What follows belongs to an exercise in optimizing a design on an open flow for small area, a short achievable clock period and few clock cycles per item; a production flow would make more cautious choices.
At most, simulation tests tie the RTL to the original design; equivalence was not proved.
Some runs may be left out. An edit can pass the tests and still lose a function that they never use.
Function not checked in runs 5 to 9: the RTL went through the layout flow alone.

--- flow/design.v: outline only ---
// module Final: 2096 lines
// module Final_fa: 4 lines
module Final(
    rst_n,
    clk,
    in_valid,
    weight_valid,
    I,
    W,
    out_valid,
    OUT
);
  // ...
==> flow/flow/run.sh <==
#!/bin/bash
# Own layout flow: the standard flow (standard.sh, unchanged synthesis and
# steps) with
#  - port buffers made from the small sky130_fd_sc_hd__buf_1 instead of the
#    default delay buffer;
#  - clock tree synthesis without dummy loads and with smaller clock buffers.
# The make output goes to standard_flow.log here; ORFS keeps each step's log
# under orfs/logs.
set -euo pipefail
export BUFFER_PORTS_ARGS="-buffer_cell sky130_fd_sc_hd__buf_1"
export CTS_ARGS="-sink_clustering_enable -repair_clock_nets -dont_use_dummy_load -buf_list {sky130_fd_sc_hd__clkbuf_8 sky130_fd_sc_hd__clkbuf_16} -root_buf sky130_fd_sc_hd__clkbuf_16"
bash standard.sh > standard_flow.log 2>&1
==> flow/standard.sh <==
#!/bin/bash
# synth_recipe.tcl (not shown) runs the flow's synth.tcl, then flattens the netlist and writes it again
# the make line also repeats each setting of config.mk as NAME=value (left out here)
make -C /OpenROAD-flow-scripts/flow DESIGN_CONFIG=/design/flow/config.mk WORK_HOME=/design/flow/orfs CLKGATE_MAP_FILE= SYNTH_SCRIPT=/design/flow/synth_recipe.tcl "${@:-finish}"
==> flow/config.mk <==
export PLATFORM = sky130hd
export DESIGN_NAME = Final
export DESIGN_NICKNAME = Final
export VERILOG_FILES = /design/flow/design.v
export SDC_FILE = /design/flow/constraint.sdc
export NUM_CORES = 4
export LEC_CHECK = 0
export CAP_MARGIN = 20
export CORE_MARGIN = 2
export CORE_UTILIZATION = 40
export SETUP_SLACK_MARGIN = 4
export SLEW_MARGIN = 20
export SYNTH_HIERARCHICAL = 1
==> flow/constraint.sdc <==
create_clock -name core_clock -period 10.0 [get_ports {clk}]
set_input_delay 2.0000 -clock core_clock [delete_from_list [all_inputs] [get_ports {clk}]]
set_output_delay 2.0000 -clock core_clock [all_outputs]
set_load 0.01 [all_outputs]
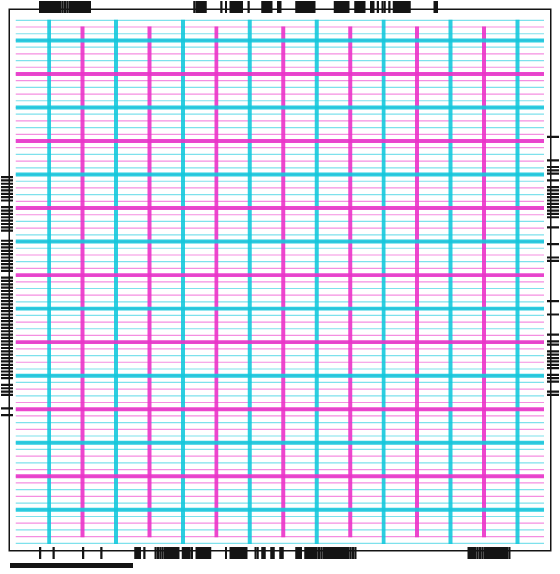
Figure 1: run 1, power grid.
Bar = 50 um. Pins as bars on the die edge.
- magenta: VDD
- cyan: VSS
- met4 straps: 15
- signal pins: 274
Core Area: 0.0455 sq mm

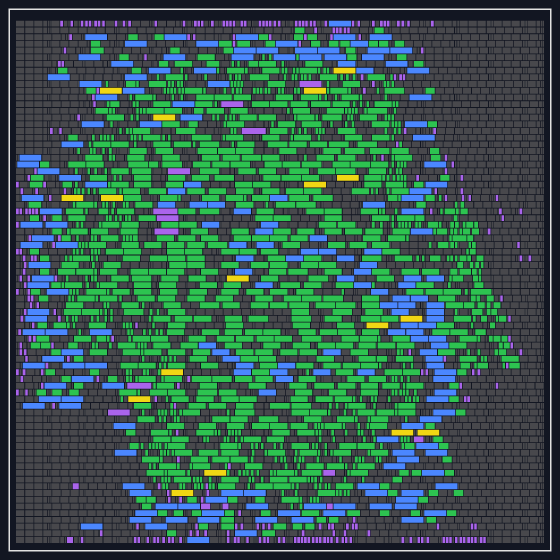
Figure 2: run 1, placed cells, one color a class.
Fill, decap, tap and diode cells in gray.
- yellow: clock drivers (cells 17; share of their area 2.1%)
- green: combinational and other logic (cells 1243; share of their area 70%)
- blue: sequential cells (cells 191; share of their area 22%)
- purple: remaining buffers and delay cells (cells 287; share of their area 6.5%)
final core utilization: 0.465
Rows: 78

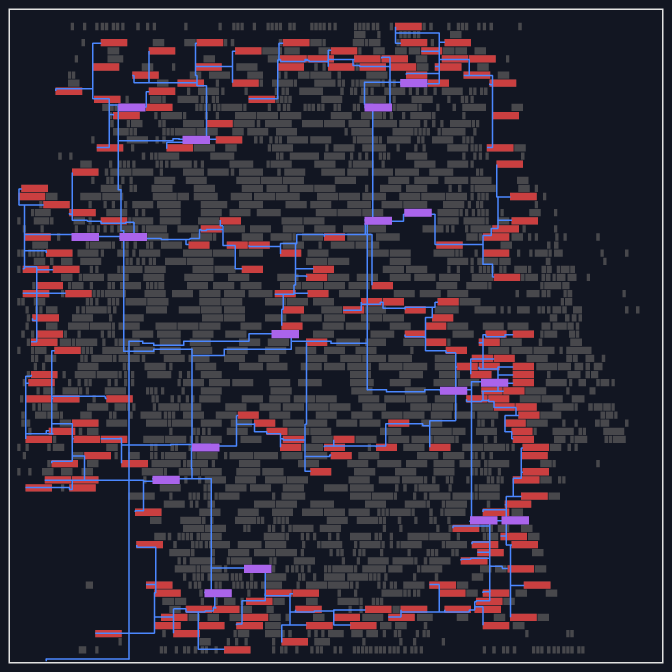
Figure 3: run 1, clock wires, drivers and flops.
- blue: clock wires (length 2670 um)
- red: flip-flops (count 191)
- purple: clock drivers (count 17)
- routed clock nets: 18
Layout Skew: 0.0264 ns
clock latency on the worst-skew pair: 0.48 ns

==> flow_metrics.env, run 1 <==
export IMPL_cts_buffers=17
export IMPL_hold_viol_final=0
export IMPL_yosys_warnings=7
export IMPL_path_cells="clkbuf_16 > clkbuf_16 > mux2_2 > nand2_1 > fa_1 > fa_1 > fa_1 > fa_1 > fa_1 > fa_1 > fa_1"
export IMPL_status="finished clean"
export IMPL_rr_worst_depth=9
export IMPL_drt_total_wl_um=61800
export IMPL_start_kind="input pin"
export IMPL_max_stage_delay_ns=0.59
export IMPL_path_class="in2reg"
export IMPL_hold_class="reg2reg"
export IMPL_grt_setup_unrepaired="true"
export IMPL_final_cell_area_sq_mm=0.0212
export IMPL_drt_initial_drc_count=953
export IMPL_critPathMaxFanout=12
export IMPL_grt_first_pass_wirelength_um=90100
export IMPL_slew_headroom=0.439
export IMPL_wl_per_cell_um=26.4
export IMPL_ff_latch_area_sq_mm=0.00447
export IMPL_hold_slack_ns=0.534
export IMPL_busiest_layer="met2"
export IMPL_area_growth_pct=14.4
export IMPL_dr_pass1_iters=5
export IMPL_syn_avg_cell_area_sq_um=12.8
export IMPL_path_common_cell="fa_1"
export IMPL_synth_distinct_cells=35
export IMPL_postPlaceCellArea_sq_mm=0.0205
export IMPL_route_met2_wl_um=29800
export IMPL_grt_max_degree=62
export IMPL_use_met1=0.359
export IMPL_critPathArrivalTime_ns=6.32
export IMPL_cts_root_buf="clkbuf_16"
export IMPL_vias=12362
export IMPL_die_h_um=219
export IMPL_top_level_ports=274
export IMPL_cts_setup_buffers=0
export IMPL_r2r_slack_ns=5.70
export IMPL_synth_area_leaders="fa_1 (54%), dfrtp_1 (17%), nand2_1 (10%)"
export IMPL_synth_top_area_share=0.538
export IMPL_whs_path_depth=1
export IMPL_grt_use_met3=0.0480
export IMPL_multiInputGateArea_sq_mm=0.0141
export IMPL_end_kind="register"
Testbench counts for the RTL of run 1, summed over its fixed seeds: cycles 3,200, items 3,200.
-- run 1: worst max-delay path: cells and delay by family --
family	cells	cell delay (ns)
adders and majority gates	7	3.35
buffers and inverters	2	0.44
muxes	1	0.39
and+or+nand+nor	1	0.10
-- run 1: cells by family (layout without fill, tap and decap cells) --
family          Yosys count  in the layout  share of synthesized area
simple gates            538            538                      0.112
other cells               1             10                   0.000203
xor+xnor                  7              7                    0.00331
buf+inv                  40            330                    0.00906
flops                   191            191                      0.242
mux                     128            128                     0.0779
fa+ha+maj               509            509                      0.546
compound gates           27             27                     0.0101
-- run 1: placed cells by master (no fill, tap or decap), types with 2 or more instances in the layout --
master	count
nand2_1	515
fa_1	436
buf_1	271
dfrtp_1	129
mux2_2	113
dfxtp_1	62
fa_2	61
inv_1	26
clkbuf_16	22
mux2_4	15
ha_1	12
nor2_1	11
conb_1	8
a21oi_1	7
o21ai_1	4
xnor2_1	4
buf_16	4
nand3_1	3
xor2_1	3
buf_4	3
diode_2	2
a21o_1	2
a21oi_2	2
o21ai_0	2
a211oi_1	2
nand2_2	2
buf_6	2
-- run 1: cells in the mapped netlist --
cell,n
o21ai_0,2
nand2b_4,1
a31oi_1,1
nand2_2,1
inv_1,26
o21ai_1,4
nand3_1,3
ha_1,12
a21o_1,2
o21ai_2,1
o21bai_1,1
nand4b_4,1
nand2b_1,1
fa_1,497
nand4b_1,1
nand2_1,516
nor2_1,11
dfxtp_1,62
a21oi_2,2
and2b_2,1
o311ai_2,1
xnor2_1,4
conb_1,1
a211o_1,1
nor2b_1,1
dfrtp_1,129
a21boi_2,1
a21oi_1,7
xor2_1,3
nor3_1,1
buf_2,14
o31ai_1,1
mux2_2,128
a211oi_1,2
o211ai_1,1
-- run 1: final cells by class --
cell class,count,share of cell area
timing repair buffer,287,0.0623
clock buffer,17,0.0201
sequential,191,0.211
antenna,2,0.000236
multi-input combinational,1217,0.666
inverter,26,0.00461
tap,600,0.0355
-- run 1: metrics by stage --
stage / setup slack (ns)
floorplan: 3.98
global placement: 2.97
detailed placement: 2.89
CTS: 4.01
global route: 3.99
finish: 4.04
-- run 1: repair_timing --
item                                    in CTS  in global routing
gates cloned                                 4                  5
endpoints found under the setup margin      31                 13
resized for setup                            8                 16
pin swaps                                    1                  3
==> run 2: changes to the inputs <==
--- a/flow/config.mk
+++ b/flow/config.mk
@@ -5,6 +5,7 @@
 export SDC_FILE = /design/flow/constraint.sdc
 export NUM_CORES = 4
 export LEC_CHECK = 0
+export ABC_CLOCK_PERIOD_IN_PS = 2000
 export CAP_MARGIN = 20
 export CORE_MARGIN = 2
 export CORE_UTILIZATION = 40
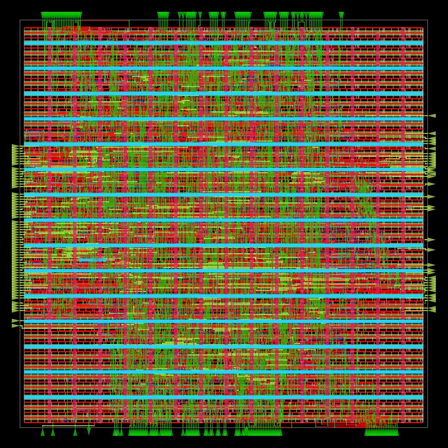
Figure 4: run 2, finished layout with every layer on.
final instance area: 0.0212 sq mm
Die Y: 219 um
area of the die: 0.0480 sq mm

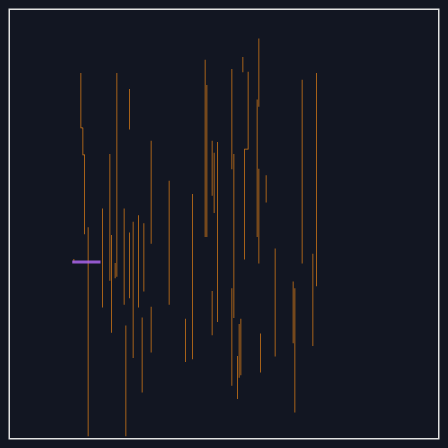
Figure 5: run 2, metal layers overlaid.
Only two layers are drawn.
- purple: metal 5 (wire length 12.9 um)
- orange: metal 4 (wire length 2350 um)
final WL: 61800 um
Vias: 12.4k

==> flow_metrics.env, run 2 <==
export IMPL_r2r_slack_ns=5.70
export IMPL_cts_buffers=17
export IMPL_clkLatencyLatePin_ns=0.48
export IMPL_max_stage_delay_ns=0.59
export IMPL_grt_first_pass_wirelength_um=90100
export IMPL_grt_setup_unrepaired="true"
export IMPL_whs_path_depth=1
export IMPL_multiInputGateArea_sq_mm=0.0141
export IMPL_hold_viol_final=0
export IMPL_slowest_stage="fa_1"
export IMPL_ff_latch_area_sq_mm=0.00447
export IMPL_area_growth_pct=14.4
export IMPL_slew_headroom=0.439
export IMPL_utilization=0.465
export IMPL_yosys_warnings=7
export IMPL_synth_top_area_share=0.538
export IMPL_syn_avg_cell_area_sq_um=12.8
export IMPL_synth_distinct_cells=35
export IMPL_cts_root_buf="clkbuf_16"
export IMPL_yosys_most_used_dff="dfrtp_1"
export IMPL_post_place_ws_ns=2.89
export IMPL_top_level_ports=274
export IMPL_path_common_cell="fa_1"
export IMPL_place_inst=2312
export IMPL_path_buf_inv=2
export IMPL_grt_max_degree=62
export IMPL_synth_edff_count=0
export IMPL_drt_initial_drc_count=953
export IMPL_synthArstFlopShare=0.675
export IMPL_dr_pass1_iters=5
export IMPL_status="finished clean"
export IMPL_path_class="in2reg"
export IMPL_cts_setup_buffers=0
export IMPL_crit_cells=11
export IMPL_cts_tree="done"
export IMPL_hold_class="reg2reg"
export IMPL_mostFrequentLayoutCells="nand2_1 (515), fa_1 (436), buf_1 (271), dfrtp_1 (129), mux2_2 (113)"
export IMPL_critPathMaxFanout=12
export IMPL_synth_area_leaders="fa_1 (54%), dfrtp_1 (17%), nand2_1 (10%)"
export IMPL_track_usage=0.267
export IMPL_placementRows=78
export IMPL_final_common_cell="nand2_1"
export IMPL_crit_family="adder cells"
export IMPL_fin_ws_ns=4.04
export IMPL_rr_worst_depth=9
export IMPL_wl_per_cell_um=26.4
export IMPL_path_cells="clkbuf_16 > clkbuf_16 > mux2_2 > nand2_1 > fa_1 > fa_1 > fa_1 > fa_1 > fa_1 > fa_1 > fa_1"
export IMPL_finClkSkew_ns=0.0264
export IMPL_synth_common_cells="nand2_1 (516), fa_1 (497), dfrtp_1 (129), mux2_2 (128), dfxtp_1 (62)"
export IMPL_start_kind="input pin"
export IMPL_end_kind="register"
export IMPL_yosys_area_top_type="fa_1"
[run 2: cell counts after synthesis]
Identical to the previous run, type by type.
[run 2: repair_timing]
item                                    in CTS  in global routing
pin swaps                                    1                  3
cloned                                       4                  5
gates resized for setup                      8                 16
endpoints found under the setup margin      31                 13
[run 2: layer usage]
metal	share of wire	routed length (um)	GRT usage	up-vias
li1	-	-	-	5078
met1	0.41	25400	0.359	6624
met2	0.48	29800	0.434	559
met3	0.069	4280	0.0480	99
met4	0.038	2350	0.105	2
met5	0.00019	12	0	-
[run 2: logic make-up (layout without fill, tap and decap cells)]
kind of cell | count (synthesis) | in the layout | share of synthesized area
simple gates | 538 | 538 | 0.112
fa+ha+maj | 509 | 509 | 0.546
flops | 191 | 191 | 0.242
mux | 128 | 128 | 0.0779
buf+inv | 40 | 330 | 0.00906
compound gates | 27 | 27 | 0.0101
xor+xnor | 7 | 7 | 0.00331
other cells | 1 | 10 | 0.000203
[run 2: per-stage QoR]
stage	area (sq um)	hold slack, ns
finish	21200	0.534
global route	21200	0.544
CTS	21000	0.535
detailed placement	20500	0.515
global placement	20500	0.514
floorplan	18800	0.492
[run 2: area by class of cell]
cell class,instances,area share
antenna,2,0.000236
clock buffer,17,0.0201
inverter,26,0.00461
multi-input combinational,1217,0.666
sequential,191,0.211
tap,600,0.0355
timing repair buffer,287,0.0623
==> run 3: changes to the inputs <==
--- a/flow/flow/run.sh
+++ b/flow/flow/run.sh
@@ -8,5 +8,5 @@
 # under orfs/logs.
 set -euo pipefail
 export BUFFER_PORTS_ARGS="-buffer_cell sky130_fd_sc_hd__buf_1"
-export CTS_ARGS="-sink_clustering_enable -repair_clock_nets -dont_use_dummy_load -buf_list {sky130_fd_sc_hd__clkbuf_8 sky130_fd_sc_hd__clkbuf_16} -root_buf sky130_fd_sc_hd__clkbuf_16"
+export CTS_ARGS="-sink_clustering_enable -repair_clock_nets -dont_use_dummy_load -buf_list {sky130_fd_sc_hd__clkbuf_4 sky130_fd_sc_hd__clkbuf_8} -root_buf sky130_fd_sc_hd__clkbuf_8"
 bash standard.sh > standard_flow.log 2>&1
==> flow/config.mk (replaced) <==
export PLATFORM = sky130hd
export DESIGN_NAME = Final
export DESIGN_NICKNAME = Final
export VERILOG_FILES = /design/flow/design.v
export SDC_FILE = /design/flow/constraint.sdc
export NUM_CORES = 4
export LEC_CHECK = 0
export CAP_MARGIN = 20
export CORE_MARGIN = 2
export CORE_UTILIZATION = 40
export SETUP_SLACK_MARGIN = 4.2
export SLEW_MARGIN = 20
export SYNTH_HIERARCHICAL = 1
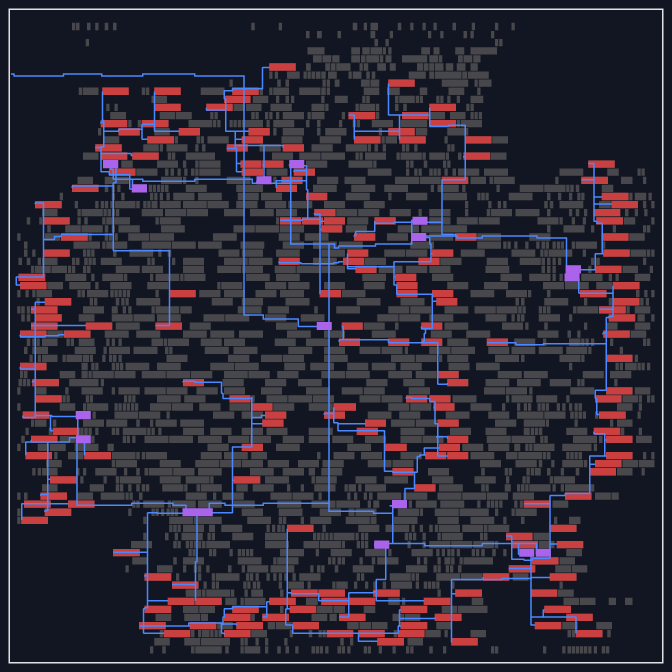
Figure 6: run 3, clock wires, drivers and flops.
- purple: clock drivers (count 17)
- red: flip-flops (count 191)
- blue: clock wires (length 2710 um)
- routed clock nets: 18
- flops lie: all over the die
clock latency on the worst-skew pair: 0.52 ns

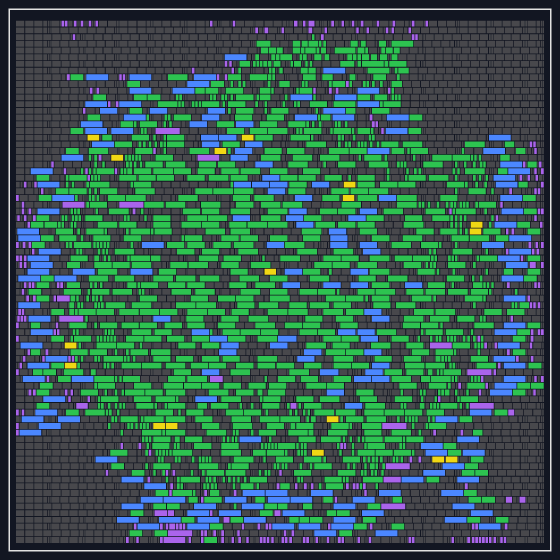
Figure 7: run 3, placed cells, one color a class.
Fill, decap, tap and diode cells in gray.
- purple: remaining buffers and delay cells (cells 299; share of their area 7.2%)
- green: combinational and other logic (cells 1243; share of their area 71%)
- yellow: clock drivers (cells 17; share of their area 1.1%)
- blue: sequential cells (cells 191; share of their area 21%)
final core utilization: 0.482
Seq area share: 0.204
final instance area: 0.0219 sq mm

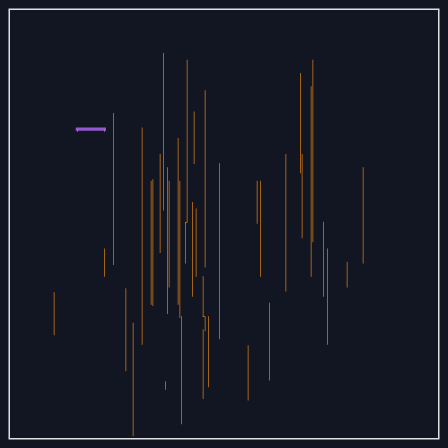
Figure 8: run 3, metal layers overlaid.
Only two layers are drawn.
- orange: metal 4 (wire length 2070 um)
- purple: metal 5 (wire length 13.8 um)
Vias: 12.1k
final WL: 63700 um
routed length per instance: 27.1 um
Overall Global Routing Usage: 0.276

==> flow_metrics.env, run 3 <==
export IMPL_path_class="in2reg"
export IMPL_synthArstFlopShare=0.675
export IMPL_path_cells="clkbuf_16 > buf_12 > buf_16 > mux2_4 > nand2_2 > fa_2 > fa_2 > fa_2 > fa_2 > fa_1 > fa_2 > fa_2"
export IMPL_synth_edff_count=0
export IMPL_grt_max_degree=72
export IMPL_cts_buffers=17
export IMPL_slew_headroom=0.339
export IMPL_top_level_ports=274
export IMPL_synth_fa_ha_area_frac=0.546
export IMPL_clock_sinks=191
export IMPL_yosys_area_top_type="fa_1"
export IMPL_grt_setup_unrepaired="true"
export IMPL_synthXorXnorAreaFrac=0.00331
export IMPL_area_growth_pct=18.5
export IMPL_cts_root_buf="clkbuf_8"
export IMPL_hold_viol_final=0
export IMPL_start_kind="input pin"
export IMPL_yosysMostFrequentCell="nand2_1"
export IMPL_whs_path_depth=1
export IMPL_placementRows=78
export IMPL_finClkSkew_ns=0.0391
export IMPL_r2r_slack_ns=5.72
export IMPL_max_stage_delay_ns=0.56
export IMPL_drc=0
export IMPL_syn_avg_cell_area_sq_um=12.8
export IMPL_yosys_warnings=7
export IMPL_synth_top_family_by_area="adder cells"
export IMPL_mostFrequentLayoutCells="nand2_1 (498), fa_1 (317), buf_1 (268), fa_2 (180), dfrtp_1 (129)"
export IMPL_synth_area_leaders="fa_1 (54%), dfrtp_1 (17%), nand2_1 (10%)"
export IMPL_h_tree_depth=4
export IMPL_rr_worst_depth=9
export IMPL_critPathMaxFanout=8
export IMPL_period_needed_ns=5.86
export IMPL_status="finished clean"
export IMPL_final_common_cell="nand2_1"
export IMPL_die_h_um=219
export IMPL_grt_first_pass_wirelength_um=91100
export IMPL_yosys_most_used_dff="dfrtp_1"
export IMPL_drt_initial_drc_count=883
export IMPL_crit_family="adder cells"
export IMPL_crit_cells=12
export IMPL_path_buf_inv=3
export IMPL_hold_class="reg2reg"
export IMPL_path_common_cell="fa_2"
export IMPL_synthSimpleGateAreaFrac=0.112
export IMPL_postPlaceCellArea_sq_mm=0.0209
export IMPL_end_kind="register"
export IMPL_synth_distinct_cells=35
export IMPL_place_inst=2311
export IMPL_synth_top_area_share=0.538
export IMPL_cts_tree="done"
export IMPL_dieArea_sq_mm=0.0480
## run 3: through the flow
stage | worst slack (ns) | hold WS [ns]
2_1_floorplan | 4.05 | 0.492
4_1_cts | 4.15 | 0.528
6_report | 4.14 | 0.525
5_1_grt | 4.10 | 0.544
3_5_place_dp | 2.80 | 0.510
3_3_place_gp | 2.88 | 0.509
## run 3: metal layers
metal  GRT usage  up-vias  wire length, um
li1            -     5091                -
met1       0.356     6486            25500
met2       0.463      478            31500
met3      0.0679       81             4590
met4      0.0836        2             2060
met5           0        -               13
## run 3: cells by family (layout without fill, tap and decap cells)
family / Yosys count / after routing
flops: 191 / 191
simple gates: 538 / 538
mux: 128 / 128
other cells: 1 / 8
compound gates: 27 / 27
xor+xnor: 7 / 7
fa+ha+maj: 509 / 509
buf+inv: 40 / 342
## run 3: timing repair
item	4_1_cts	5_1_grt
setup buffers	6	4
setup endpoints to repair	38	21
gates resized for setup	60	81
hold buffers	0	0
pin swaps	31	63
cloned	8	4
## run 3: final cells by class
| type | instances | area, sq um | area share |
|---|---|---|---|
| clock buffer | 17 | 234 | 0.0107 |
| timing repair buffer | 299 | 1520 | 0.0695 |
| tap | 600 | 751 | 0.0343 |
| sequential | 191 | 4470 | 0.204 |
| inverter | 26 | 97.6 | 0.00445 |
| multi-input combinational | 1217 | 14800 | 0.677 |
## run 3: worst reg2reg max path, delay by kind of cell (launching register included)
family                   cells  cell delay, ns
adder cells (fa/ha/maj)      7            3.33
flip-flops                   1            0.38
multiplexers                 1            0.31
AND/OR/NAND/NOR              1            0.11
==> run 4: changes to the inputs <==
--- a/flow/config.mk
+++ b/flow/config.mk
@@ -8,6 +8,6 @@
 export CAP_MARGIN = 20
 export CORE_MARGIN = 2
 export CORE_UTILIZATION = 40
-export SETUP_SLACK_MARGIN = 4.2
+export SETUP_SLACK_MARGIN = 4
 export SLEW_MARGIN = 20
 export SYNTH_HIERARCHICAL = 1
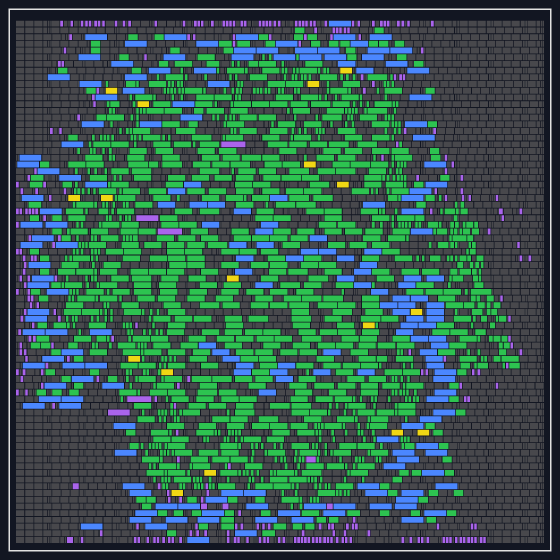
Figure 9: run 4, placed cells, one color a class.
Fill, decap, tap and diode cells in gray.
- blue: sequential cells (cells 191; share of their area 22%)
- purple: remaining buffers and delay cells (cells 282; share of their area 6.0%)
- green: combinational and other logic (cells 1243; share of their area 71%)
- yellow: clock drivers (cells 17; share of their area 1.2%)
final core utilization: 0.458
final instance area: 0.0208 sq mm

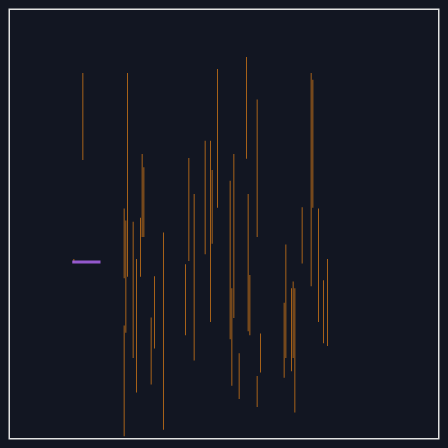
Figure 10: run 4, metal layers overlaid.
Only two layers are drawn.
routed length per instance: 26.0 um
Vias: 12.2k

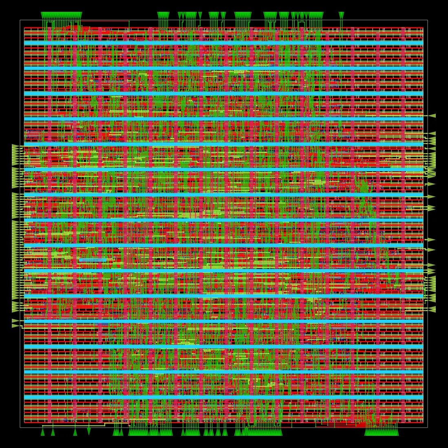
Figure 11: run 4, finished layout with every layer on.
Die X: 219 um
Ports: 274

==> flow_metrics.env, run 4 <==
export IMPL_drt_total_wl_um=60700
export IMPL_status="finished clean"
export IMPL_cts_hold_buf=0
export IMPL_clkLatencyLatePin_ns=0.54
export IMPL_clock_sinks=191
export IMPL_grt_first_pass_wirelength_um=89200
export IMPL_slew_violations=0
export IMPL_cts_tree="done"
export IMPL_critPathMaxFanout=21
export IMPL_cts_setup_buffers=0
export IMPL_grt_pass1_vias=13868
export IMPL_clock_fmax_mhz=168
export IMPL_critPathArrivalTime_ns=6.38
export IMPL_nNetsFinal=2504
export IMPL_fin_setup_tns_ns=0
export IMPL_setup_viol=0
export IMPL_synthArstFlopShare=0.675
export IMPL_yosysMostFrequentCell="nand2_1"
export IMPL_area_growth_pct=12.6
export IMPL_synth_edff_count=0
export IMPL_path_class="in2reg"
export IMPL_syn_inst=1441
export IMPL_synth_area_leaders="fa_1 (54%), dfrtp_1 (17%), nand2_1 (10%)"
export IMPL_yosys_area_top_type="fa_1"
export IMPL_ys_ff_latch=191
export IMPL_mostFrequentLayoutCells="nand2_1 (515), fa_1 (446), buf_1 (270), dfrtp_1 (129), mux2_2 (115)"
export IMPL_yosys_most_used_dff="dfrtp_1"
export IMPL_r2r_slack_ns=5.67
export IMPL_drive_above_1_share=0.126
export IMPL_hold_viol_final=0
export IMPL_port_buffers=273
export IMPL_start_kind="input pin"
export IMPL_grt_max_degree=62
export IMPL_rr_worst_depth=9
export IMPL_grt_setup_unrepaired="true"
export IMPL_required_ns=10.43
export IMPL_core_sq_mm=0.0455
export IMPL_h_tree_depth=4
export IMPL_cap_violations=0
export IMPL_placementRows=78
export IMPL_dieArea_sq_mm=0.0480
export IMPL_largest_register_ffs=128
export IMPL_ys_seq_area_frac=0.242
export IMPL_dr_pass1_iters=5
export IMPL_synth_area_sq_mm=0.0185
export IMPL_hold_slack_ns=0.537
export IMPL_globalRoute_totalOverflow=0
export IMPL_synth_top_area_share=0.538
export IMPL_period_needed_ns=5.96
export IMPL_clockBufferDepth=2
export IMPL_place_inst=2312
export IMPL_track_usage=0.265
export IMPL_slew_headroom=0.446
export IMPL_start_util=0.407
export IMPL_hold_class="reg2reg"
export IMPL_finClkSkew_ns=0.0399
export IMPL_dp_hpwl_um=53300
export IMPL_final_cells=2335
export IMPL_finalCritPeriodShare=0.596
export IMPL_grt_antenna_before_repair=4
export IMPL_fin_ws_ns=4.04
export IMPL_syn_avg_cell_area_sq_um=12.8
export IMPL_yosys_warnings=7
export IMPL_synth_distinct_cells=35
export IMPL_tightest_slew_ns=0.830
export IMPL_synth_common_cells="nand2_1 (516), fa_1 (497), dfrtp_1 (129), mux2_2 (128), dfxtp_1 (62)"
export IMPL_end_kind="register"
export IMPL_cts_root_buf="clkbuf_8"
export IMPL_drt_initial_drc_count=981
export IMPL_final_common_cell="nand2_1"
export IMPL_drc=0
export IMPL_path_clk_slew_ns=0.11
export IMPL_drtAntennaViolNets=0
export IMPL_cts_buffers=17
export IMPL_vias_per_cell=5.22
export IMPL_post_place_ws_ns=2.89
export IMPL_gp_congestion=0.940
export IMPL_whs_path_depth=1
## run 4: cell families after synthesis
logic type	share of synthesized area
AOI/OAI and AO/OA	0.0101
xor gates and xnor gates	0.00331
adders and majority gates	0.546
buffers and inverters	0.00906
DFF	0.242
muxes	0.0779
other	0.000203
and+or+nand+nor	0.112
## run 4: stage by stage
stage	util	area (sq um)
global placement	0.450	20500
finish	0.458	20800
global route	0.458	20800
detailed placement	0.450	20500
floorplan	-	18800
CTS	0.457	20800
## run 4: final cells by class
type,instances,area [sq um]
fill,4314,24600
multi-input combinational,1217,14100
sequential,191,4470
timing repair buffer,282,1200
tap,600,751
clock buffer,17,234
inverter,26,97.6
antenna,2,5.00
## run 4: repair_timing
action | CTS | global route
gates cloned | 2 | 2
gates resized for setup | 6 | 6
setup endpoints to repair | 29 | 20
pin swaps | 0 | 0
## run 4: metal layers
layer | up-vias | routed length [um] | track usage
met3 | 92 | 4400 | 0.0505
met1 | 6514 | 24800 | 0.356
met5 | - | 12 | 0
met4 | 2 | 2220 | 0.101
met2 | 527 | 29200 | 0.429
li1 | 5059 | - | -
## run 4: worst max-delay path, stage by stage
cell       delay [ns]
clkbuf_16        0.21
buf_16           0.21
mux2_2           0.43
nand2_1          0.11
fa_1             0.46
fa_1             0.51
fa_2             0.64
fa_1             0.47
fa_1             0.45
fa_1             0.42
fa_1             0.44
==> run 5: changes to the inputs <==
--- a/flow/design.v
+++ b/flow/design.v
@@ -16,11 +16,14 @@
     input [127:0] W;
     output reg out_valid;
     output [12:0] OUT;
+  reg          wz;
   reg  [127:0] weight;
-  wire [127:0] wn = weight_valid ? W : weight;
+  wire [127:0] wn = ({128{weight_valid}} & W) | ({128{~weight_valid & ~wz}} & weight);
   always @(posedge clk or negedge rst_n)
-    if (~rst_n) weight <= 128'd0;
-    else        weight <= wn;
+    if (~rst_n)            wz <= 1'b1;
+    else if (weight_valid) wz <= 1'b0;
+  always @(posedge clk)
+    weight <= wn;
   always @(posedge clk or negedge rst_n)
     if (~rst_n) out_valid <= 1'b0;
     else        out_valid <= in_valid;
@@ -1638,8 +1641,8 @@
   Final_fa us210 (.a(s180), .b(s182), .c(s184), .s(s210), .co(c211));
   Final_fa us212 (.a(s186), .b(s188), .c(s190), .s(s212), .co(c213));
   Final_fa us214 (.a(s192), .b(s194), .c(c97), .s(s214), .co(c215));
-  Final_fa us216 (.a(c89), .b(c91), .c(s196), .s(s216), .co(c217));
-  Final_fa us218 (.a(c93), .b(c95), .c(s198), .s(s218), .co(c219));
+  Final_fa us216 (.a(s196), .b(c89), .c(c91), .s(s216), .co(c217));
+  Final_fa us218 (.a(c93), .b(s198), .c(c95), .s(s218), .co(c219));
   Final_fa us220 (.a(s200), .b(s202), .c(s204), .s(s220), .co(c221));
   Final_fa us222 (.a(s206), .b(s208), .c(s210), .s(s222), .co(c223));
   Final_fa us224 (.a(pp[102]), .b(pp[105]), .c(pp[108]), .s(s224), .co(c225));
@@ -1711,11 +1714,11 @@
   Final_fa us356 (.a(s300), .b(s302), .c(s304), .s(s356), .co(c357));
   Final_fa us358 (.a(s306), .b(c163), .c(c165), .s(s358), .co(c359));
   Final_fa us360 (.a(c167), .b(c169), .c(c171), .s(s360), .co(c361));
-  Final_fa us362 (.a(c173), .b(c175), .c(c177), .s(s362), .co(c363));
-  Final_fa us364 (.a(c179), .b(c181), .c(c183), .s(s364), .co(c365));
-  Final_fa us366 (.a(c185), .b(c187), .c(c189), .s(s366), .co(c367));
-  Final_fa us368 (.a(c191), .b(c193), .c(c195), .s(s368), .co(c369));
-  Final_fa us370 (.a(s308), .b(s310), .c(s312), .s(s370), .co(c371));
+  Final_fa us362 (.a(c173), .b(c175), .c(s308), .s(s362), .co(c363));
+  Final_fa us364 (.a(c177), .b(c179), .c(c181), .s(s364), .co(c365));
+  Final_fa us366 (.a(c183), .b(c185), .c(c187), .s(s366), .co(c367));
+  Final_fa us368 (.a(c189), .b(c191), .c(c193), .s(s368), .co(c369));
+  Final_fa us370 (.a(c195), .b(s310), .c(s312), .s(s370), .co(c371));
   Final_fa us372 (.a(s314), .b(s316), .c(s318), .s(s372), .co(c373));
   Final_fa us374 (.a(s320), .b(s322), .c(s324), .s(s374), .co(c375));
   Final_fa us376 (.a(s326), .b(s328), .c(s330), .s(s376), .co(c377));
@@ -1726,13 +1729,13 @@
   Final_fa us386 (.a(s356), .b(c197), .c(c199), .s(s386), .co(c387));
   Final_fa us388 (.a(c201), .b(c203), .c(c205), .s(s388), .co(c389));
   Final_fa us390 (.a(c207), .b(s358), .c(s360), .s(s390), .co(c391));
-  Final_fa us392 (.a(c209), .b(c211), .c(c213), .s(s392), .co(c393));
-  Final_fa us394 (.a(s362), .b(s364), .c(s366), .s(s394), .co(c395));
+  Final_fa us392 (.a(s362), .b(c209), .c(c211), .s(s392), .co(c393));
+  Final_fa us394 (.a(c213), .b(s364), .c(s366), .s(s394), .co(c395));
   Final_fa us396 (.a(s368), .b(s370), .c(s372), .s(s396), .co(c397));
   Final_fa us398 (.a(s374), .b(s376), .c(s378), .s(s398), .co(c399));
   Final_fa us400 (.a(s380), .b(s382), .c(s384), .s(s400), .co(c401));
-  Final_fa us402 (.a(c215), .b(c217), .c(c219), .s(s402), .co(c403));
-  Final_fa us404 (.a(c221), .b(s386), .c(s388), .s(s404), .co(c405));
+  Final_fa us402 (.a(c215), .b(c217), .c(s386), .s(s402), .co(c403));
+  Final_fa us404 (.a(c219), .b(c221), .c(s388), .s(s404), .co(c405));
   Final_fa us406 (.a(s390), .b(c223), .c(s392), .s(s406), .co(c407));
   Final_fa us408 (.a(s394), .b(s396), .c(1'b1), .s(s408), .co(c409));
   Final_fa us410 (.a(pp[103]), .b(pp[106]), .c(pp[109]), .s(s410), .co(c411));
@@ -1808,10 +1811,10 @@
   Final_fa us550 (.a(s504), .b(s506), .c(s508), .s(s550), .co(c551));
   Final_fa us552 (.a(s510), .b(s512), .c(s514), .s(s552), .co(c553));
   Final_fa us554 (.a(s516), .b(s518), .c(s520), .s(s554), .co(c555));
-  Final_fa us556 (.a(c359), .b(c361), .c(c363), .s(s556), .co(c557));
-  Final_fa us558 (.a(c365), .b(c367), .c(c369), .s(s558), .co(c559));
-  Final_fa us560 (.a(c371), .b(c373), .c(c375), .s(s560), .co(c561));
-  Final_fa us562 (.a(s522), .b(s524), .c(s526), .s(s562), .co(c563));
+  Final_fa us556 (.a(s522), .b(c359), .c(c361), .s(s556), .co(c557));
+  Final_fa us558 (.a(c363), .b(c365), .c(c367), .s(s558), .co(c559));
+  Final_fa us560 (.a(c369), .b(c371), .c(c373), .s(s560), .co(c561));
+  Final_fa us562 (.a(c375), .b(s524), .c(s526), .s(s562), .co(c563));
   Final_fa us564 (.a(s528), .b(c377), .c(c379), .s(s564), .co(c565));
   Final_fa us566 (.a(c381), .b(c383), .c(c385), .s(s566), .co(c567));
   Final_fa us568 (.a(s530), .b(s532), .c(s534), .s(s568), .co(c569));
@@ -1819,14 +1822,14 @@
   Final_fa us572 (.a(s542), .b(s544), .c(s546), .s(s572), .co(c573));
   Final_fa us574 (.a(s548), .b(s550), .c(s552), .s(s574), .co(c575));
   Final_fa us576 (.a(s554), .b(c387), .c(c389), .s(s576), .co(c577));
-  Final_fa us578 (.a(c391), .b(c393), .c(c395), .s(s578), .co(c579));
-  Final_fa us580 (.a(c397), .b(s556), .c(s558), .s(s580), .co(c581));
+  Final_fa us578 (.a(s556), .b(c391), .c(c393), .s(s578), .co(c579));
+  Final_fa us580 (.a(c395), .b(c397), .c(s558), .s(s580), .co(c581));
   Final_fa us582 (.a(s560), .b(s562), .c(c399), .s(s582), .co(c583));
-  Final_fa us584 (.a(c401), .b(s564), .c(s566), .s(s584), .co(c585));
+  Final_fa us584 (.a(s564), .b(c401), .c(s566), .s(s584), .co(c585));
   Final_fa us586 (.a(s568), .b(s570), .c(s572), .s(s586), .co(c587));
-  Final_fa us588 (.a(s574), .b(c409), .c(c403), .s(s588), .co(c589));
-  Final_fa us590 (.a(c405), .b(s576), .c(c407), .s(s590), .co(c591));
-  Final_fa us592 (.a(s578), .b(s580), .c(1'b1), .s(s592), .co(c593));
+  Final_fa us588 (.a(s574), .b(c403), .c(c409), .s(s588), .co(c589));
+  Final_fa us590 (.a(s576), .b(c405), .c(s578), .s(s590), .co(c591));
+  Final_fa us592 (.a(c407), .b(s580), .c(1'b1), .s(s592), .co(c593));
   Final_fa us594 (.a(pp[107]), .b(pp[110]), .c(pp[11]), .s(s594), .co(c595));
   Final_fa us596 (.a(pp[123]), .b(pp[126]), .c(pp[139]), .s(s596), .co(c597));
   Final_fa us598 (.a(pp[142]), .b(pp[14]), .c(pp[155]), .s(s598), .co(c599));
@@ -1885,23 +1888,23 @@
   Final_fa us704 (.a(c535), .b(c537), .c(c539), .s(s704), .co(c705));
   Final_fa us706 (.a(c541), .b(c543), .c(c545), .s(s706), .co(c707));
   Final_fa us708 (.a(c547), .b(s672), .c(s674), .s(s708), .co(c709));
-  Final_fa us710 (.a(s676), .b(s678), .c(c549), .s(s710), .co(c711));
-  Final_fa us712 (.a(c551), .b(c553), .c(c555), .s(s712), .co(c713));
-  Final_fa us714 (.a(s680), .b(s682), .c(s684), .s(s714), .co(c715));
+  Final_fa us710 (.a(s676), .b(s678), .c(s680), .s(s710), .co(c711));
+  Final_fa us712 (.a(c549), .b(c551), .c(c553), .s(s712), .co(c713));
+  Final_fa us714 (.a(c555), .b(s682), .c(s684), .s(s714), .co(c715));
   Final_fa us716 (.a(s686), .b(s688), .c(s690), .s(s716), .co(c717));
   Final_fa us718 (.a(s692), .b(s694), .c(s696), .s(s718), .co(c719));
   Final_fa us720 (.a(s698), .b(c557), .c(c559), .s(s720), .co(c721));
-  Final_fa us722 (.a(c561), .b(c563), .c(s700), .s(s722), .co(c723));
+  Final_fa us722 (.a(c561), .b(s700), .c(c563), .s(s722), .co(c723));
   Final_fa us724 (.a(c565), .b(c567), .c(c569), .s(s724), .co(c725));
   Final_fa us726 (.a(c571), .b(c573), .c(s702), .s(s726), .co(c727));
   Final_fa us728 (.a(s704), .b(s706), .c(s708), .s(s728), .co(c729));
-  Final_fa us730 (.a(c575), .b(s710), .c(s712), .s(s730), .co(c731));
+  Final_fa us730 (.a(s710), .b(c575), .c(s712), .s(s730), .co(c731));
   Final_fa us732 (.a(s714), .b(s716), .c(s718), .s(s732), .co(c733));
-  Final_fa us734 (.a(c577), .b(c579), .c(c581), .s(s734), .co(c735));
-  Final_fa us736 (.a(s720), .b(s722), .c(c583), .s(s736), .co(c737));
+  Final_fa us734 (.a(c577), .b(s720), .c(c579), .s(s734), .co(c735));
+  Final_fa us736 (.a(c581), .b(s722), .c(c583), .s(s736), .co(c737));
   Final_fa us738 (.a(c585), .b(c587), .c(s724), .s(s738), .co(c739));
   Final_fa us740 (.a(s726), .b(s728), .c(s730), .s(s740), .co(c741));
-  Final_fa us742 (.a(s732), .b(c593), .c(c589), .s(s742), .co(c743));
+  Final_fa us742 (.a(s732), .b(c589), .c(c593), .s(s742), .co(c743));
   Final_fa us744 (.a(pp[111]), .b(pp[127]), .c(pp[143]), .s(s744), .co(c745));
   Final_fa us746 (.a(pp[159]), .b(pp[15]), .c(pp[175]), .s(s746), .co(c747));
   Final_fa us748 (.a(pp[191]), .b(pp[207]), .c(pp[223]), .s(s748), .co(c749));
@@ -1926,10 +1929,10 @@
   Final_fa us786 (.a(c637), .b(c639), .c(c641), .s(s786), .co(c787));
   Final_fa us788 (.a(c643), .b(c645), .c(c647), .s(s788), .co(c789));
   Final_fa us790 (.a(c649), .b(c651), .c(c653), .s(s790), .co(c791));
-  Final_fa us792 (.a(c655), .b(c657), .c(c659), .s(s792), .co(c793));
-  Final_fa us794 (.a(c661), .b(c663), .c(c665), .s(s794), .co(c795));
-  Final_fa us796 (.a(c667), .b(c669), .c(c671), .s(s796), .co(c797));
-  Final_fa us798 (.a(s764), .b(s766), .c(s768), .s(s798), .co(c799));
+  Final_fa us792 (.a(c655), .b(c657), .c(s764), .s(s792), .co(c793));
+  Final_fa us794 (.a(c659), .b(c661), .c(c663), .s(s794), .co(c795));
+  Final_fa us796 (.a(c665), .b(c667), .c(c669), .s(s796), .co(c797));
+  Final_fa us798 (.a(c671), .b(s766), .c(s768), .s(s798), .co(c799));
   Final_fa us800 (.a(s770), .b(s772), .c(s774), .s(s800), .co(c801));
   Final_fa us802 (.a(s776), .b(s778), .c(s780), .s(s802), .co(c803));
   Final_fa us804 (.a(s782), .b(s784), .c(c673), .s(s804), .co(c805));
@@ -1937,22 +1940,22 @@
   Final_fa us808 (.a(c681), .b(c683), .c(c685), .s(s808), .co(c809));
   Final_fa us810 (.a(c687), .b(c689), .c(c691), .s(s810), .co(c811));
   Final_fa us812 (.a(c693), .b(s786), .c(s788), .s(s812), .co(c813));
-  Final_fa us814 (.a(s790), .b(c695), .c(c697), .s(s814), .co(c815));
-  Final_fa us816 (.a(c699), .b(s792), .c(s794), .s(s816), .co(c817));
+  Final_fa us814 (.a(s790), .b(s792), .c(c695), .s(s814), .co(c815));
+  Final_fa us816 (.a(c697), .b(c699), .c(s794), .s(s816), .co(c817));
   Final_fa us818 (.a(s796), .b(s798), .c(s800), .s(s818), .co(c819));
-  Final_fa us820 (.a(s802), .b(c701), .c(c703), .s(s820), .co(c821));
-  Final_fa us822 (.a(c705), .b(c707), .c(c709), .s(s822), .co(c823));
-  Final_fa us824 (.a(s804), .b(s806), .c(c711), .s(s824), .co(c825));
+  Final_fa us820 (.a(s802), .b(c701), .c(s804), .s(s820), .co(c821));
+  Final_fa us822 (.a(c703), .b(c705), .c(c707), .s(s822), .co(c823));
+  Final_fa us824 (.a(s806), .b(c709), .c(c711), .s(s824), .co(c825));
   Final_fa us826 (.a(c713), .b(c715), .c(c717), .s(s826), .co(c827));
   Final_fa us828 (.a(s808), .b(s810), .c(s812), .s(s828), .co(c829));
-  Final_fa us830 (.a(c719), .b(s814), .c(s816), .s(s830), .co(c831));
+  Final_fa us830 (.a(s814), .b(c719), .c(s816), .s(s830), .co(c831));
   Final_fa us832 (.a(s818), .b(c721), .c(c723), .s(s832), .co(c833));
-  Final_fa us834 (.a(c725), .b(c727), .c(c729), .s(s834), .co(c835));
-  Final_fa us836 (.a(s820), .b(s822), .c(c731), .s(s836), .co(c837));
-  Final_fa us838 (.a(s824), .b(s826), .c(s828), .s(s838), .co(c839));
-  Final_fa us840 (.a(s830), .b(c733), .c(c735), .s(s840), .co(c841));
+  Final_fa us834 (.a(s820), .b(c725), .c(c727), .s(s834), .co(c835));
+  Final_fa us836 (.a(c729), .b(s822), .c(s824), .s(s836), .co(c837));
+  Final_fa us838 (.a(c731), .b(c733), .c(s826), .s(s838), .co(c839));
+  Final_fa us840 (.a(s828), .b(s830), .c(c735), .s(s840), .co(c841));
   Final_fa us842 (.a(s832), .b(c737), .c(c739), .s(s842), .co(c843));
-  Final_fa us844 (.a(s834), .b(c741), .c(1'b1), .s(s844), .co(c845));
+  Final_fa us844 (.a(s834), .b(s836), .c(1'b1), .s(s844), .co(c845));
   Final_fa us846 (.a(c745), .b(c747), .c(c749), .s(s846), .co(c847));
   Final_fa us848 (.a(c751), .b(c753), .c(c755), .s(s848), .co(c849));
   Final_fa us850 (.a(c757), .b(c759), .c(c761), .s(s850), .co(c851));
@@ -1962,31 +1965,31 @@
   Final_fa us858 (.a(c781), .b(c783), .c(c785), .s(s858), .co(c859));
   Final_fa us860 (.a(s846), .b(s848), .c(s850), .s(s860), .co(c861));
   Final_fa us862 (.a(c787), .b(c789), .c(c791), .s(s862), .co(c863));
-  Final_fa us864 (.a(c793), .b(c795), .c(c797), .s(s864), .co(c865));
-  Final_fa us866 (.a(c799), .b(c801), .c(s852), .s(s866), .co(c867));
-  Final_fa us868 (.a(s854), .b(c803), .c(s856), .s(s868), .co(c869));
+  Final_fa us864 (.a(c793), .b(s852), .c(c795), .s(s864), .co(c865));
+  Final_fa us866 (.a(c797), .b(c799), .c(c801), .s(s866), .co(c867));
+  Final_fa us868 (.a(s854), .b(s856), .c(c803), .s(s868), .co(c869));
   Final_fa us870 (.a(s858), .b(s860), .c(c805), .s(s870), .co(c871));
   Final_fa us872 (.a(c807), .b(c809), .c(c811), .s(s872), .co(c873));
-  Final_fa us874 (.a(c813), .b(s862), .c(c815), .s(s874), .co(c875));
-  Final_fa us876 (.a(c817), .b(c819), .c(s864), .s(s876), .co(c877));
-  Final_fa us878 (.a(s866), .b(s868), .c(c821), .s(s878), .co(c879));
-  Final_fa us880 (.a(c823), .b(s870), .c(c825), .s(s880), .co(c881));
+  Final_fa us874 (.a(s862), .b(c813), .c(c815), .s(s874), .co(c875));
+  Final_fa us876 (.a(s864), .b(c817), .c(c819), .s(s876), .co(c877));
+  Final_fa us878 (.a(s866), .b(s868), .c(s870), .s(s878), .co(c879));
+  Final_fa us880 (.a(c821), .b(c823), .c(c825), .s(s880), .co(c881));
   Final_fa us882 (.a(c827), .b(c829), .c(s872), .s(s882), .co(c883));
-  Final_fa us884 (.a(c831), .b(s874), .c(s876), .s(s884), .co(c885));
-  Final_fa us886 (.a(c833), .b(s878), .c(c835), .s(s886), .co(c887));
-  Final_fa us888 (.a(c837), .b(c839), .c(s880), .s(s888), .co(c889));
+  Final_fa us884 (.a(s874), .b(c831), .c(s876), .s(s884), .co(c885));
+  Final_fa us886 (.a(s878), .b(c833), .c(c835), .s(s886), .co(c887));
+  Final_fa us888 (.a(c837), .b(s880), .c(c839), .s(s888), .co(c889));
   Final_fa us890 (.a(s882), .b(s884), .c(1'b1), .s(s890), .co(c891));
   Final_fa us892 (.a(c847), .b(c849), .c(c851), .s(s892), .co(c893));
   Final_fa us894 (.a(c853), .b(c855), .c(c857), .s(s894), .co(c895));
   Final_fa us896 (.a(c859), .b(c861), .c(s892), .s(s896), .co(c897));
   Final_fa us898 (.a(c863), .b(c865), .c(c867), .s(s898), .co(c899));
-  Final_fa us900 (.a(c869), .b(s894), .c(s896), .s(s900), .co(c901));
+  Final_fa us900 (.a(s894), .b(c869), .c(s896), .s(s900), .co(c901));
   Final_fa us902 (.a(c871), .b(c873), .c(c875), .s(s902), .co(c903));
-  Final_fa us904 (.a(c877), .b(s898), .c(s900), .s(s904), .co(c905));
+  Final_fa us904 (.a(s898), .b(c877), .c(s900), .s(s904), .co(c905));
   Final_fa us906 (.a(c879), .b(c881), .c(c883), .s(s906), .co(c907));
-  Final_fa us908 (.a(c885), .b(s902), .c(1'b1), .s(s908), .co(c909));
+  Final_fa us908 (.a(s902), .b(c885), .c(1'b1), .s(s908), .co(c909));
   Final_fa us910 (.a(c893), .b(c895), .c(c897), .s(s910), .co(c911));
-  Final_fa us912 (.a(c899), .b(c901), .c(1'b1), .s(s912), .co(c913));
+  Final_fa us912 (.a(c899), .b(s910), .c(1'b1), .s(s912), .co(c913));
   Final_fa us914 (.a(cs[0]), .b(cs[1]), .c(cs[2]), .s(s914), .co(c915));
   Final_fa us916 (.a(cs[3]), .b(cs[4]), .c(cs[5]), .s(s916), .co(c917));
   Final_fa us918 (.a(cs[10]), .b(cs[11]), .c(cs[6]), .s(s918), .co(c919));
@@ -2025,7 +2028,7 @@
   Final_fa us984 (.a(c973), .b(c975), .c(s980), .s(s984), .co(c985));
   Final_fa us986 (.a(s982), .b(c977), .c(s984), .s(s986), .co(c987));
   Final_fa us988 (.a(cs[60]), .b(cs[61]), .c(c981), .s(s988), .co(c989));
-  Final_fa us990 (.a(c983), .b(c985), .c(s988), .s(s990), .co(c991));
+  Final_fa us990 (.a(c983), .b(s988), .c(c985), .s(s990), .co(c991));
   always @(posedge clk) begin
     cs[0] <= s4;
     cs[1] <= s6;
@@ -2063,25 +2066,25 @@
     cs[33] <= s738;
     cs[34] <= s740;
     cs[35] <= s742;
-    cs[36] <= s836;
+    cs[36] <= c741;
     cs[37] <= s838;
     cs[38] <= c743;
-    cs[39] <= s844;
-    cs[40] <= s840;
+    cs[39] <= s840;
+    cs[40] <= s844;
     cs[41] <= s842;
-    cs[42] <= c845;
-    cs[43] <= c841;
-    cs[44] <= s890;
-    cs[45] <= c843;
-    cs[46] <= s886;
+    cs[42] <= c841;
+    cs[43] <= c845;
+    cs[44] <= s886;
+    cs[45] <= s890;
+    cs[46] <= c843;
     cs[47] <= s888;
     cs[48] <= s904;
     cs[49] <= s908;
-    cs[50] <= c891;
-    cs[51] <= c887;
-    cs[52] <= c889;
-    cs[53] <= s906;
-    cs[54] <= s910;
+    cs[50] <= c887;
+    cs[51] <= c891;
+    cs[52] <= s906;
+    cs[53] <= c889;
+    cs[54] <= c901;
     cs[55] <= s912;
     cs[56] <= c903;
     cs[57] <= c905;
==> flow/flow/run.sh (replaced) <==
#!/bin/bash
# Own layout flow: the standard flow (standard.sh, unchanged synthesis and
# steps) with the port buffers made from the small sky130_fd_sc_hd__buf_1
# instead of the default delay buffer. Each tool's output goes to a log here.
set -euo pipefail
export BUFFER_PORTS_ARGS="-buffer_cell sky130_fd_sc_hd__buf_1"
bash standard.sh > standard_flow.log 2>&1
--- a/flow/config.mk
+++ b/flow/config.mk
@@ -8,6 +8,6 @@
 export CAP_MARGIN = 20
 export CORE_MARGIN = 2
 export CORE_UTILIZATION = 40
-export SETUP_SLACK_MARGIN = 4
+export SETUP_SLACK_MARGIN = 4.5
 export SLEW_MARGIN = 20
 export SYNTH_HIERARCHICAL = 1
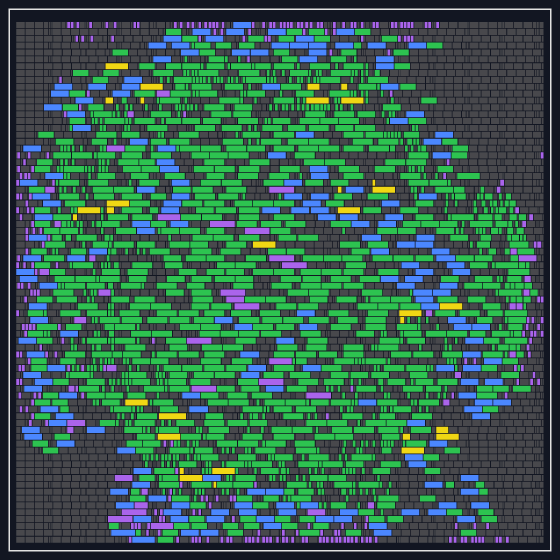
Figure 12: run 5, placed cells, one color a class.
Fill, decap, tap and diode cells in gray.
- green: combinational and other logic (cells 1245; share of their area 72%)
- yellow: clock drivers and dummy loads (cells 31; share of their area 2.5%)
- blue: sequential cells (cells 192; share of their area 17%)
- purple: remaining buffers and delay cells (cells 317; share of their area 8.1%)
Rows: 76
Seq area share: 0.169
Core Area: 0.0433 sq mm
final instance area: 0.0228 sq mm
final core utilization: 0.527

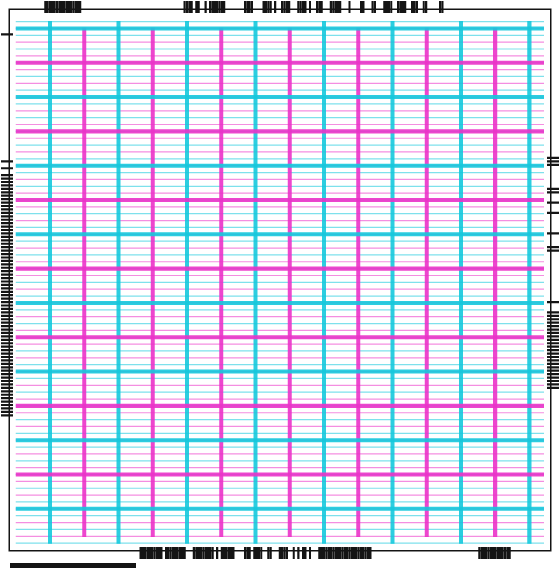
Figure 13: run 5, power grid.
Bar = 50 um. Pins as bars on the die edge.
- magenta: VDD
- cyan: VSS
- met5 straps: 15
- met1 rails: 77
Die Y: 214 um
Die X: 214 um

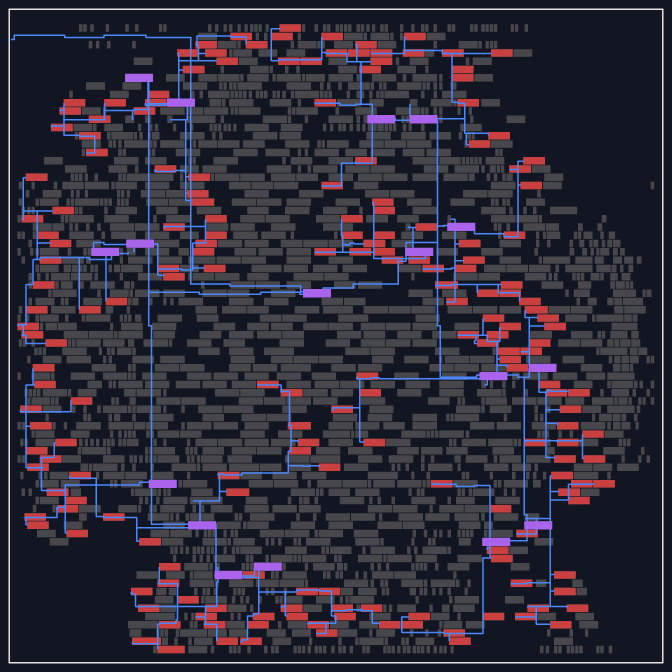
Figure 14: run 5, clock wires, drivers and flops.
Layout Skew: 0.0169 ns

==> flow_metrics.env, run 5 <==
export IMPL_status="finished clean"
export IMPL_critPathArrivalTime_ns=6.42
export IMPL_end_kind="register"
export IMPL_grt_antenna_before_repair=2
export IMPL_drt_total_wl_um=68200
export IMPL_setup_viol=0
export IMPL_vias_per_cell=5.44
export IMPL_top_level_ports=274
export IMPL_synth_common_cells="nand2_1 (516), fa_1 (497), dfxtp_1 (190), a22o_1 (128)"
export IMPL_final_cells=2372
export IMPL_hold_class="reg2reg"
export IMPL_whs_path_depth=1
export IMPL_cap_violations=0
export IMPL_synth_area_sq_mm=0.0176
export IMPL_yosys_most_used_dff="dfxtp_1"
export IMPL_track_usage=0.305
export IMPL_critPathMaxFanout=8
export IMPL_nNetsFinal=2542
export IMPL_drt_initial_drc_count=1199
export IMPL_wl_met3_um=5650
export IMPL_grt_max_degree=49
export IMPL_gp_congestion=0.980
export IMPL_clock_fmax_mhz=165
export IMPL_drt_met1_wl_um=27100
export IMPL_slew_violations=0
export IMPL_clockBufferDepth=2
export IMPL_start_util=0.408
export IMPL_place_inst=2298
export IMPL_yosys_area_top_type="fa_1"
export IMPL_ys_ff_latch=192
export IMPL_h_tree_depth=4
export IMPL_path_cells="clkbuf_16 > nor2_4 > buf_12 > buf_16 > buf_16 > buf_4 > a22o_4 > nand2_1 > fa_2 > fa_2 > fa_2 > fa_1 > fa_2 > fa_2 > fa_2"
export IMPL_dr_pass1_iters=5
export IMPL_grt_pass1_vias=14301
export IMPL_ys_seq_area_frac=0.218
export IMPL_path_buf_inv=5
export IMPL_final_common_cell="nand2_1"
export IMPL_path_clk_slew_ns=0.07
export IMPL_route_met2_wl_um=32800
export IMPL_mostFrequentLayoutCells="nand2_1 (491), fa_2 (342), buf_1 (266), dfxtp_1 (184), fa_1 (155)"
export IMPL_drive_above_1_share=0.341
export IMPL_route_top_layer_used="met4"
export IMPL_slowest_stage="fa_2"
export IMPL_fin_setup_tns_ns=0
export IMPL_drc=0
export IMPL_max_stage_delay_ns=0.58
export IMPL_crit_cells=15
export IMPL_area_growth_pct=29.3
export IMPL_finalCritPeriodShare=0.608
export IMPL_drtAntennaViolNets=0
export IMPL_syn_inst=1458
export IMPL_start_kind="input pin"
export IMPL_syn_avg_cell_area_sq_um=12.1
export IMPL_r2r_slack_ns=5.03
export IMPL_period_needed_ns=6.08
export IMPL_synth_area_leaders="fa_1 (56%), dfxtp_1 (22%), nand2_1 (11%)"
export IMPL_hold_viol_final=0
export IMPL_grt_first_pass_wirelength_um=98600
export IMPL_cts_tree="done"
export IMPL_crit_family="adder cells"
export IMPL_cts_buffers=17
export IMPL_cts_root_buf="clkbuf_16"
export IMPL_yosys_warnings=7
export IMPL_clkLatencyLatePin_ns=0.48
export IMPL_synth_distinct_cells=37
export IMPL_synthArstFlopShare=0.0104
export IMPL_synth_top_area_share=0.564
export IMPL_largest_register_ffs=128
export IMPL_grt_setup_unrepaired="true"
export IMPL_port_buffers=273
export IMPL_synth_edff_count=0
export IMPL_clock_sinks=192
export IMPL_path_class="in2reg"
## run 5: stage by stage
stage          setup WS [ns]  hold slack (ns)   util  area, sq um
5_1_grt                 3.87            0.504  0.527        22800
2_1_floorplan           4.04            0.485      -        18300
4_1_cts                 3.96            0.485  0.518        22400
3_5_place_dp            2.76            0.496  0.460        19900
6_report                3.92            0.492  0.527        22800
3_3_place_gp            2.83            0.497  0.460        19900
## run 5: area by class of cell
| class | instances | area [sq um] |
|---|---|---|
| fillers | 3805 | 20500 |
| multi-input cells | 1219 | 15800 |
| flip-flops and latches | 192 | 3860 |
| repair buffers | 317 | 1790 |
| well taps | 585 | 732 |
| clock buffers | 21 | 460 |
| inverters | 26 | 97.6 |
| clock inverters | 10 | 88.8 |
| diodes | 2 | 5.00 |
## run 5: layer usage
| layer | vias to the layer above | GRT usage |
|---|---|---|
| li1 | 5302 | - |
| met1 | 6773 | 0.406 |
| met2 | 703 | 0.496 |
| met3 | 115 | 0.0618 |
| met4 | 0 | 0.111 |
| met5 | - | 0 |
## run 5: logic make-up (layout without fill, tap and decap cells)
kind of cell	after synthesis	in the layout	synth area share
compound gates	155	155	0.0741
fa+ha+maj	509	509	0.572
other cells	1	10	0.000213
xor+xnor	7	7	0.00347
flops	192	192	0.218
simple gates	540	540	0.118
buf+inv	54	374	0.0133
## run 5: repair_timing
action                                  CTS  global route
gates cloned                             13             2
buffers inserted                         16            10
hold buffers                              0             0
pin swaps                               168           113
resized for setup                       288            75
endpoints found under the setup margin   51            38
==> run 6: changes to the inputs <==
--- a/flow/config.mk
+++ b/flow/config.mk
@@ -8,6 +8,6 @@
 export CAP_MARGIN = 20
 export CORE_MARGIN = 2
 export CORE_UTILIZATION = 40
-export SETUP_SLACK_MARGIN = 4.5
+export SETUP_SLACK_MARGIN = 4
 export SLEW_MARGIN = 20
 export SYNTH_HIERARCHICAL = 1
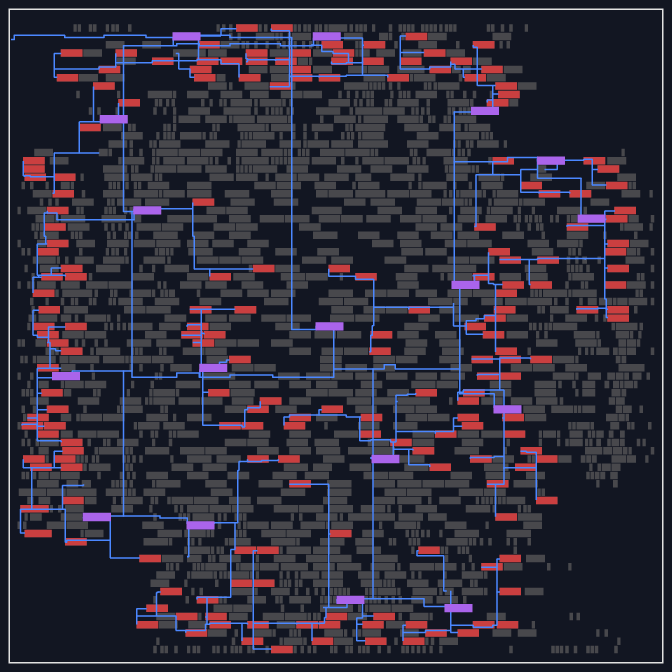
Figure 15: run 6, clock wires, drivers and flops.
- blue: clock wires (length 2940 um)
- red: flip-flops (count 192)
- purple: clock drivers (count 17)
- routed clock nets: 18
- flops lie: all over the die
Layout Skew: 0.0125 ns
clock latency on the worst-skew pair: 0.50 ns

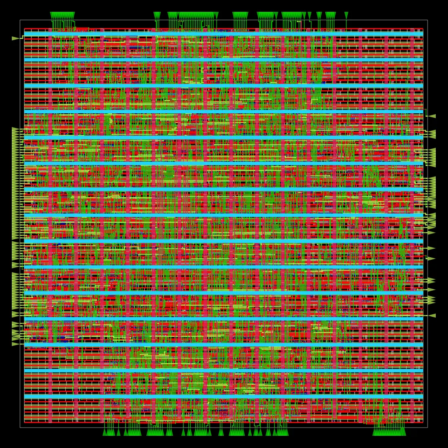
Figure 16: run 6, finished layout with every layer on.
area of the die: 0.0458 sq mm
final core utilization: 0.507
final WL: 64900 um
non-filler cells, final: 2356
final instance area: 0.0219 sq mm

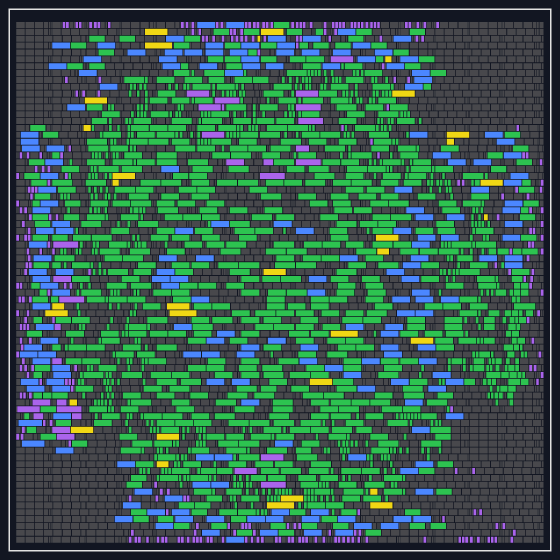
Figure 17: run 6, placed cells, one color a class.
Fill, decap, tap and diode cells in gray.
Seq area share: 0.176

==> flow_metrics.env, run 6 <==
export IMPL_grt_setup_unrepaired="true"
export IMPL_vias=12456
export IMPL_ys_ff_latch=192
export IMPL_vias_per_cell=5.29
export IMPL_end_kind="register"
export IMPL_post_place_ws_ns=2.81
export IMPL_synthArstFlopShare=0.0104
export IMPL_yosysMostFrequentCell="nand2_1"
export IMPL_clock_fmax_mhz=166
export IMPL_ys_seq_area_frac=0.218
export IMPL_cap_violations=0
export IMPL_status="finished clean"
export IMPL_whs_path_depth=1
export IMPL_port_buffers=273
export IMPL_grt_antenna_before_repair=1
export IMPL_yosys_most_used_dff="dfxtp_1"
export IMPL_wl_per_cell_um=27.5
export IMPL_core_sq_mm=0.0433
export IMPL_nNetsFinal=2526
export IMPL_synth_area_leaders="fa_1 (56%), dfxtp_1 (22%), nand2_1 (11%)"
export IMPL_synth_area_sq_mm=0.0176
export IMPL_h_tree_depth=4
export IMPL_synth_top_family_by_area="adder cells"
export IMPL_hold_viol_final=0
export IMPL_start_util=0.408
export IMPL_final_common_cell="nand2_1"
export IMPL_syn_avg_cell_area_sq_um=12.1
export IMPL_finalCritPeriodShare=0.602
export IMPL_cts_root_buf="clkbuf_16"
export IMPL_area_growth_pct=24.3
export IMPL_synth_distinct_cells=37
export IMPL_dp_hpwl_um=53300
export IMPL_synth_area_mux_share=0
export IMPL_slew_headroom=0.659
export IMPL_period_needed_ns=6.02
export IMPL_path_class="in2reg"
export IMPL_fin_ws_ns=3.98
export IMPL_gp_congestion=0.983
export IMPL_cts_hold_buf=0
export IMPL_path_clk_slew_ns=0.08
export IMPL_die_w_um=214
export IMPL_clock_sinks=192
export IMPL_synth_edff_count=0
export IMPL_clockBufferDepth=2
export IMPL_rr_worst_depth=13
export IMPL_drive_above_1_share=0.199
export IMPL_track_usage=0.284
export IMPL_slowest_stage="fa_2"
-- run 6: timing repair --
action	in CTS	in global routing
endpoints found under the setup margin	32	18
pin swaps	31	21
gates cloned	6	8
setup buffers	7	3
gates resized for setup	165	77
-- run 6: stage by stage --
| stage | utilization | instances | hold slack (ns) | area [sq um] |
|---|---|---|---|---|
| after global routing | 0.507 | 2356 | 0.503 | 21900 |
| after CTS | 0.495 | 2344 | 0.487 | 21400 |
| after detailed placement | 0.452 | 2299 | 0.497 | 19500 |
| final | 0.507 | 2356 | 0.489 | 21900 |
| after global placement | 0.452 | 2299 | 0.499 | 19500 |
| after floorplan | - | 1465 | 0.485 | 18000 |
-- run 6: area by class of cell --
| type | count | area, sq um | area share |
|---|---|---|---|
| sequential | 192 | 3850 | 0.176 |
| timing repair buffer | 301 | 1650 | 0.0751 |
| multi-input combinational | 1219 | 14900 | 0.682 |
| inverter | 26 | 97.6 | 0.00445 |
| tap | 585 | 732 | 0.0334 |
| clock inverter | 11 | 175 | 0.00799 |
| antenna | 1 | 2.50 | 0.000114 |
| clock buffer | 21 | 470 | 0.0215 |
-- run 6: worst max-delay path: cells and delay by family --
family                   cells  cell delay, ns
adder cells (fa/ha/maj)      7            3.44
AO/OA/AOI/OAI                1            0.16
AND/OR/NAND/NOR              2            0.19
buffers and inverters        4            0.61
-- run 6: routing by layer --
metal	wire (um)	track usage
met1	27500	0.389
met2	30900	0.461
met3	4470	0.0504
met4	1980	0.0902
met5	0	0
-- run 6: cells by family (layout without fill, tap and decap cells) --
logic type / after synthesis / count (layout)
and+or+nand+nor: 540 / 540
AOI/OAI and AO/OA: 155 / 155
DFF: 192 / 192
xor gates and xnor gates: 7 / 7
other: 1 / 9
adders and majority gates: 509 / 509
buffers and inverters: 54 / 359
==> run 7: changes to the inputs <==
--- a/flow/config.mk
+++ b/flow/config.mk
@@ -8,6 +8,6 @@
 export CAP_MARGIN = 20
 export CORE_MARGIN = 2
 export CORE_UTILIZATION = 40
-export SETUP_SLACK_MARGIN = 4
+export SETUP_SLACK_MARGIN = 3.5
 export SLEW_MARGIN = 20
 export SYNTH_HIERARCHICAL = 1
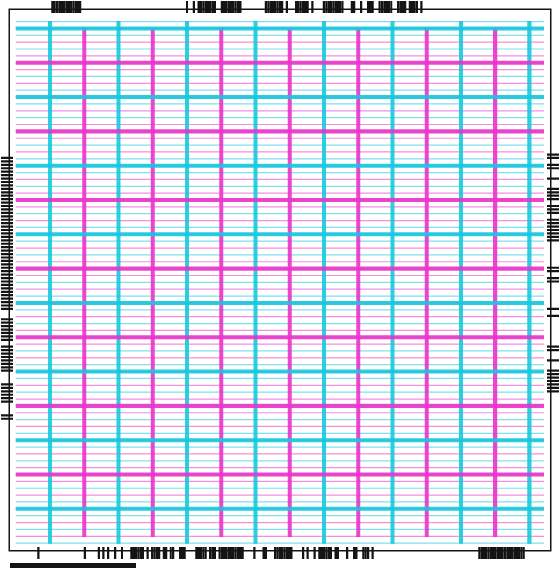
Figure 18: run 7, power grid.
Bar = 50 um. Pins as bars on the die edge.
- magenta: VDD
- cyan: VSS
- rows: 76
- signal pins: 274
- met1 rails: 77
- met5 straps: 15

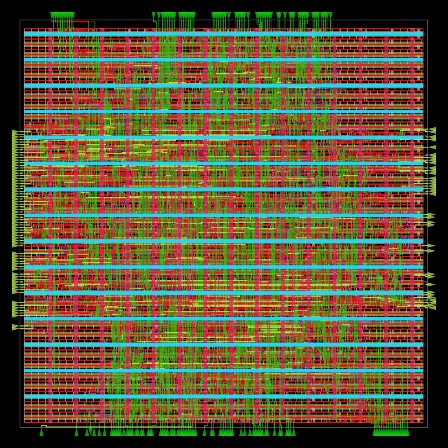
Figure 19: run 7, finished layout with every layer on.
final core utilization: 0.465
final WL: 60100 um
final instance area: 0.0201 sq mm

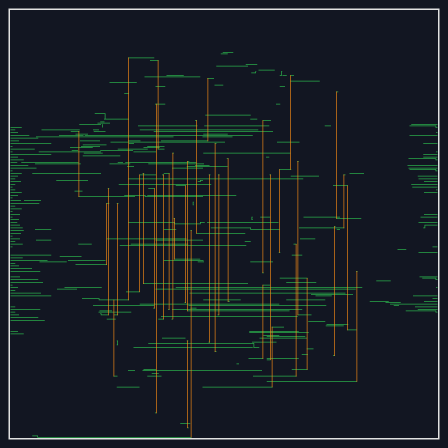
Figure 20: run 7, metal layers overlaid.
Only two layers are drawn.
Overall Global Routing Usage: 0.271
routed length per instance: 25.7 um
Vias: 12.1k

==> flow_metrics.env, run 7 <==
export IMPL_ys_seq_area_frac=0.218
export IMPL_hold_slack_ns=0.486
export IMPL_area_growth_pct=13.9
export IMPL_required_ns=10.36
export IMPL_diodes=0
export IMPL_cts_tree="done"
export IMPL_grt_first_pass_wirelength_um=88600
export IMPL_slew_headroom=0.621
export IMPL_syn_avg_cell_area_sq_um=12.1
export IMPL_hold_class="reg2reg"
export IMPL_yosysMostFrequentCell="nand2_1"
export IMPL_clkLatencyLatePin_ns=0.47
export IMPL_yosys_most_used_dff="dfxtp_1"
export IMPL_dp_hpwl_um=52900
export IMPL_drive_above_1_share=0.0456
export IMPL_drtAntennaViolNets=0
export IMPL_largest_register_ffs=128
export IMPL_dieArea_sq_mm=0.0458
export IMPL_rr_worst_depth=13
export IMPL_start_kind="input pin"
export IMPL_r2r_slack_ns=4.95
export IMPL_core_sq_mm=0.0433
export IMPL_final_common_cell="nand2_1"
export IMPL_dr_pass1_iters=5
export IMPL_postPlaceCellArea_sq_mm=0.0193
export IMPL_clock_fmax_mhz=158
export IMPL_synth_distinct_cells=37
export IMPL_cts_buffers=17
export IMPL_mostFrequentLayoutCells="nand2_1 (516), fa_1 (492), buf_1 (272), dfxtp_1 (190), a22o_1 (106)"
export IMPL_grt_setup_unrepaired="true"
export IMPL_finClkSkew_ns=0.0142
export IMPL_synth_area_leaders="fa_1 (56%), dfxtp_1 (22%), nand2_1 (11%)"
export IMPL_start_util=0.408
export IMPL_drc=0
export IMPL_synth_area_sq_mm=0.0176
export IMPL_synth_common_cells="nand2_1 (516), fa_1 (497), dfxtp_1 (190), a22o_1 (128)"
export IMPL_cts_hold_buf=0
export IMPL_syn_inst=1458
export IMPL_port_buffers=273
export IMPL_vias_per_cell=5.16
export IMPL_synth_edff_count=0
export IMPL_hold_viol_final=0
export IMPL_path_class="in2reg"
export IMPL_cts_root_buf="clkbuf_16"
export IMPL_grt_max_degree=74
export IMPL_clock_sinks=192
export IMPL_placementRows=76
export IMPL_ff_latch_area_sq_mm=0.00385
export IMPL_synthArstFlopShare=0.0104
export IMPL_tightest_slew_ns=0.567
export IMPL_final_cells=2338
export IMPL_whs_path_depth=1
export IMPL_drt_initial_drc_count=994
export IMPL_critPathMaxFanout=60
export IMPL_grt_pass1_vias=13712
export IMPL_status="finished clean"
export IMPL_num_fill_cells=4022
export IMPL_synth_top_area_share=0.564
export IMPL_gp_congestion=0.960
export IMPL_finalCritPeriodShare=0.634
export IMPL_path_clk_slew_ns=0.08
export IMPL_multiInputGateArea_sq_mm=0.0137
export IMPL_yosys_warnings=7
export IMPL_cap_violations=0
export IMPL_h_tree_depth=4
export IMPL_period_needed_ns=6.34
export IMPL_place_inst=2300
export IMPL_grt_antenna_before_repair=1
export IMPL_yosys_area_top_type="fa_1"
export IMPL_end_kind="register"
export IMPL_die_w_um=214
export IMPL_clockBufferDepth=2
export IMPL_top_level_ports=274
export IMPL_setup_viol=0
export IMPL_slew_violations=0
export IMPL_globalRoute_totalOverflow=0
export IMPL_ys_ff_latch=192
export IMPL_nNetsFinal=2509
-- run 7: worst max-delay path, stage by stage --
cell and delay, ns:
clkbuf_16 0.23, nor2_4 0.13, buf_4 0.19, buf_4 0.17, buf_4 0.19, a22o_1 0.25, nand2_1 0.11, fa_1 0.48
fa_1 0.48, fa_1 0.50, fa_1 0.53, fa_1 0.46, fa_1 0.52, fa_1 0.48
-- run 7: layout make-up --
class                           instances  share of cell area
Multi-Input combinational cell       1220               0.680
Clock inverter                         12             0.00548
Clock buffer                           20              0.0222
Sequential cell                       192               0.192
Inverter                               26             0.00486
Timing Repair Buffer                  283              0.0588
Tap cell                              585              0.0364
-- run 7: what timing repair did --
item | 4_1_cts | 5_1_grt
cloned | 1 | 1
pin swaps | 1 | 0
setup buffers | 4 | 0
setup endpoints to repair | 39 | 13
resized for setup | 9 | 31
-- run 7: kinds of logic after synthesis --
family / Yosys count / synth area share
simple gates: 540 / 0.118
fa+ha+maj: 509 / 0.572
other cells: 1 / 0.000213
flops: 192 / 0.218
compound gates: 155 / 0.0741
xor+xnor: 7 / 0.00347
buf+inv: 54 / 0.0133
-- run 7: routing by layer --
layer	vias to the layer above	track usage	part of all wire
li1	5218	-	-
met1	6262	0.349	0.40
met2	495	0.440	0.48
met3	84	0.0637	0.071
met4	0	0.118	0.041
met5	-	0	0
-- run 7: per-stage QoR --
stage               worst slack, ns
finish                         3.66
global placement               1.97
floorplan                      3.80
global route                   3.50
detailed placement             1.92
CTS                            3.54
==> run 8: changes to the inputs <==
==> flow/flow/run.sh (replaced) <==
#!/bin/bash
# Own layout flow: the standard flow (standard.sh, unchanged synthesis and
# steps) with
#  - port buffers made from the small sky130_fd_sc_hd__buf_1 instead of the
#    default delay buffer;
#  - clock tree synthesis without dummy loads and with smaller clock buffers.
# The make output goes to standard_flow.log here; ORFS keeps each step's log
# under orfs/logs.
set -euo pipefail
export BUFFER_PORTS_ARGS="-buffer_cell sky130_fd_sc_hd__buf_1"
export CTS_ARGS="-sink_clustering_enable -sink_clustering_size 14 -repair_clock_nets -dont_use_dummy_load -buf_list {sky130_fd_sc_hd__clkbuf_4 sky130_fd_sc_hd__clkbuf_8} -root_buf sky130_fd_sc_hd__clkbuf_8"
bash standard.sh > standard_flow.log 2>&1
--- a/flow/config.mk
+++ b/flow/config.mk
@@ -8,6 +8,6 @@
 export CAP_MARGIN = 20
 export CORE_MARGIN = 2
 export CORE_UTILIZATION = 40
-export SETUP_SLACK_MARGIN = 3.5
+export SETUP_SLACK_MARGIN = 4
 export SLEW_MARGIN = 20
 export SYNTH_HIERARCHICAL = 1
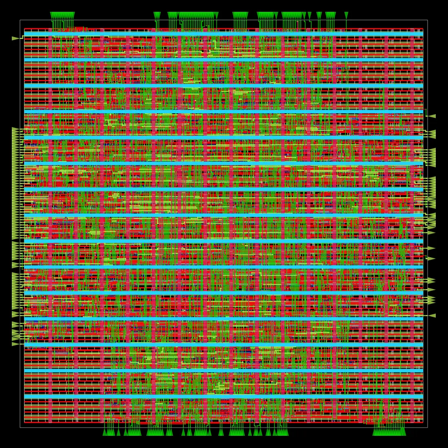
Figure 21: run 8, finished layout with every layer on.
final instance area: 0.0210 sq mm
final core utilization: 0.485
non-filler cells, final: 2332

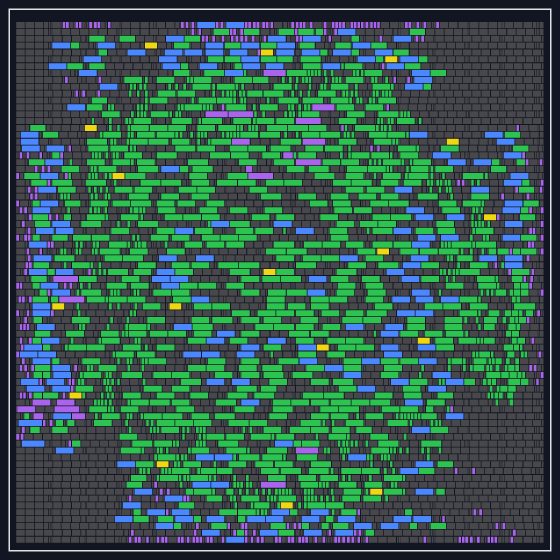
Figure 22: run 8, placed cells, one color a class.
Fill, decap, tap and diode cells in gray.
- yellow: clock drivers (cells 17; share of their area 1.2%)
- blue: sequential cells (cells 192; share of their area 19%)
- green: combinational and other logic (cells 1245; share of their area 72%)
- purple: remaining buffers and delay cells (cells 293; share of their area 7.4%)
Seq area share: 0.184

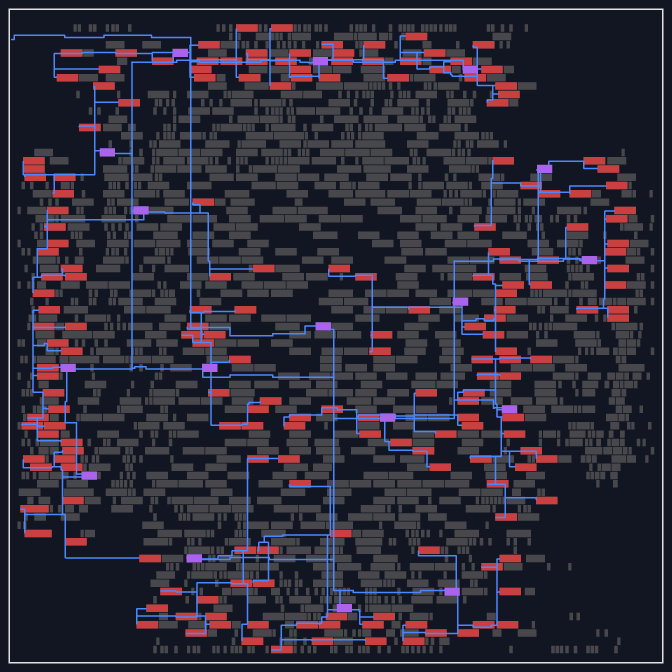
Figure 23: run 8, clock wires, drivers and flops.
Layout Skew: 0.0314 ns
clock latency on the worst-skew pair: 0.58 ns

==> flow_metrics.env, run 8 <==
export IMPL_required_ns=10.46
export IMPL_port_buffers=273
export IMPL_status="finished clean"
export IMPL_clockBufferDepth=2
export IMPL_clock_sinks=192
export IMPL_drt_initial_drc_count=1126
export IMPL_drtAntennaViolNets=0
export IMPL_clock_fmax_mhz=167
export IMPL_slowest_stage="fa_1"
export IMPL_diodes=0
export IMPL_nNetsFinal=2518
export IMPL_end_kind="register"
export IMPL_crit_cells=14
export IMPL_critPathMaxFanout=21
export IMPL_synth_distinct_cells=37
export IMPL_dr_pass1_iters=5
export IMPL_largest_register_ffs=128
export IMPL_critPathArrivalTime_ns=6.46
export IMPL_synth_area_sq_mm=0.0176
export IMPL_vias=12362
export IMPL_period_needed_ns=6.00
export IMPL_syn_inst=1458
export IMPL_gp_congestion=0.983
export IMPL_crit_family="adder cells"
export IMPL_path_clk_slew_ns=0.10
export IMPL_r2r_slack_ns=5.10
export IMPL_yosysMostFrequentCell="nand2_1"
export IMPL_area_growth_pct=18.9
export IMPL_finalCritPeriodShare=0.600
export IMPL_drt_total_wl_um=63600
export IMPL_yosys_area_top_type="fa_1"
export IMPL_ys_ff_latch=192
export IMPL_drc=0
export IMPL_path_class="in2reg"
export IMPL_hold_viol_final=0
export IMPL_synth_common_cells="nand2_1 (516), fa_1 (497), dfxtp_1 (190), a22o_1 (128)"
export IMPL_track_usage=0.281
export IMPL_top_level_ports=274
export IMPL_synth_top_area_share=0.564
export IMPL_whs_path_depth=1
export IMPL_grt_max_degree=74
export IMPL_die_w_um=214
export IMPL_syn_avg_cell_area_sq_um=12.1
export IMPL_core_sq_mm=0.0433
export IMPL_grt_antenna_before_repair=0
export IMPL_dieArea_sq_mm=0.0458
export IMPL_synth_edff_count=0
export IMPL_setup_viol=0
export IMPL_yosys_warnings=7
export IMPL_path_common_cell="fa_1"
export IMPL_h_tree_depth=4
export IMPL_place_inst=2299
export IMPL_start_util=0.408
export IMPL_path_buf_inv=4
export IMPL_dp_hpwl_um=53300
export IMPL_grt_first_pass_wirelength_um=91700
export IMPL_vias_per_cell=5.30
export IMPL_grt_setup_unrepaired="true"
export IMPL_placementRows=76
export IMPL_wl_per_cell_um=27.3
export IMPL_hold_class="reg2reg"
export IMPL_synthArstFlopShare=0.0104
export IMPL_cap_violations=0
export IMPL_rr_worst_depth=13
export IMPL_cts_tree="done"
export IMPL_grt_pass1_vias=13827
export IMPL_mostFrequentLayoutCells="nand2_1 (514), fa_1 (378), buf_1 (272), dfxtp_1 (190), fa_2 (119)"
export IMPL_final_common_cell="nand2_1"
export IMPL_fin_setup_tns_ns=0
export IMPL_cts_root_buf="clkbuf_8"
export IMPL_die_h_um=214
export IMPL_path_cells="buf_12 > nor2_4 > buf_12 > buf_12 > buf_16 > a22o_4 > nand2_1 > fa_1 > fa_1 > fa_1 > fa_1 > fa_2 > fa_1 > fa_1"
export IMPL_drive_above_1_share=0.148
export IMPL_num_fill_cells=3956
export IMPL_globalRoute_totalOverflow=0
export IMPL_cts_buffers=17
export IMPL_slew_violations=0
export IMPL_max_stage_delay_ns=0.62
export IMPL_synth_area_leaders="fa_1 (56%), dfxtp_1 (22%), nand2_1 (11%)"
run 8: what timing repair did:
item,4_1_cts,5_1_grt
resized for setup,116,46
buffers inserted,5,1
endpoints found under the setup margin,30,19
hold buffers,0,0
pin swaps,10,21
cloned,5,5
run 8: metal layers:
| metal | global-route usage | wire (um) | up-vias |
|---|---|---|---|
| li1 | - | - | 5228 |
| met1 | 0.390 | 27100 | 6511 |
| met2 | 0.459 | 30500 | 554 |
| met3 | 0.0484 | 4380 | 69 |
| met4 | 0.0758 | 1580 | 0 |
| met5 | 0 | 0 | - |
run 8: logic make-up after synthesis:
| logic type | after synthesis | share of synthesized area |
|---|---|---|
| AND/OR/NAND/NOR | 540 | 0.118 |
| adder cells (fa/ha/maj) | 509 | 0.572 |
| flip-flops | 192 | 0.218 |
| AO/OA/AOI/OAI | 155 | 0.0741 |
| buffers and inverters | 54 | 0.0133 |
| XOR/XNOR | 7 | 0.00347 |
| other | 1 | 0.000213 |
run 8: metrics by stage:
stage | area, sq um | hold slack [ns] | setup slack, ns | utilization
finish | 21000 | 0.493 | 4.00 | 0.485
CTS | 20700 | 0.489 | 4.00 | 0.478
global placement | 19500 | 0.499 | 2.87 | 0.452
global route | 21000 | 0.512 | 3.95 | 0.485
floorplan | 18000 | 0.485 | 4.00 | -
detailed placement | 19500 | 0.497 | 2.81 | 0.452
run 8: area by class of cell:
cell class | count | area, sq um | share of cell area
Multi-Input combinational cell | 1219 | 14600 | 0.694
Sequential cell | 192 | 3850 | 0.184
Timing Repair Buffer | 293 | 1490 | 0.0711
Tap cell | 585 | 732 | 0.0349
Clock buffer | 17 | 234 | 0.0112
Inverter | 26 | 97.6 | 0.00465
==> run 9: changes to the inputs <==
--- a/flow/flow/run.sh
+++ b/flow/flow/run.sh
@@ -8,5 +8,5 @@
 # under orfs/logs.
 set -euo pipefail
 export BUFFER_PORTS_ARGS="-buffer_cell sky130_fd_sc_hd__buf_1"
-export CTS_ARGS="-sink_clustering_enable -sink_clustering_size 14 -repair_clock_nets -dont_use_dummy_load -buf_list {sky130_fd_sc_hd__clkbuf_4 sky130_fd_sc_hd__clkbuf_8} -root_buf sky130_fd_sc_hd__clkbuf_8"
+export CTS_ARGS="-sink_clustering_enable -repair_clock_nets -dont_use_dummy_load -buf_list {sky130_fd_sc_hd__clkbuf_4 sky130_fd_sc_hd__clkbuf_8} -root_buf sky130_fd_sc_hd__clkbuf_8"
 bash standard.sh > standard_flow.log 2>&1
--- a/flow/config.mk
+++ b/flow/config.mk
@@ -8,6 +8,6 @@
 export CAP_MARGIN = 20
 export CORE_MARGIN = 2
 export CORE_UTILIZATION = 40
-export SETUP_SLACK_MARGIN = 4
+export SETUP_SLACK_MARGIN = 3.8
 export SLEW_MARGIN = 20
 export SYNTH_HIERARCHICAL = 1
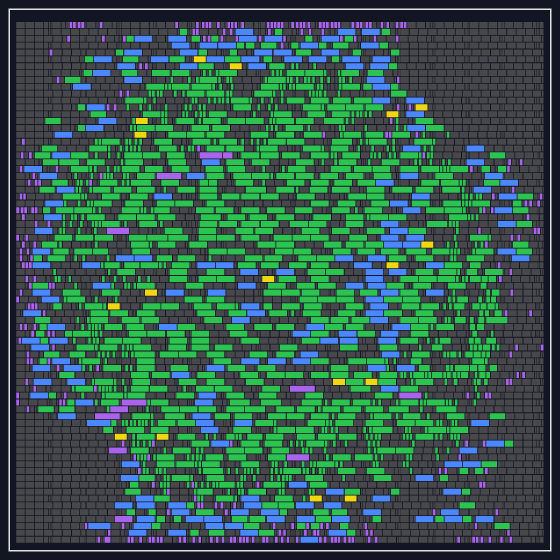
Figure 24: run 9, placed cells, one color a class.
Fill, decap, tap and diode cells in gray.
Seq area share: 0.188
final core utilization: 0.473

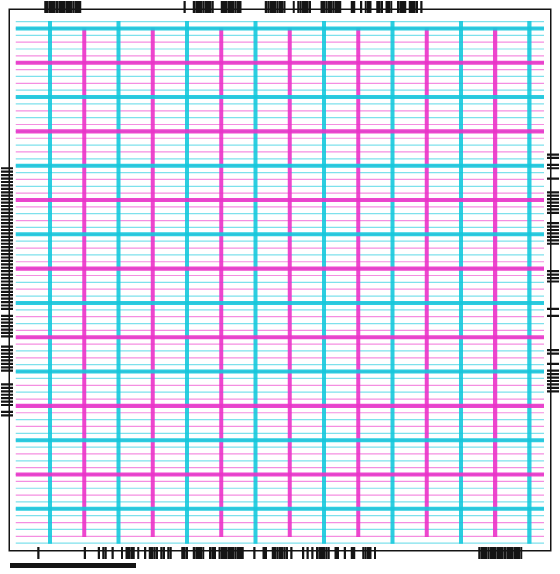
Figure 25: run 9, power grid.
Bar = 50 um. Pins as bars on the die edge.
- cyan: VSS
- magenta: VDD
- met4 straps: 15
- rows: 76
- met1 rails: 77

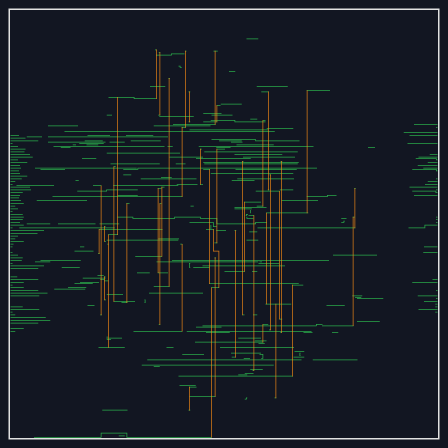
Figure 26: run 9, metal layers overlaid.
Only two layers are drawn.
- orange: metal 4 (wire length 1970 um)
- green: metal 3 (wire length 3990 um)
Vias: 12.3k
Overall Global Routing Usage: 0.273
routed length per instance: 26.7 um
final WL: 62000 um

==> flow_metrics.env, run 9 <==
export IMPL_synth_top_area_share=0.564
export IMPL_nNetsFinal=2510
export IMPL_ys_ff_latch=192
export IMPL_path_class="in2reg"
export IMPL_max_stage_delay_ns=0.58
export IMPL_cts_buffers=17
export IMPL_final_common_cell="nand2_1"
export IMPL_end_kind="register"
export IMPL_globalRoute_totalOverflow=0
export IMPL_hold_viol_final=0
export IMPL_port_buffers=273
export IMPL_setup_viol=0
export IMPL_synth_edff_count=0
export IMPL_critPathArrivalTime_ns=6.55
export IMPL_start_kind="input pin"
export IMPL_drtAntennaViolNets=0
export IMPL_grt_first_pass_wirelength_um=89600
export IMPL_dp_hpwl_um=53200
export IMPL_finClkSkew_ns=0.0333
export IMPL_path_clk_slew_ns=0.08
export IMPL_critPathMaxFanout=18
export IMPL_period_needed_ns=6.16
export IMPL_synthArstFlopShare=0.0104
export IMPL_num_fill_cells=4012
export IMPL_finalCritPeriodShare=0.616
export IMPL_largest_register_ffs=128
export IMPL_drt_initial_drc_count=1071
export IMPL_drc=0
export IMPL_top_level_ports=274
export IMPL_synth_distinct_cells=37
export IMPL_dieArea_sq_mm=0.0458
export IMPL_area_growth_pct=16.0
export IMPL_yosys_most_used_dff="dfxtp_1"
export IMPL_path_cells="clkbuf_4 > nor2_4 > buf_12 > buf_16 > a22o_2 > nand2_1 > fa_1 > fa_1 > fa_1 > fa_1 > fa_1 > fa_1 > fa_1"
export IMPL_grt_setup_unrepaired="true"
export IMPL_rr_worst_depth=12
export IMPL_final_cells=2326
export IMPL_whs_path_depth=1
export IMPL_hold_slack_ns=0.493
export IMPL_dr_pass1_iters=5
export IMPL_hold_class="reg2reg"
export IMPL_cap_violations=0
export IMPL_r2r_slack_ns=5.08
export IMPL_vias_per_cell=5.29
export IMPL_start_util=0.408
export IMPL_h_tree_depth=4
export IMPL_clockBufferDepth=2
export IMPL_die_w_um=214
export IMPL_cts_tree="done"
export IMPL_place_inst=2299
export IMPL_yosys_area_top_type="fa_1"
export IMPL_status="finished clean"
export IMPL_die_h_um=214
export IMPL_grt_antenna_before_repair=1
export IMPL_synth_area_leaders="fa_1 (56%), dfxtp_1 (22%), nand2_1 (11%)"
export IMPL_syn_inst=1458
export IMPL_path_common_cell="fa_1"
export IMPL_slew_violations=0
==> run 9: cell families (layout without fill, tap and decap cells) <==
group / count (synthesis) / in the layout / share of synthesized area
adder cells (fa/ha/maj): 509 / 509 / 0.572
buffers and inverters: 54 / 328 / 0.0133
flip-flops: 192 / 192 / 0.218
AND/OR/NAND/NOR: 540 / 540 / 0.118
other: 1 / 10 / 0.000213
XOR/XNOR: 7 / 7 / 0.00347
AO/OA/AOI/OAI: 155 / 155 / 0.0741
==> run 9: what timing repair did <==
action / CTS / global route
setup endpoints to repair: 18 / 16
setup buffers: 1 / 0
cloned: 2 / 5
gates resized for setup: 20 / 129
pin swaps: 1 / 0
==> run 9: routing by layer <==
layer,GRT usage,wire [um],vias to the layer above
met5,0,0,-
met4,0.0904,1970,0
met3,0.0458,3990,91
met2,0.455,30400,505
met1,0.365,25600,6502
li1,-,-,5211
==> run 9: cell type report <==
class | count | area share
Multi-Input combinational cell | 1219 | 0.696
Inverter | 26 | 0.00477
Sequential cell | 192 | 0.188
Clock buffer | 17 | 0.0114
Antenna cell | 2 | 0.000244
Tap cell | 585 | 0.0357
Timing Repair Buffer | 285 | 0.0640
==> run 9: stage by stage <==
step	setup slack [ns]	area, sq um
CTS	3.79	19700
detailed placement	2.87	19300
global placement	2.88	19300
finish	3.84	20500
global route	3.77	20500
floorplan	3.81	17700
==> run 9: worst max-delay path: cells and delay by family <==
| kind | cells | cell delay (ns) |
|---|---|---|
| buf+inv | 3 | 0.57 |
| fa+ha+maj | 7 | 3.52 |
| compound gates | 1 | 0.22 |
| simple gates | 2 | 0.20 |
==> run 10: changes to the inputs <==
--- a/flow/design.v
+++ b/flow/design.v
@@ -18,7 +18,7 @@
     output [12:0] OUT;
   reg          wz;
   reg  [127:0] weight;
-  wire [127:0] wn = ({128{weight_valid}} & W) | ({128{~weight_valid & ~wz}} & weight);
+  wire [127:0] wn = weight_valid ? W : weight;
   always @(posedge clk or negedge rst_n)
     if (~rst_n)            wz <= 1'b1;
     else if (weight_valid) wz <= 1'b0;
@@ -2095,7 +2095,7 @@
   end
   wire [12:0] ra = {1'b0, ~c989, ~c987, ~c979, ~c971, ~c963, ~c955, ~c947, ~c939, ~c931, ~s928, ~s920, ~s914};
   wire [12:0] rb = {1'b0, ~c991, ~s990, ~s986, ~s978, ~s970, ~s962, ~s954, ~s946, ~s938, ~s930, ~s922, ~s916};
-  assign OUT = ra + rb;
+  assign OUT = (ra + rb) & {13{~wz}};
 endmodule
 module Final_fa(input a, input b, input c, output s, output co);
   assign s = a ^ b ^ c;
--- a/flow/config.mk
+++ b/flow/config.mk
@@ -8,6 +8,6 @@
 export CAP_MARGIN = 20
 export CORE_MARGIN = 2
 export CORE_UTILIZATION = 40
-export SETUP_SLACK_MARGIN = 3.8
+export SETUP_SLACK_MARGIN = 4
 export SLEW_MARGIN = 20
 export SYNTH_HIERARCHICAL = 1
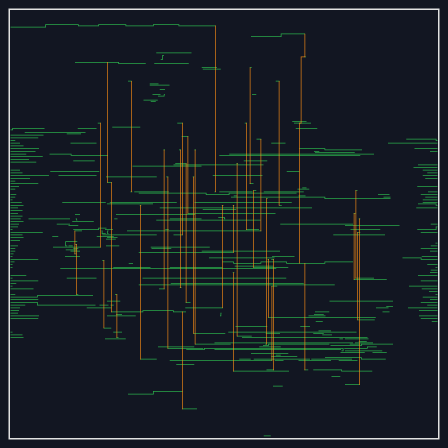
Figure 27: run 10, metal layers overlaid.
Only two layers are drawn.
- green: metal 3 (wire length 4580 um)
- orange: metal 4 (wire length 2160 um)
final WL: 60200 um
routed length per instance: 25.9 um
Vias: 11.9k
Overall Global Routing Usage: 0.272

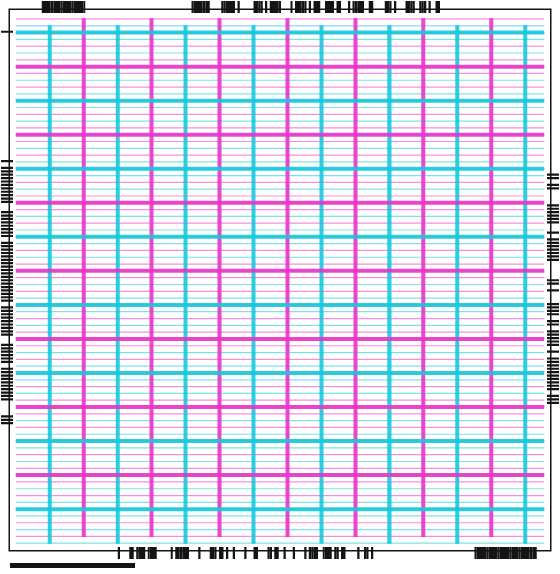
Figure 28: run 10, power grid.
Bar = 50 um. Pins as bars on the die edge.
Die Y: 216 um

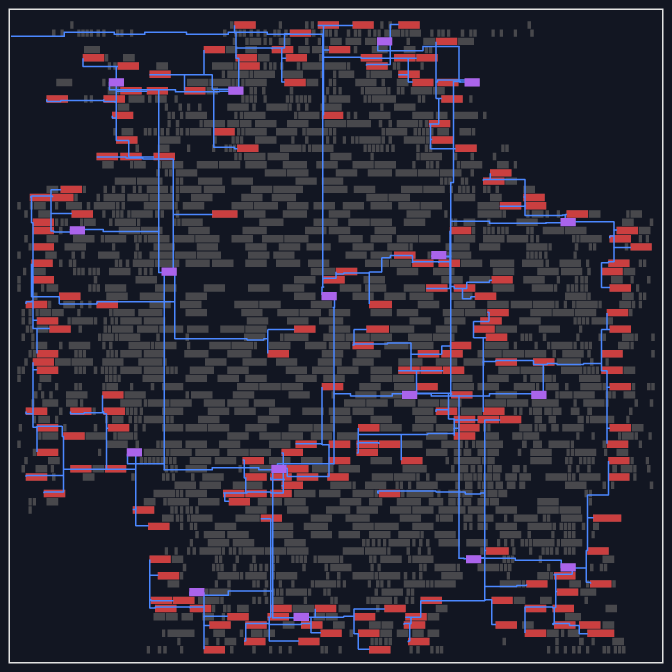
Figure 29: run 10, clock wires, drivers and flops.
Layout Skew: 0.0560 ns
clock latency on the worst-skew pair: 0.60 ns

==> flow_metrics.env, run 10 <==
export IMPL_status="finished clean"
export IMPL_grt_first_pass_wirelength_um=88200
export IMPL_grt_antenna_before_repair=0
export IMPL_grt_setup_unrepaired="true"
export IMPL_slowest_stage="fa_2"
export IMPL_area_growth_pct=13.6
export IMPL_die_w_um=216
export IMPL_period_needed_ns=5.95
export IMPL_path_buf_inv=2
export IMPL_yosys_area_top_type="fa_1"
export IMPL_clock_sinks=192
export IMPL_yosys_warnings=7
export IMPL_cap_violations=0
export IMPL_cts_root_buf="clkbuf_8"
export IMPL_hold_class="reg2reg"
export IMPL_path_cells="fa_2 > fa_1 > fa_1 > inv_2 > ha_4 > a211o_1 > a211oi_2 > o21bai_1 > a41oi_2 > mux2_4 > buf_6"
export IMPL_synth_distinct_cells=40
export IMPL_final_common_cell="nand2_1"
export IMPL_yosys_most_used_dff="dfxtp_1"
export IMPL_fin_setup_tns_ns=0
export IMPL_largest_register_ffs=128
export IMPL_start_util=0.406
export IMPL_start_kind="register"
export IMPL_path_class="reg2out"
export IMPL_max_stage_delay_ns=0.59
export IMPL_h_tree_depth=4
export IMPL_drt_initial_drc_count=961
export IMPL_synth_area_sq_mm=0.0179
export IMPL_synth_top_area_share=0.555
export IMPL_drtAntennaViolNets=0
export IMPL_num_fill_cells=4103
export IMPL_port_buffers=273
export IMPL_drc=0
export IMPL_synthArstFlopShare=0.0104
export IMPL_multiInputGateArea_sq_mm=0.0142
export IMPL_yosysMostFrequentCell="nand2_1"
export IMPL_grt_max_degree=35
export IMPL_whs_path_depth=1
export IMPL_ys_seq_area_frac=0.215
Testbench counts for the RTL of run 10, summed over its fixed seeds: cycles 3,200, items 3,200.
run 10: cell count changes after synthesis, sizes merged, moves of 3 or more:
cell	delta
buf	-11
nor2b	+4
a22o	-128
o21ai	-4
mux2	+130
xor2	-3
o21a	+3
nand2	-3
a21oi	-4
run 10: final cells by class:
cell class                      instances  share of cell area
Clock buffer                           17              0.0115
Inverter                               26             0.00479
Multi-Input combinational cell       1220               0.699
Sequential cell                       192               0.190
Tap cell                              592              0.0364
Timing Repair Buffer                  282              0.0586
run 10: cell families (layout without fill, tap and decap cells):
| group | count (synthesis) | after routing | synth area share |
|---|---|---|---|
| AO/OA/AOI/OAI | 27 | 27 | 0.0119 |
| buffers and inverters | 43 | 325 | 0.0104 |
| multiplexers | 130 | 130 | 0.0816 |
| flip-flops | 192 | 192 | 0.215 |
| AND/OR/NAND/NOR | 541 | 541 | 0.115 |
| other | 1 | 8 | 0.000209 |
| XOR/XNOR | 5 | 5 | 0.00244 |
| adder cells (fa/ha/maj) | 509 | 509 | 0.563 |
run 10: what timing repair did:
item | in CTS | in global routing
pin swaps | 7 | 1
buffers inserted | 4 | 0
setup endpoints to repair | 37 | 11
cloned | 3 | 1
resized for setup | 28 | 12
run 10: per-layer routing:
metal | global-route usage | share of wire | up-vias
met5 | 0 | 0 | -
met4 | 0.108 | 0.036 | 0
met3 | 0.0734 | 0.076 | 83
met2 | 0.444 | 0.49 | 511
met1 | 0.344 | 0.40 | 6221
li1 | - | - | 5076
run 10: through the flow:
stage          cells  cell area (sq um)  hold slack [ns]  setup WS, ns
6_report        2329              20400            0.516          4.05
5_1_grt         2329              20400            0.528          3.92
4_1_cts         2328              20300            0.516          4.00
3_5_place_dp    2304              19900            0.488          2.63
3_3_place_gp    2304              19900            0.489          2.68
2_1_floorplan   1455              18300            0.472          3.97
==> run 11: changes to the inputs <==
--- a/flow/flow/run.sh
+++ b/flow/flow/run.sh
@@ -8,5 +8,5 @@
 # under orfs/logs.
 set -euo pipefail
 export BUFFER_PORTS_ARGS="-buffer_cell sky130_fd_sc_hd__buf_1"
-export CTS_ARGS="-sink_clustering_enable -repair_clock_nets -dont_use_dummy_load -buf_list {sky130_fd_sc_hd__clkbuf_4 sky130_fd_sc_hd__clkbuf_8} -root_buf sky130_fd_sc_hd__clkbuf_8"
+export CTS_ARGS="-sink_clustering_enable -repair_clock_nets -dont_use_dummy_load -buf_list {sky130_fd_sc_hd__clkbuf_8} -root_buf sky130_fd_sc_hd__clkbuf_16"
 bash standard.sh > standard_flow.log 2>&1
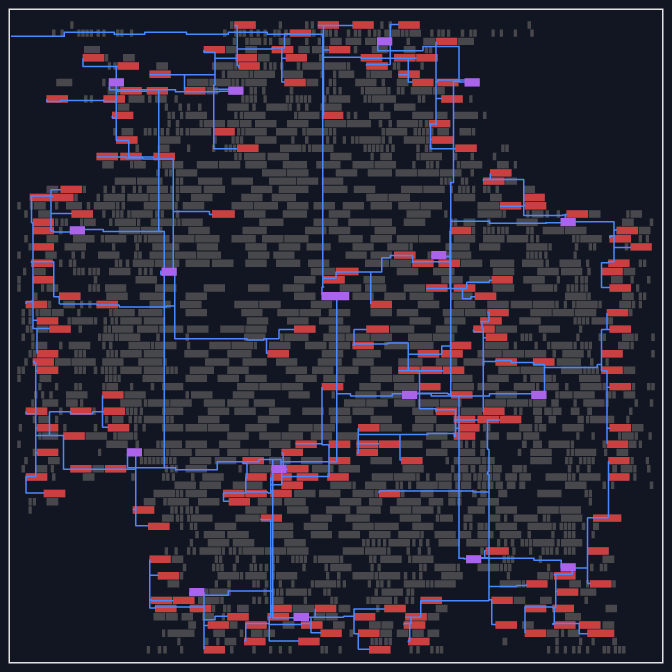
Figure 30: run 11, clock wires, drivers and flops.
- purple: clock drivers (count 17)
- red: flip-flops (count 192)
- blue: clock wires (length 3050 um)
- flops lie: all over the die
Layout Skew: 0.0563 ns
clock latency on the worst-skew pair: 0.48 ns

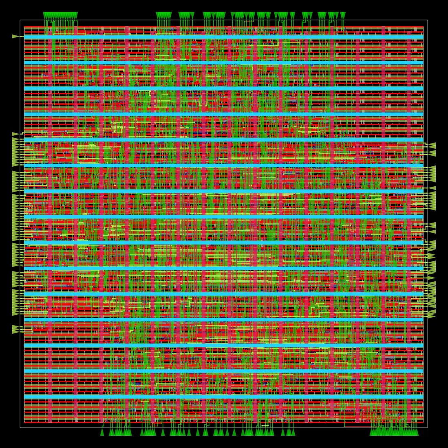
Figure 31: run 11, finished layout with every layer on.
final WL: 61000 um
non-filler cells, final: 2334
Die X: 216 um

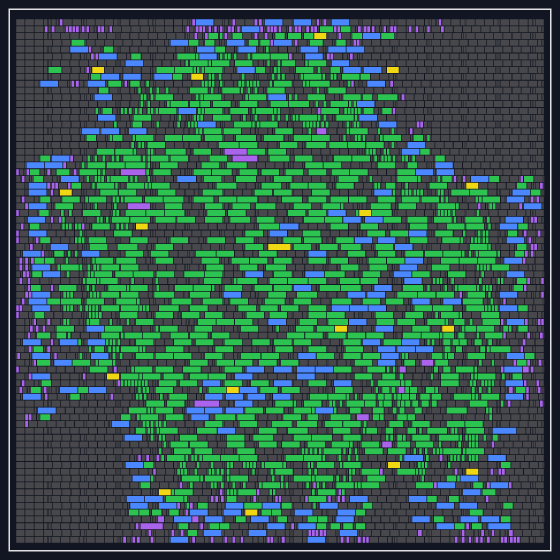
Figure 32: run 11, placed cells, one color a class.
Fill, decap, tap and diode cells in gray.
- green: combinational and other logic (cells 1246; share of their area 73%)
- purple: remaining buffers and delay cells (cells 287; share of their area 6.5%)
- yellow: clock drivers (cells 17; share of their area 1.2%)
- blue: sequential cells (cells 192; share of their area 20%)
Core Area: 0.0442 sq mm
final core utilization: 0.462
final instance area: 0.0204 sq mm
Seq area share: 0.189
Rows: 77

==> flow_metrics.env, run 11 <==
export IMPL_yosys_most_used_dff="dfxtp_1"
export IMPL_syn_inst=1448
export IMPL_yosys_warnings=7
export IMPL_top_level_ports=274
export IMPL_path_buf_inv=1
export IMPL_clockBufferDepth=2
export IMPL_track_usage=0.272
export IMPL_grt_antenna_before_repair=0
export IMPL_grt_setup_unrepaired="true"
export IMPL_grt_pass1_vias=13495
export IMPL_cts_tree="done"
export IMPL_multiInputGateArea_sq_mm=0.0142
export IMPL_num_fill_cells=4103
export IMPL_area_growth_pct=13.8
export IMPL_max_stage_delay_ns=0.58
export IMPL_mostFrequentLayoutCells="nand2_1 (514), fa_1 (422), buf_1 (269), dfxtp_1 (186), mux2_2 (114)"
export IMPL_path_clk_slew_ns=0.12
export IMPL_path_cells="clkbuf_16 > mux2_2 > nand2_1 > fa_1 > fa_2 > fa_1 > fa_1 > fa_1 > fa_1 > fa_1"
export IMPL_wl_per_cell_um=26.1
export IMPL_port_buffers=273
export IMPL_grt_max_degree=35
export IMPL_syn_avg_cell_area_sq_um=12.4
export IMPL_critPathMaxFanout=9
export IMPL_fin_setup_tns_ns=0
export IMPL_r2r_slack_ns=5.56
export IMPL_cap_violations=0
export IMPL_yosysMostFrequentCell="nand2_1"
export IMPL_crit_family="adder cells"
export IMPL_crit_cells=10
export IMPL_ys_ff_latch=192
export IMPL_drtAntennaViolNets=0
export IMPL_period_needed_ns=5.96
export IMPL_dieArea_sq_mm=0.0465
export IMPL_clock_sinks=192
export IMPL_globalRoute_totalOverflow=0
export IMPL_required_ns=10.37
export IMPL_vias=11950
export IMPL_grt_first_pass_wirelength_um=88100
export IMPL_postPlaceCellArea_sq_mm=0.0199
export IMPL_synthArstFlopShare=0.0104
export IMPL_dp_hpwl_um=52800
export IMPL_finalCritPeriodShare=0.596
export IMPL_whs_path_depth=1
export IMPL_hold_viol_final=0
export IMPL_hold_class="reg2reg"
export IMPL_setup_viol=0
export IMPL_largest_register_ffs=128
export IMPL_ff_latch_area_sq_mm=0.00386
export IMPL_synth_area_leaders="fa_1 (55%), dfxtp_1 (21%), nand2_1 (11%)"
export IMPL_cts_buffers=17
export IMPL_critPathArrivalTime_ns=6.32
export IMPL_end_kind="register"
export IMPL_path_common_cell="fa_1"
export IMPL_drt_initial_drc_count=965
export IMPL_h_tree_depth=4
export IMPL_yosys_area_top_type="fa_1"
export IMPL_diodes=0
export IMPL_cts_hold_buf=0
export IMPL_start_kind="input pin"
export IMPL_synth_common_cells="nand2_1 (514), fa_1 (497), dfxtp_1 (190), mux2_2 (129), inv_1 (26)"
export IMPL_path_class="in2reg"
export IMPL_synth_top_area_share=0.555
export IMPL_cts_root_buf="clkbuf_16"
export IMPL_drc=0
export IMPL_drive_above_1_share=0.149
export IMPL_gp_congestion=0.991
export IMPL_start_util=0.406
export IMPL_dr_pass1_iters=5
export IMPL_synth_area_sq_mm=0.0179
export IMPL_ys_seq_area_frac=0.215
export IMPL_synth_edff_count=0
export IMPL_rr_worst_depth=9
export IMPL_slowest_stage="fa_1"
export IMPL_status="finished clean"
export IMPL_clock_fmax_mhz=168
export IMPL_synth_distinct_cells=40
export IMPL_final_common_cell="nand2_1"
export IMPL_nNetsFinal=2513
export IMPL_slew_violations=0
export IMPL_vias_per_cell=5.12
run 11: cell counts after synthesis:
Identical to the previous run, type by type.
run 11: logic make-up after synthesis:
group / Yosys count / synth area share
XOR/XNOR: 5 / 0.00244
AND/OR/NAND/NOR: 541 / 0.115
AO/OA/AOI/OAI: 27 / 0.0119
multiplexers: 130 / 0.0816
other: 1 / 0.000209
buffers and inverters: 43 / 0.0104
flip-flops: 192 / 0.215
adder cells (fa/ha/maj): 509 / 0.563
run 11: final cells by class:
| cell class | count | share of cell area |
|---|---|---|
| Multi-Input combinational cell | 1220 | 0.696 |
| Clock buffer | 17 | 0.0120 |
| Tap cell | 592 | 0.0363 |
| Sequential cell | 192 | 0.189 |
| Inverter | 26 | 0.00478 |
| Timing Repair Buffer | 287 | 0.0622 |
run 11: stage by stage:
step / setup slack, ns / hold WS [ns] / instances / utilization
3_5_place_dp: 2.63 / 0.488 / 2304 / 0.449
3_3_place_gp: 2.68 / 0.489 / 2304 / 0.449
2_1_floorplan: 3.97 / 0.472 / 1455 / -
5_1_grt: 3.99 / 0.528 / 2334 / 0.462
4_1_cts: 4.00 / 0.515 / 2325 / 0.458
6_report: 4.04 / 0.513 / 2334 / 0.462
run 11: timing repair:
action / 4_1_cts / 5_1_grt
buffers inserted: 0 / 5
gates cloned: 4 / 4
endpoints found under the setup margin: 38 / 12
pin swaps: 2 / 5
resized for setup: 17 / 21
run 11: metal layers:
metal  vias up  part of all wire  track usage  wire [um]
li1       5088                 -            -          -
met1      6240              0.40        0.348      24300
met3        87             0.079       0.0710       4810
met5         -                 0            0          0
met4         0             0.038        0.109       2310
met2       535              0.48        0.442      29500
==> run 12: changes to the inputs <==
--- a/flow/flow/run.sh
+++ b/flow/flow/run.sh
@@ -8,5 +8,5 @@
 # under orfs/logs.
 set -euo pipefail
 export BUFFER_PORTS_ARGS="-buffer_cell sky130_fd_sc_hd__buf_1"
-export CTS_ARGS="-sink_clustering_enable -repair_clock_nets -dont_use_dummy_load -buf_list {sky130_fd_sc_hd__clkbuf_8} -root_buf sky130_fd_sc_hd__clkbuf_16"
+export CTS_ARGS="-sink_clustering_enable -sink_clustering_size 10 -sink_clustering_max_diameter 40 -repair_clock_nets -dont_use_dummy_load -buf_list {sky130_fd_sc_hd__clkbuf_4 sky130_fd_sc_hd__clkbuf_8} -root_buf sky130_fd_sc_hd__clkbuf_8"
 bash standard.sh > standard_flow.log 2>&1
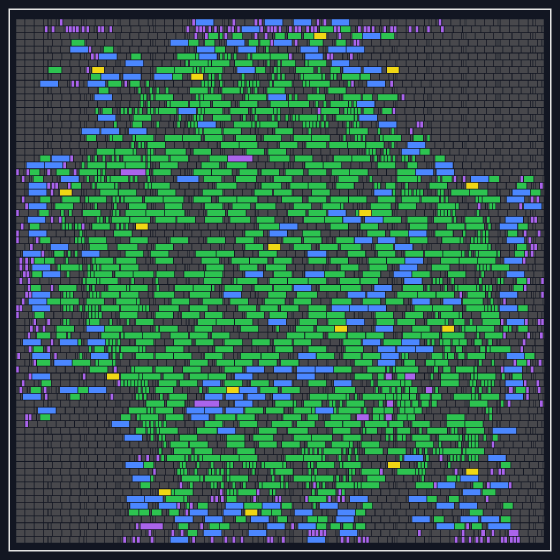
Figure 33: run 12, placed cells, one color a class.
Fill, decap, tap and diode cells in gray.
final core utilization: 0.461
final instance area: 0.0204 sq mm
Seq area share: 0.190

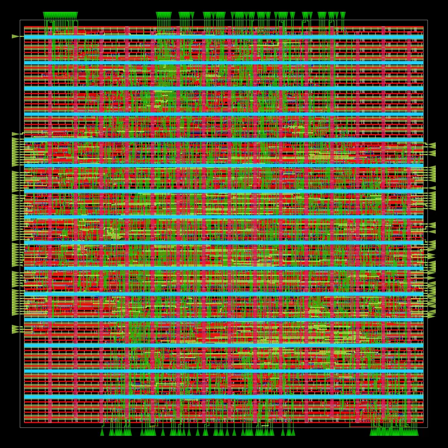
Figure 34: run 12, finished layout with every layer on.
area of the die: 0.0465 sq mm
final WL: 60200 um
non-filler cells, final: 2329

==> flow_metrics.env, run 12 <==
export IMPL_end_kind="output port"
export IMPL_die_w_um=216
export IMPL_final_common_cell="nand2_1"
export IMPL_critPathMaxFanout=3
export IMPL_yosysMostFrequentCell="nand2_1"
export IMPL_dr_pass1_iters=6
export IMPL_clockBufferDepth=2
export IMPL_critPathArrivalTime_ns=3.95
export IMPL_top_level_ports=274
export IMPL_slew_violations=0
export IMPL_largest_register_ffs=128
export IMPL_vias_per_cell=5.11
export IMPL_yosys_area_top_type="fa_1"
export IMPL_clkLatencyLatePin_ns=0.60
export IMPL_status="finished clean"
export IMPL_drt_initial_drc_count=961
export IMPL_globalRoute_totalOverflow=0
export IMPL_r2r_slack_ns=5.47
export IMPL_wl_per_cell_um=25.9
export IMPL_grt_pass1_vias=13562
export IMPL_drc=0
export IMPL_syn_avg_cell_area_sq_um=12.4
export IMPL_synth_distinct_cells=40
export IMPL_setup_viol=0
export IMPL_placementRows=77
export IMPL_period_needed_ns=5.95
export IMPL_synthSimpleGateAreaFrac=0.115
export IMPL_finClkSkew_ns=0.0560
export IMPL_path_class="reg2out"
export IMPL_cts_hold_buf=0
export IMPL_drtAntennaViolNets=0
export IMPL_cts_root_buf="clkbuf_8"
export IMPL_whs_path_depth=1
export IMPL_hold_class="reg2reg"
export IMPL_grt_first_pass_wirelength_um=88200
export IMPL_port_buffers=273
export IMPL_start_util=0.406
export IMPL_core_sq_mm=0.0442
export IMPL_syn_inst=1448
export IMPL_synthArstFlopShare=0.0104
export IMPL_mostFrequentLayoutCells="nand2_1 (514), fa_1 (429), buf_1 (269), dfxtp_1 (186), mux2_2 (114)"
export IMPL_nNetsFinal=2508
export IMPL_synth_common_cells="nand2_1 (514), fa_1 (497), dfxtp_1 (190), mux2_2 (129), inv_1 (26)"
## run 12: cell count changes in the layout (fill, tap and decap cells not counted), moves of 2 or more
cell       delta
ha_4          +5
clkbuf_16     -3
ha_2          -2
ha_1          -3
fa_2          -7
fa_1          +7
## run 12: cells by family (layout without fill, tap and decap cells)
group           count (synthesis)  after routing
buf+inv                        43            325
simple gates                  541            541
xor+xnor                        5              5
other cells                     1              8
flops                         192            192
fa+ha+maj                     509            509
mux                           130            130
compound gates                 27             27
## run 12: critical path: stages, from the launching register on
cell and delay [ns]:
dfxtp_2 0.33, fa_2 0.59, fa_1 0.45, fa_1 0.52, inv_2 0.05, ha_4 0.22
a211o_1 0.29, a211oi_2 0.18, o21bai_1 0.10, a41oi_2 0.18, mux2_4 0.35, buf_6 0.13
## run 12: cell type report
| type | count | area [sq um] |
|---|---|---|
| clock buffers | 17 | 234 |
| fillers | 4103 | 23800 |
| inverters | 26 | 97.6 |
| multi-input cells | 1220 | 14200 |
| flip-flops and latches | 192 | 3860 |
| well taps | 592 | 741 |
| repair buffers | 282 | 1190 |
## run 12: per-layer routing
| metal | global-route usage | routed length, um | vias to the layer above |
|---|---|---|---|
| met4 | 0.108 | 2160 | 0 |
| met1 | 0.344 | 24200 | 6221 |
| li1 | - | - | 5076 |
| met2 | 0.444 | 29300 | 511 |
| met3 | 0.0734 | 4580 | 83 |
| met5 | 0 | 0 | - |
## run 12: metrics by stage
| stage | hold WS (ns) | util |
|---|---|---|
| after floorplan | 0.472 | - |
| after global placement | 0.489 | 0.449 |
| after detailed placement | 0.488 | 0.449 |
| after CTS | 0.516 | 0.460 |
| after global routing | 0.528 | 0.461 |
| final | 0.516 | 0.461 |
## run 12: what timing repair did
item | CTS | global route
resized for setup | 28 | 12
pin swaps | 7 | 1
setup buffers | 4 | 0
endpoints found under the setup margin | 37 | 11
gates cloned | 3 | 1
endpoints found under the hold margin | 0 | 0

## Gallery

Clock wires, drivers and flops.
Plate I
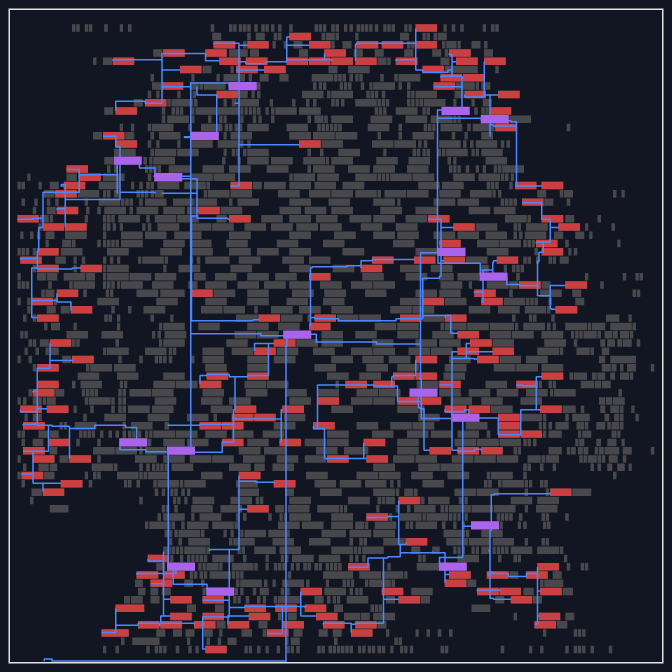
Plate II
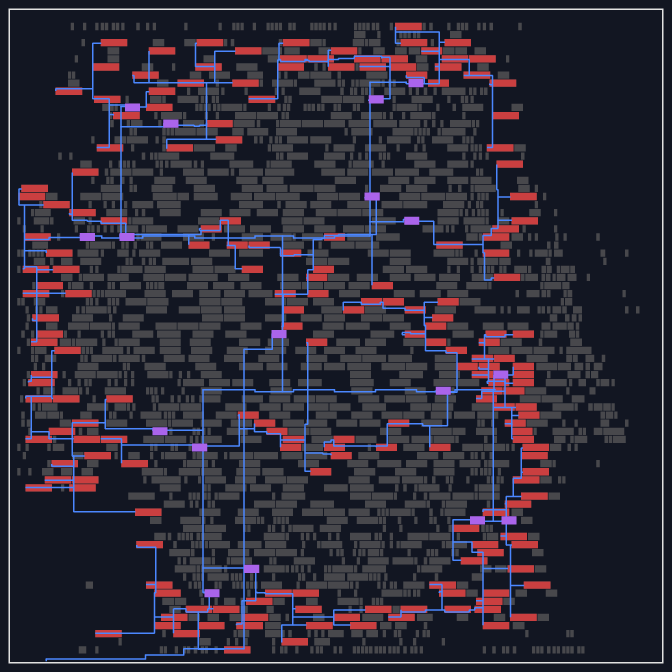
Plate III
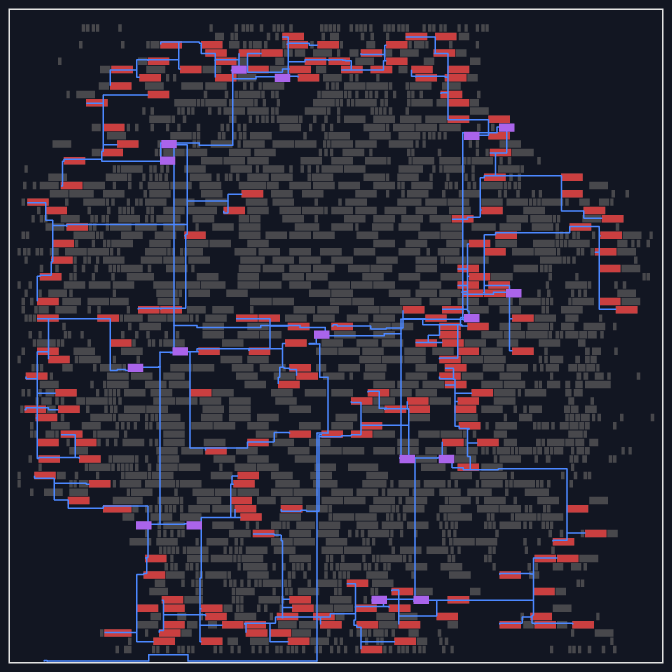
Plate I: run 7
Plate II: run 4
Plate III: run 9

Key to Plate I:
- purple: clock drivers (count 17)
- blue: clock wires (length 2840 um)
- red: flip-flops (count 192)
- routed clock nets: 18
- flops lie: all over the die


==> screenshots <==
Metal layers overlaid.
Only two layers are drawn.
image #1
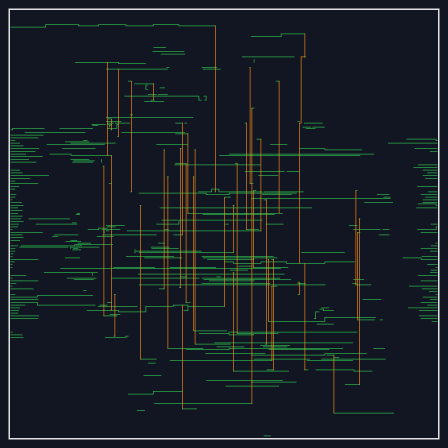
image #2
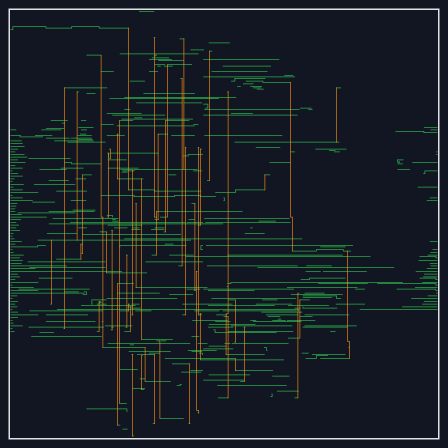
image #3
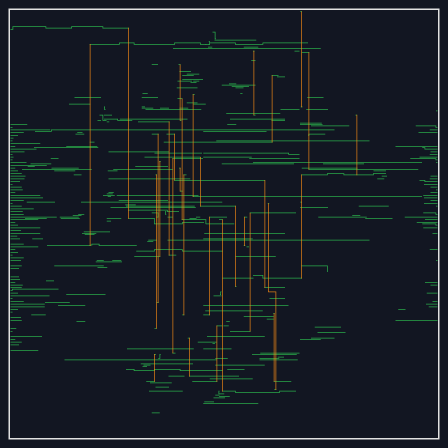
run 5 -> image #2
run 11 -> image #1
run 8 -> image #3

Key to image #1:
- orange: metal 4 (wire length 2310 um)
- green: metal 3 (wire length 4810 um)

[what the ideal ports hide]
In the flow no input, the clock included, has a driving cell. The finished layouts below were timed again as built, in two steps.
Step 1 sets driving cells, clkbuf_16 on the clock port and buf_2 on the other inputs (assumed; they add their load-dependent delay and slew).
Step 2 adds t to the input delays and takes it off the output delays; t is the mean of the earliest and latest rising clock arrival at the registers after step 1. Input paths then give back, and output paths get back, about the clock's delay inside the block.
Three values: ideal, step 1, step 2; two values: the first two.
| run | t (ns) | setup WS [ns] | clock arrival spread, ns | worst data-port slew with drivers (ns) | pins driven straight from the clock port |
|---|---|---|---|---|---|
| run 1 | 0.516 | 4.036 / 3.843 / 3.327 | 0.030 / 0.031 | 0.24 | 1 |
| run 2 | 0.516 | 4.036 / 3.843 / 3.327 | 0.030 / 0.031 | 0.24 | 1 |
| run 3 | 0.556 | 4.137 / 3.960 / 3.404 | 0.046 / 0.046 | 0.22 | 1 |
| run 4 | 0.574 | 4.044 / 3.918 / 3.344 | 0.044 / 0.044 | 0.17 | 1 |
| run 5 | 0.522 | 3.925 / 3.787 / 3.266 | 0.016 / 0.017 | 0.19 | 1 |
| run 6 | 0.551 | 3.985 / 3.975 / 3.424 | 0.015 / 0.016 | 0.09 | 1 |
| run 7 | 0.520 | 3.658 / 3.669 / 3.150 | 0.015 / 0.015 | 0.07 | 1 |
| run 8 | 0.617 | 3.995 / 4.005 / 3.388 | 0.033 / 0.033 | 0.06 | 1 |
| run 9 | 0.563 | 3.839 / 3.873 / 3.310 | 0.037 / 0.038 | 0.07 | 1 |
| run 10 | 0.625 | 4.051 / 3.909 / 3.284 | 0.057 / 0.056 | 0.23 | 1 |
| run 11 | 0.512 | 4.044 / 3.864 / 3.351 | 0.056 / 0.057 | 0.26 | 1 |
| run 12 | 0.625 | 4.051 / 3.909 / 3.284 | 0.057 / 0.056 | 0.23 | 1 |
After both steps setup and hold are still met in every run listed.
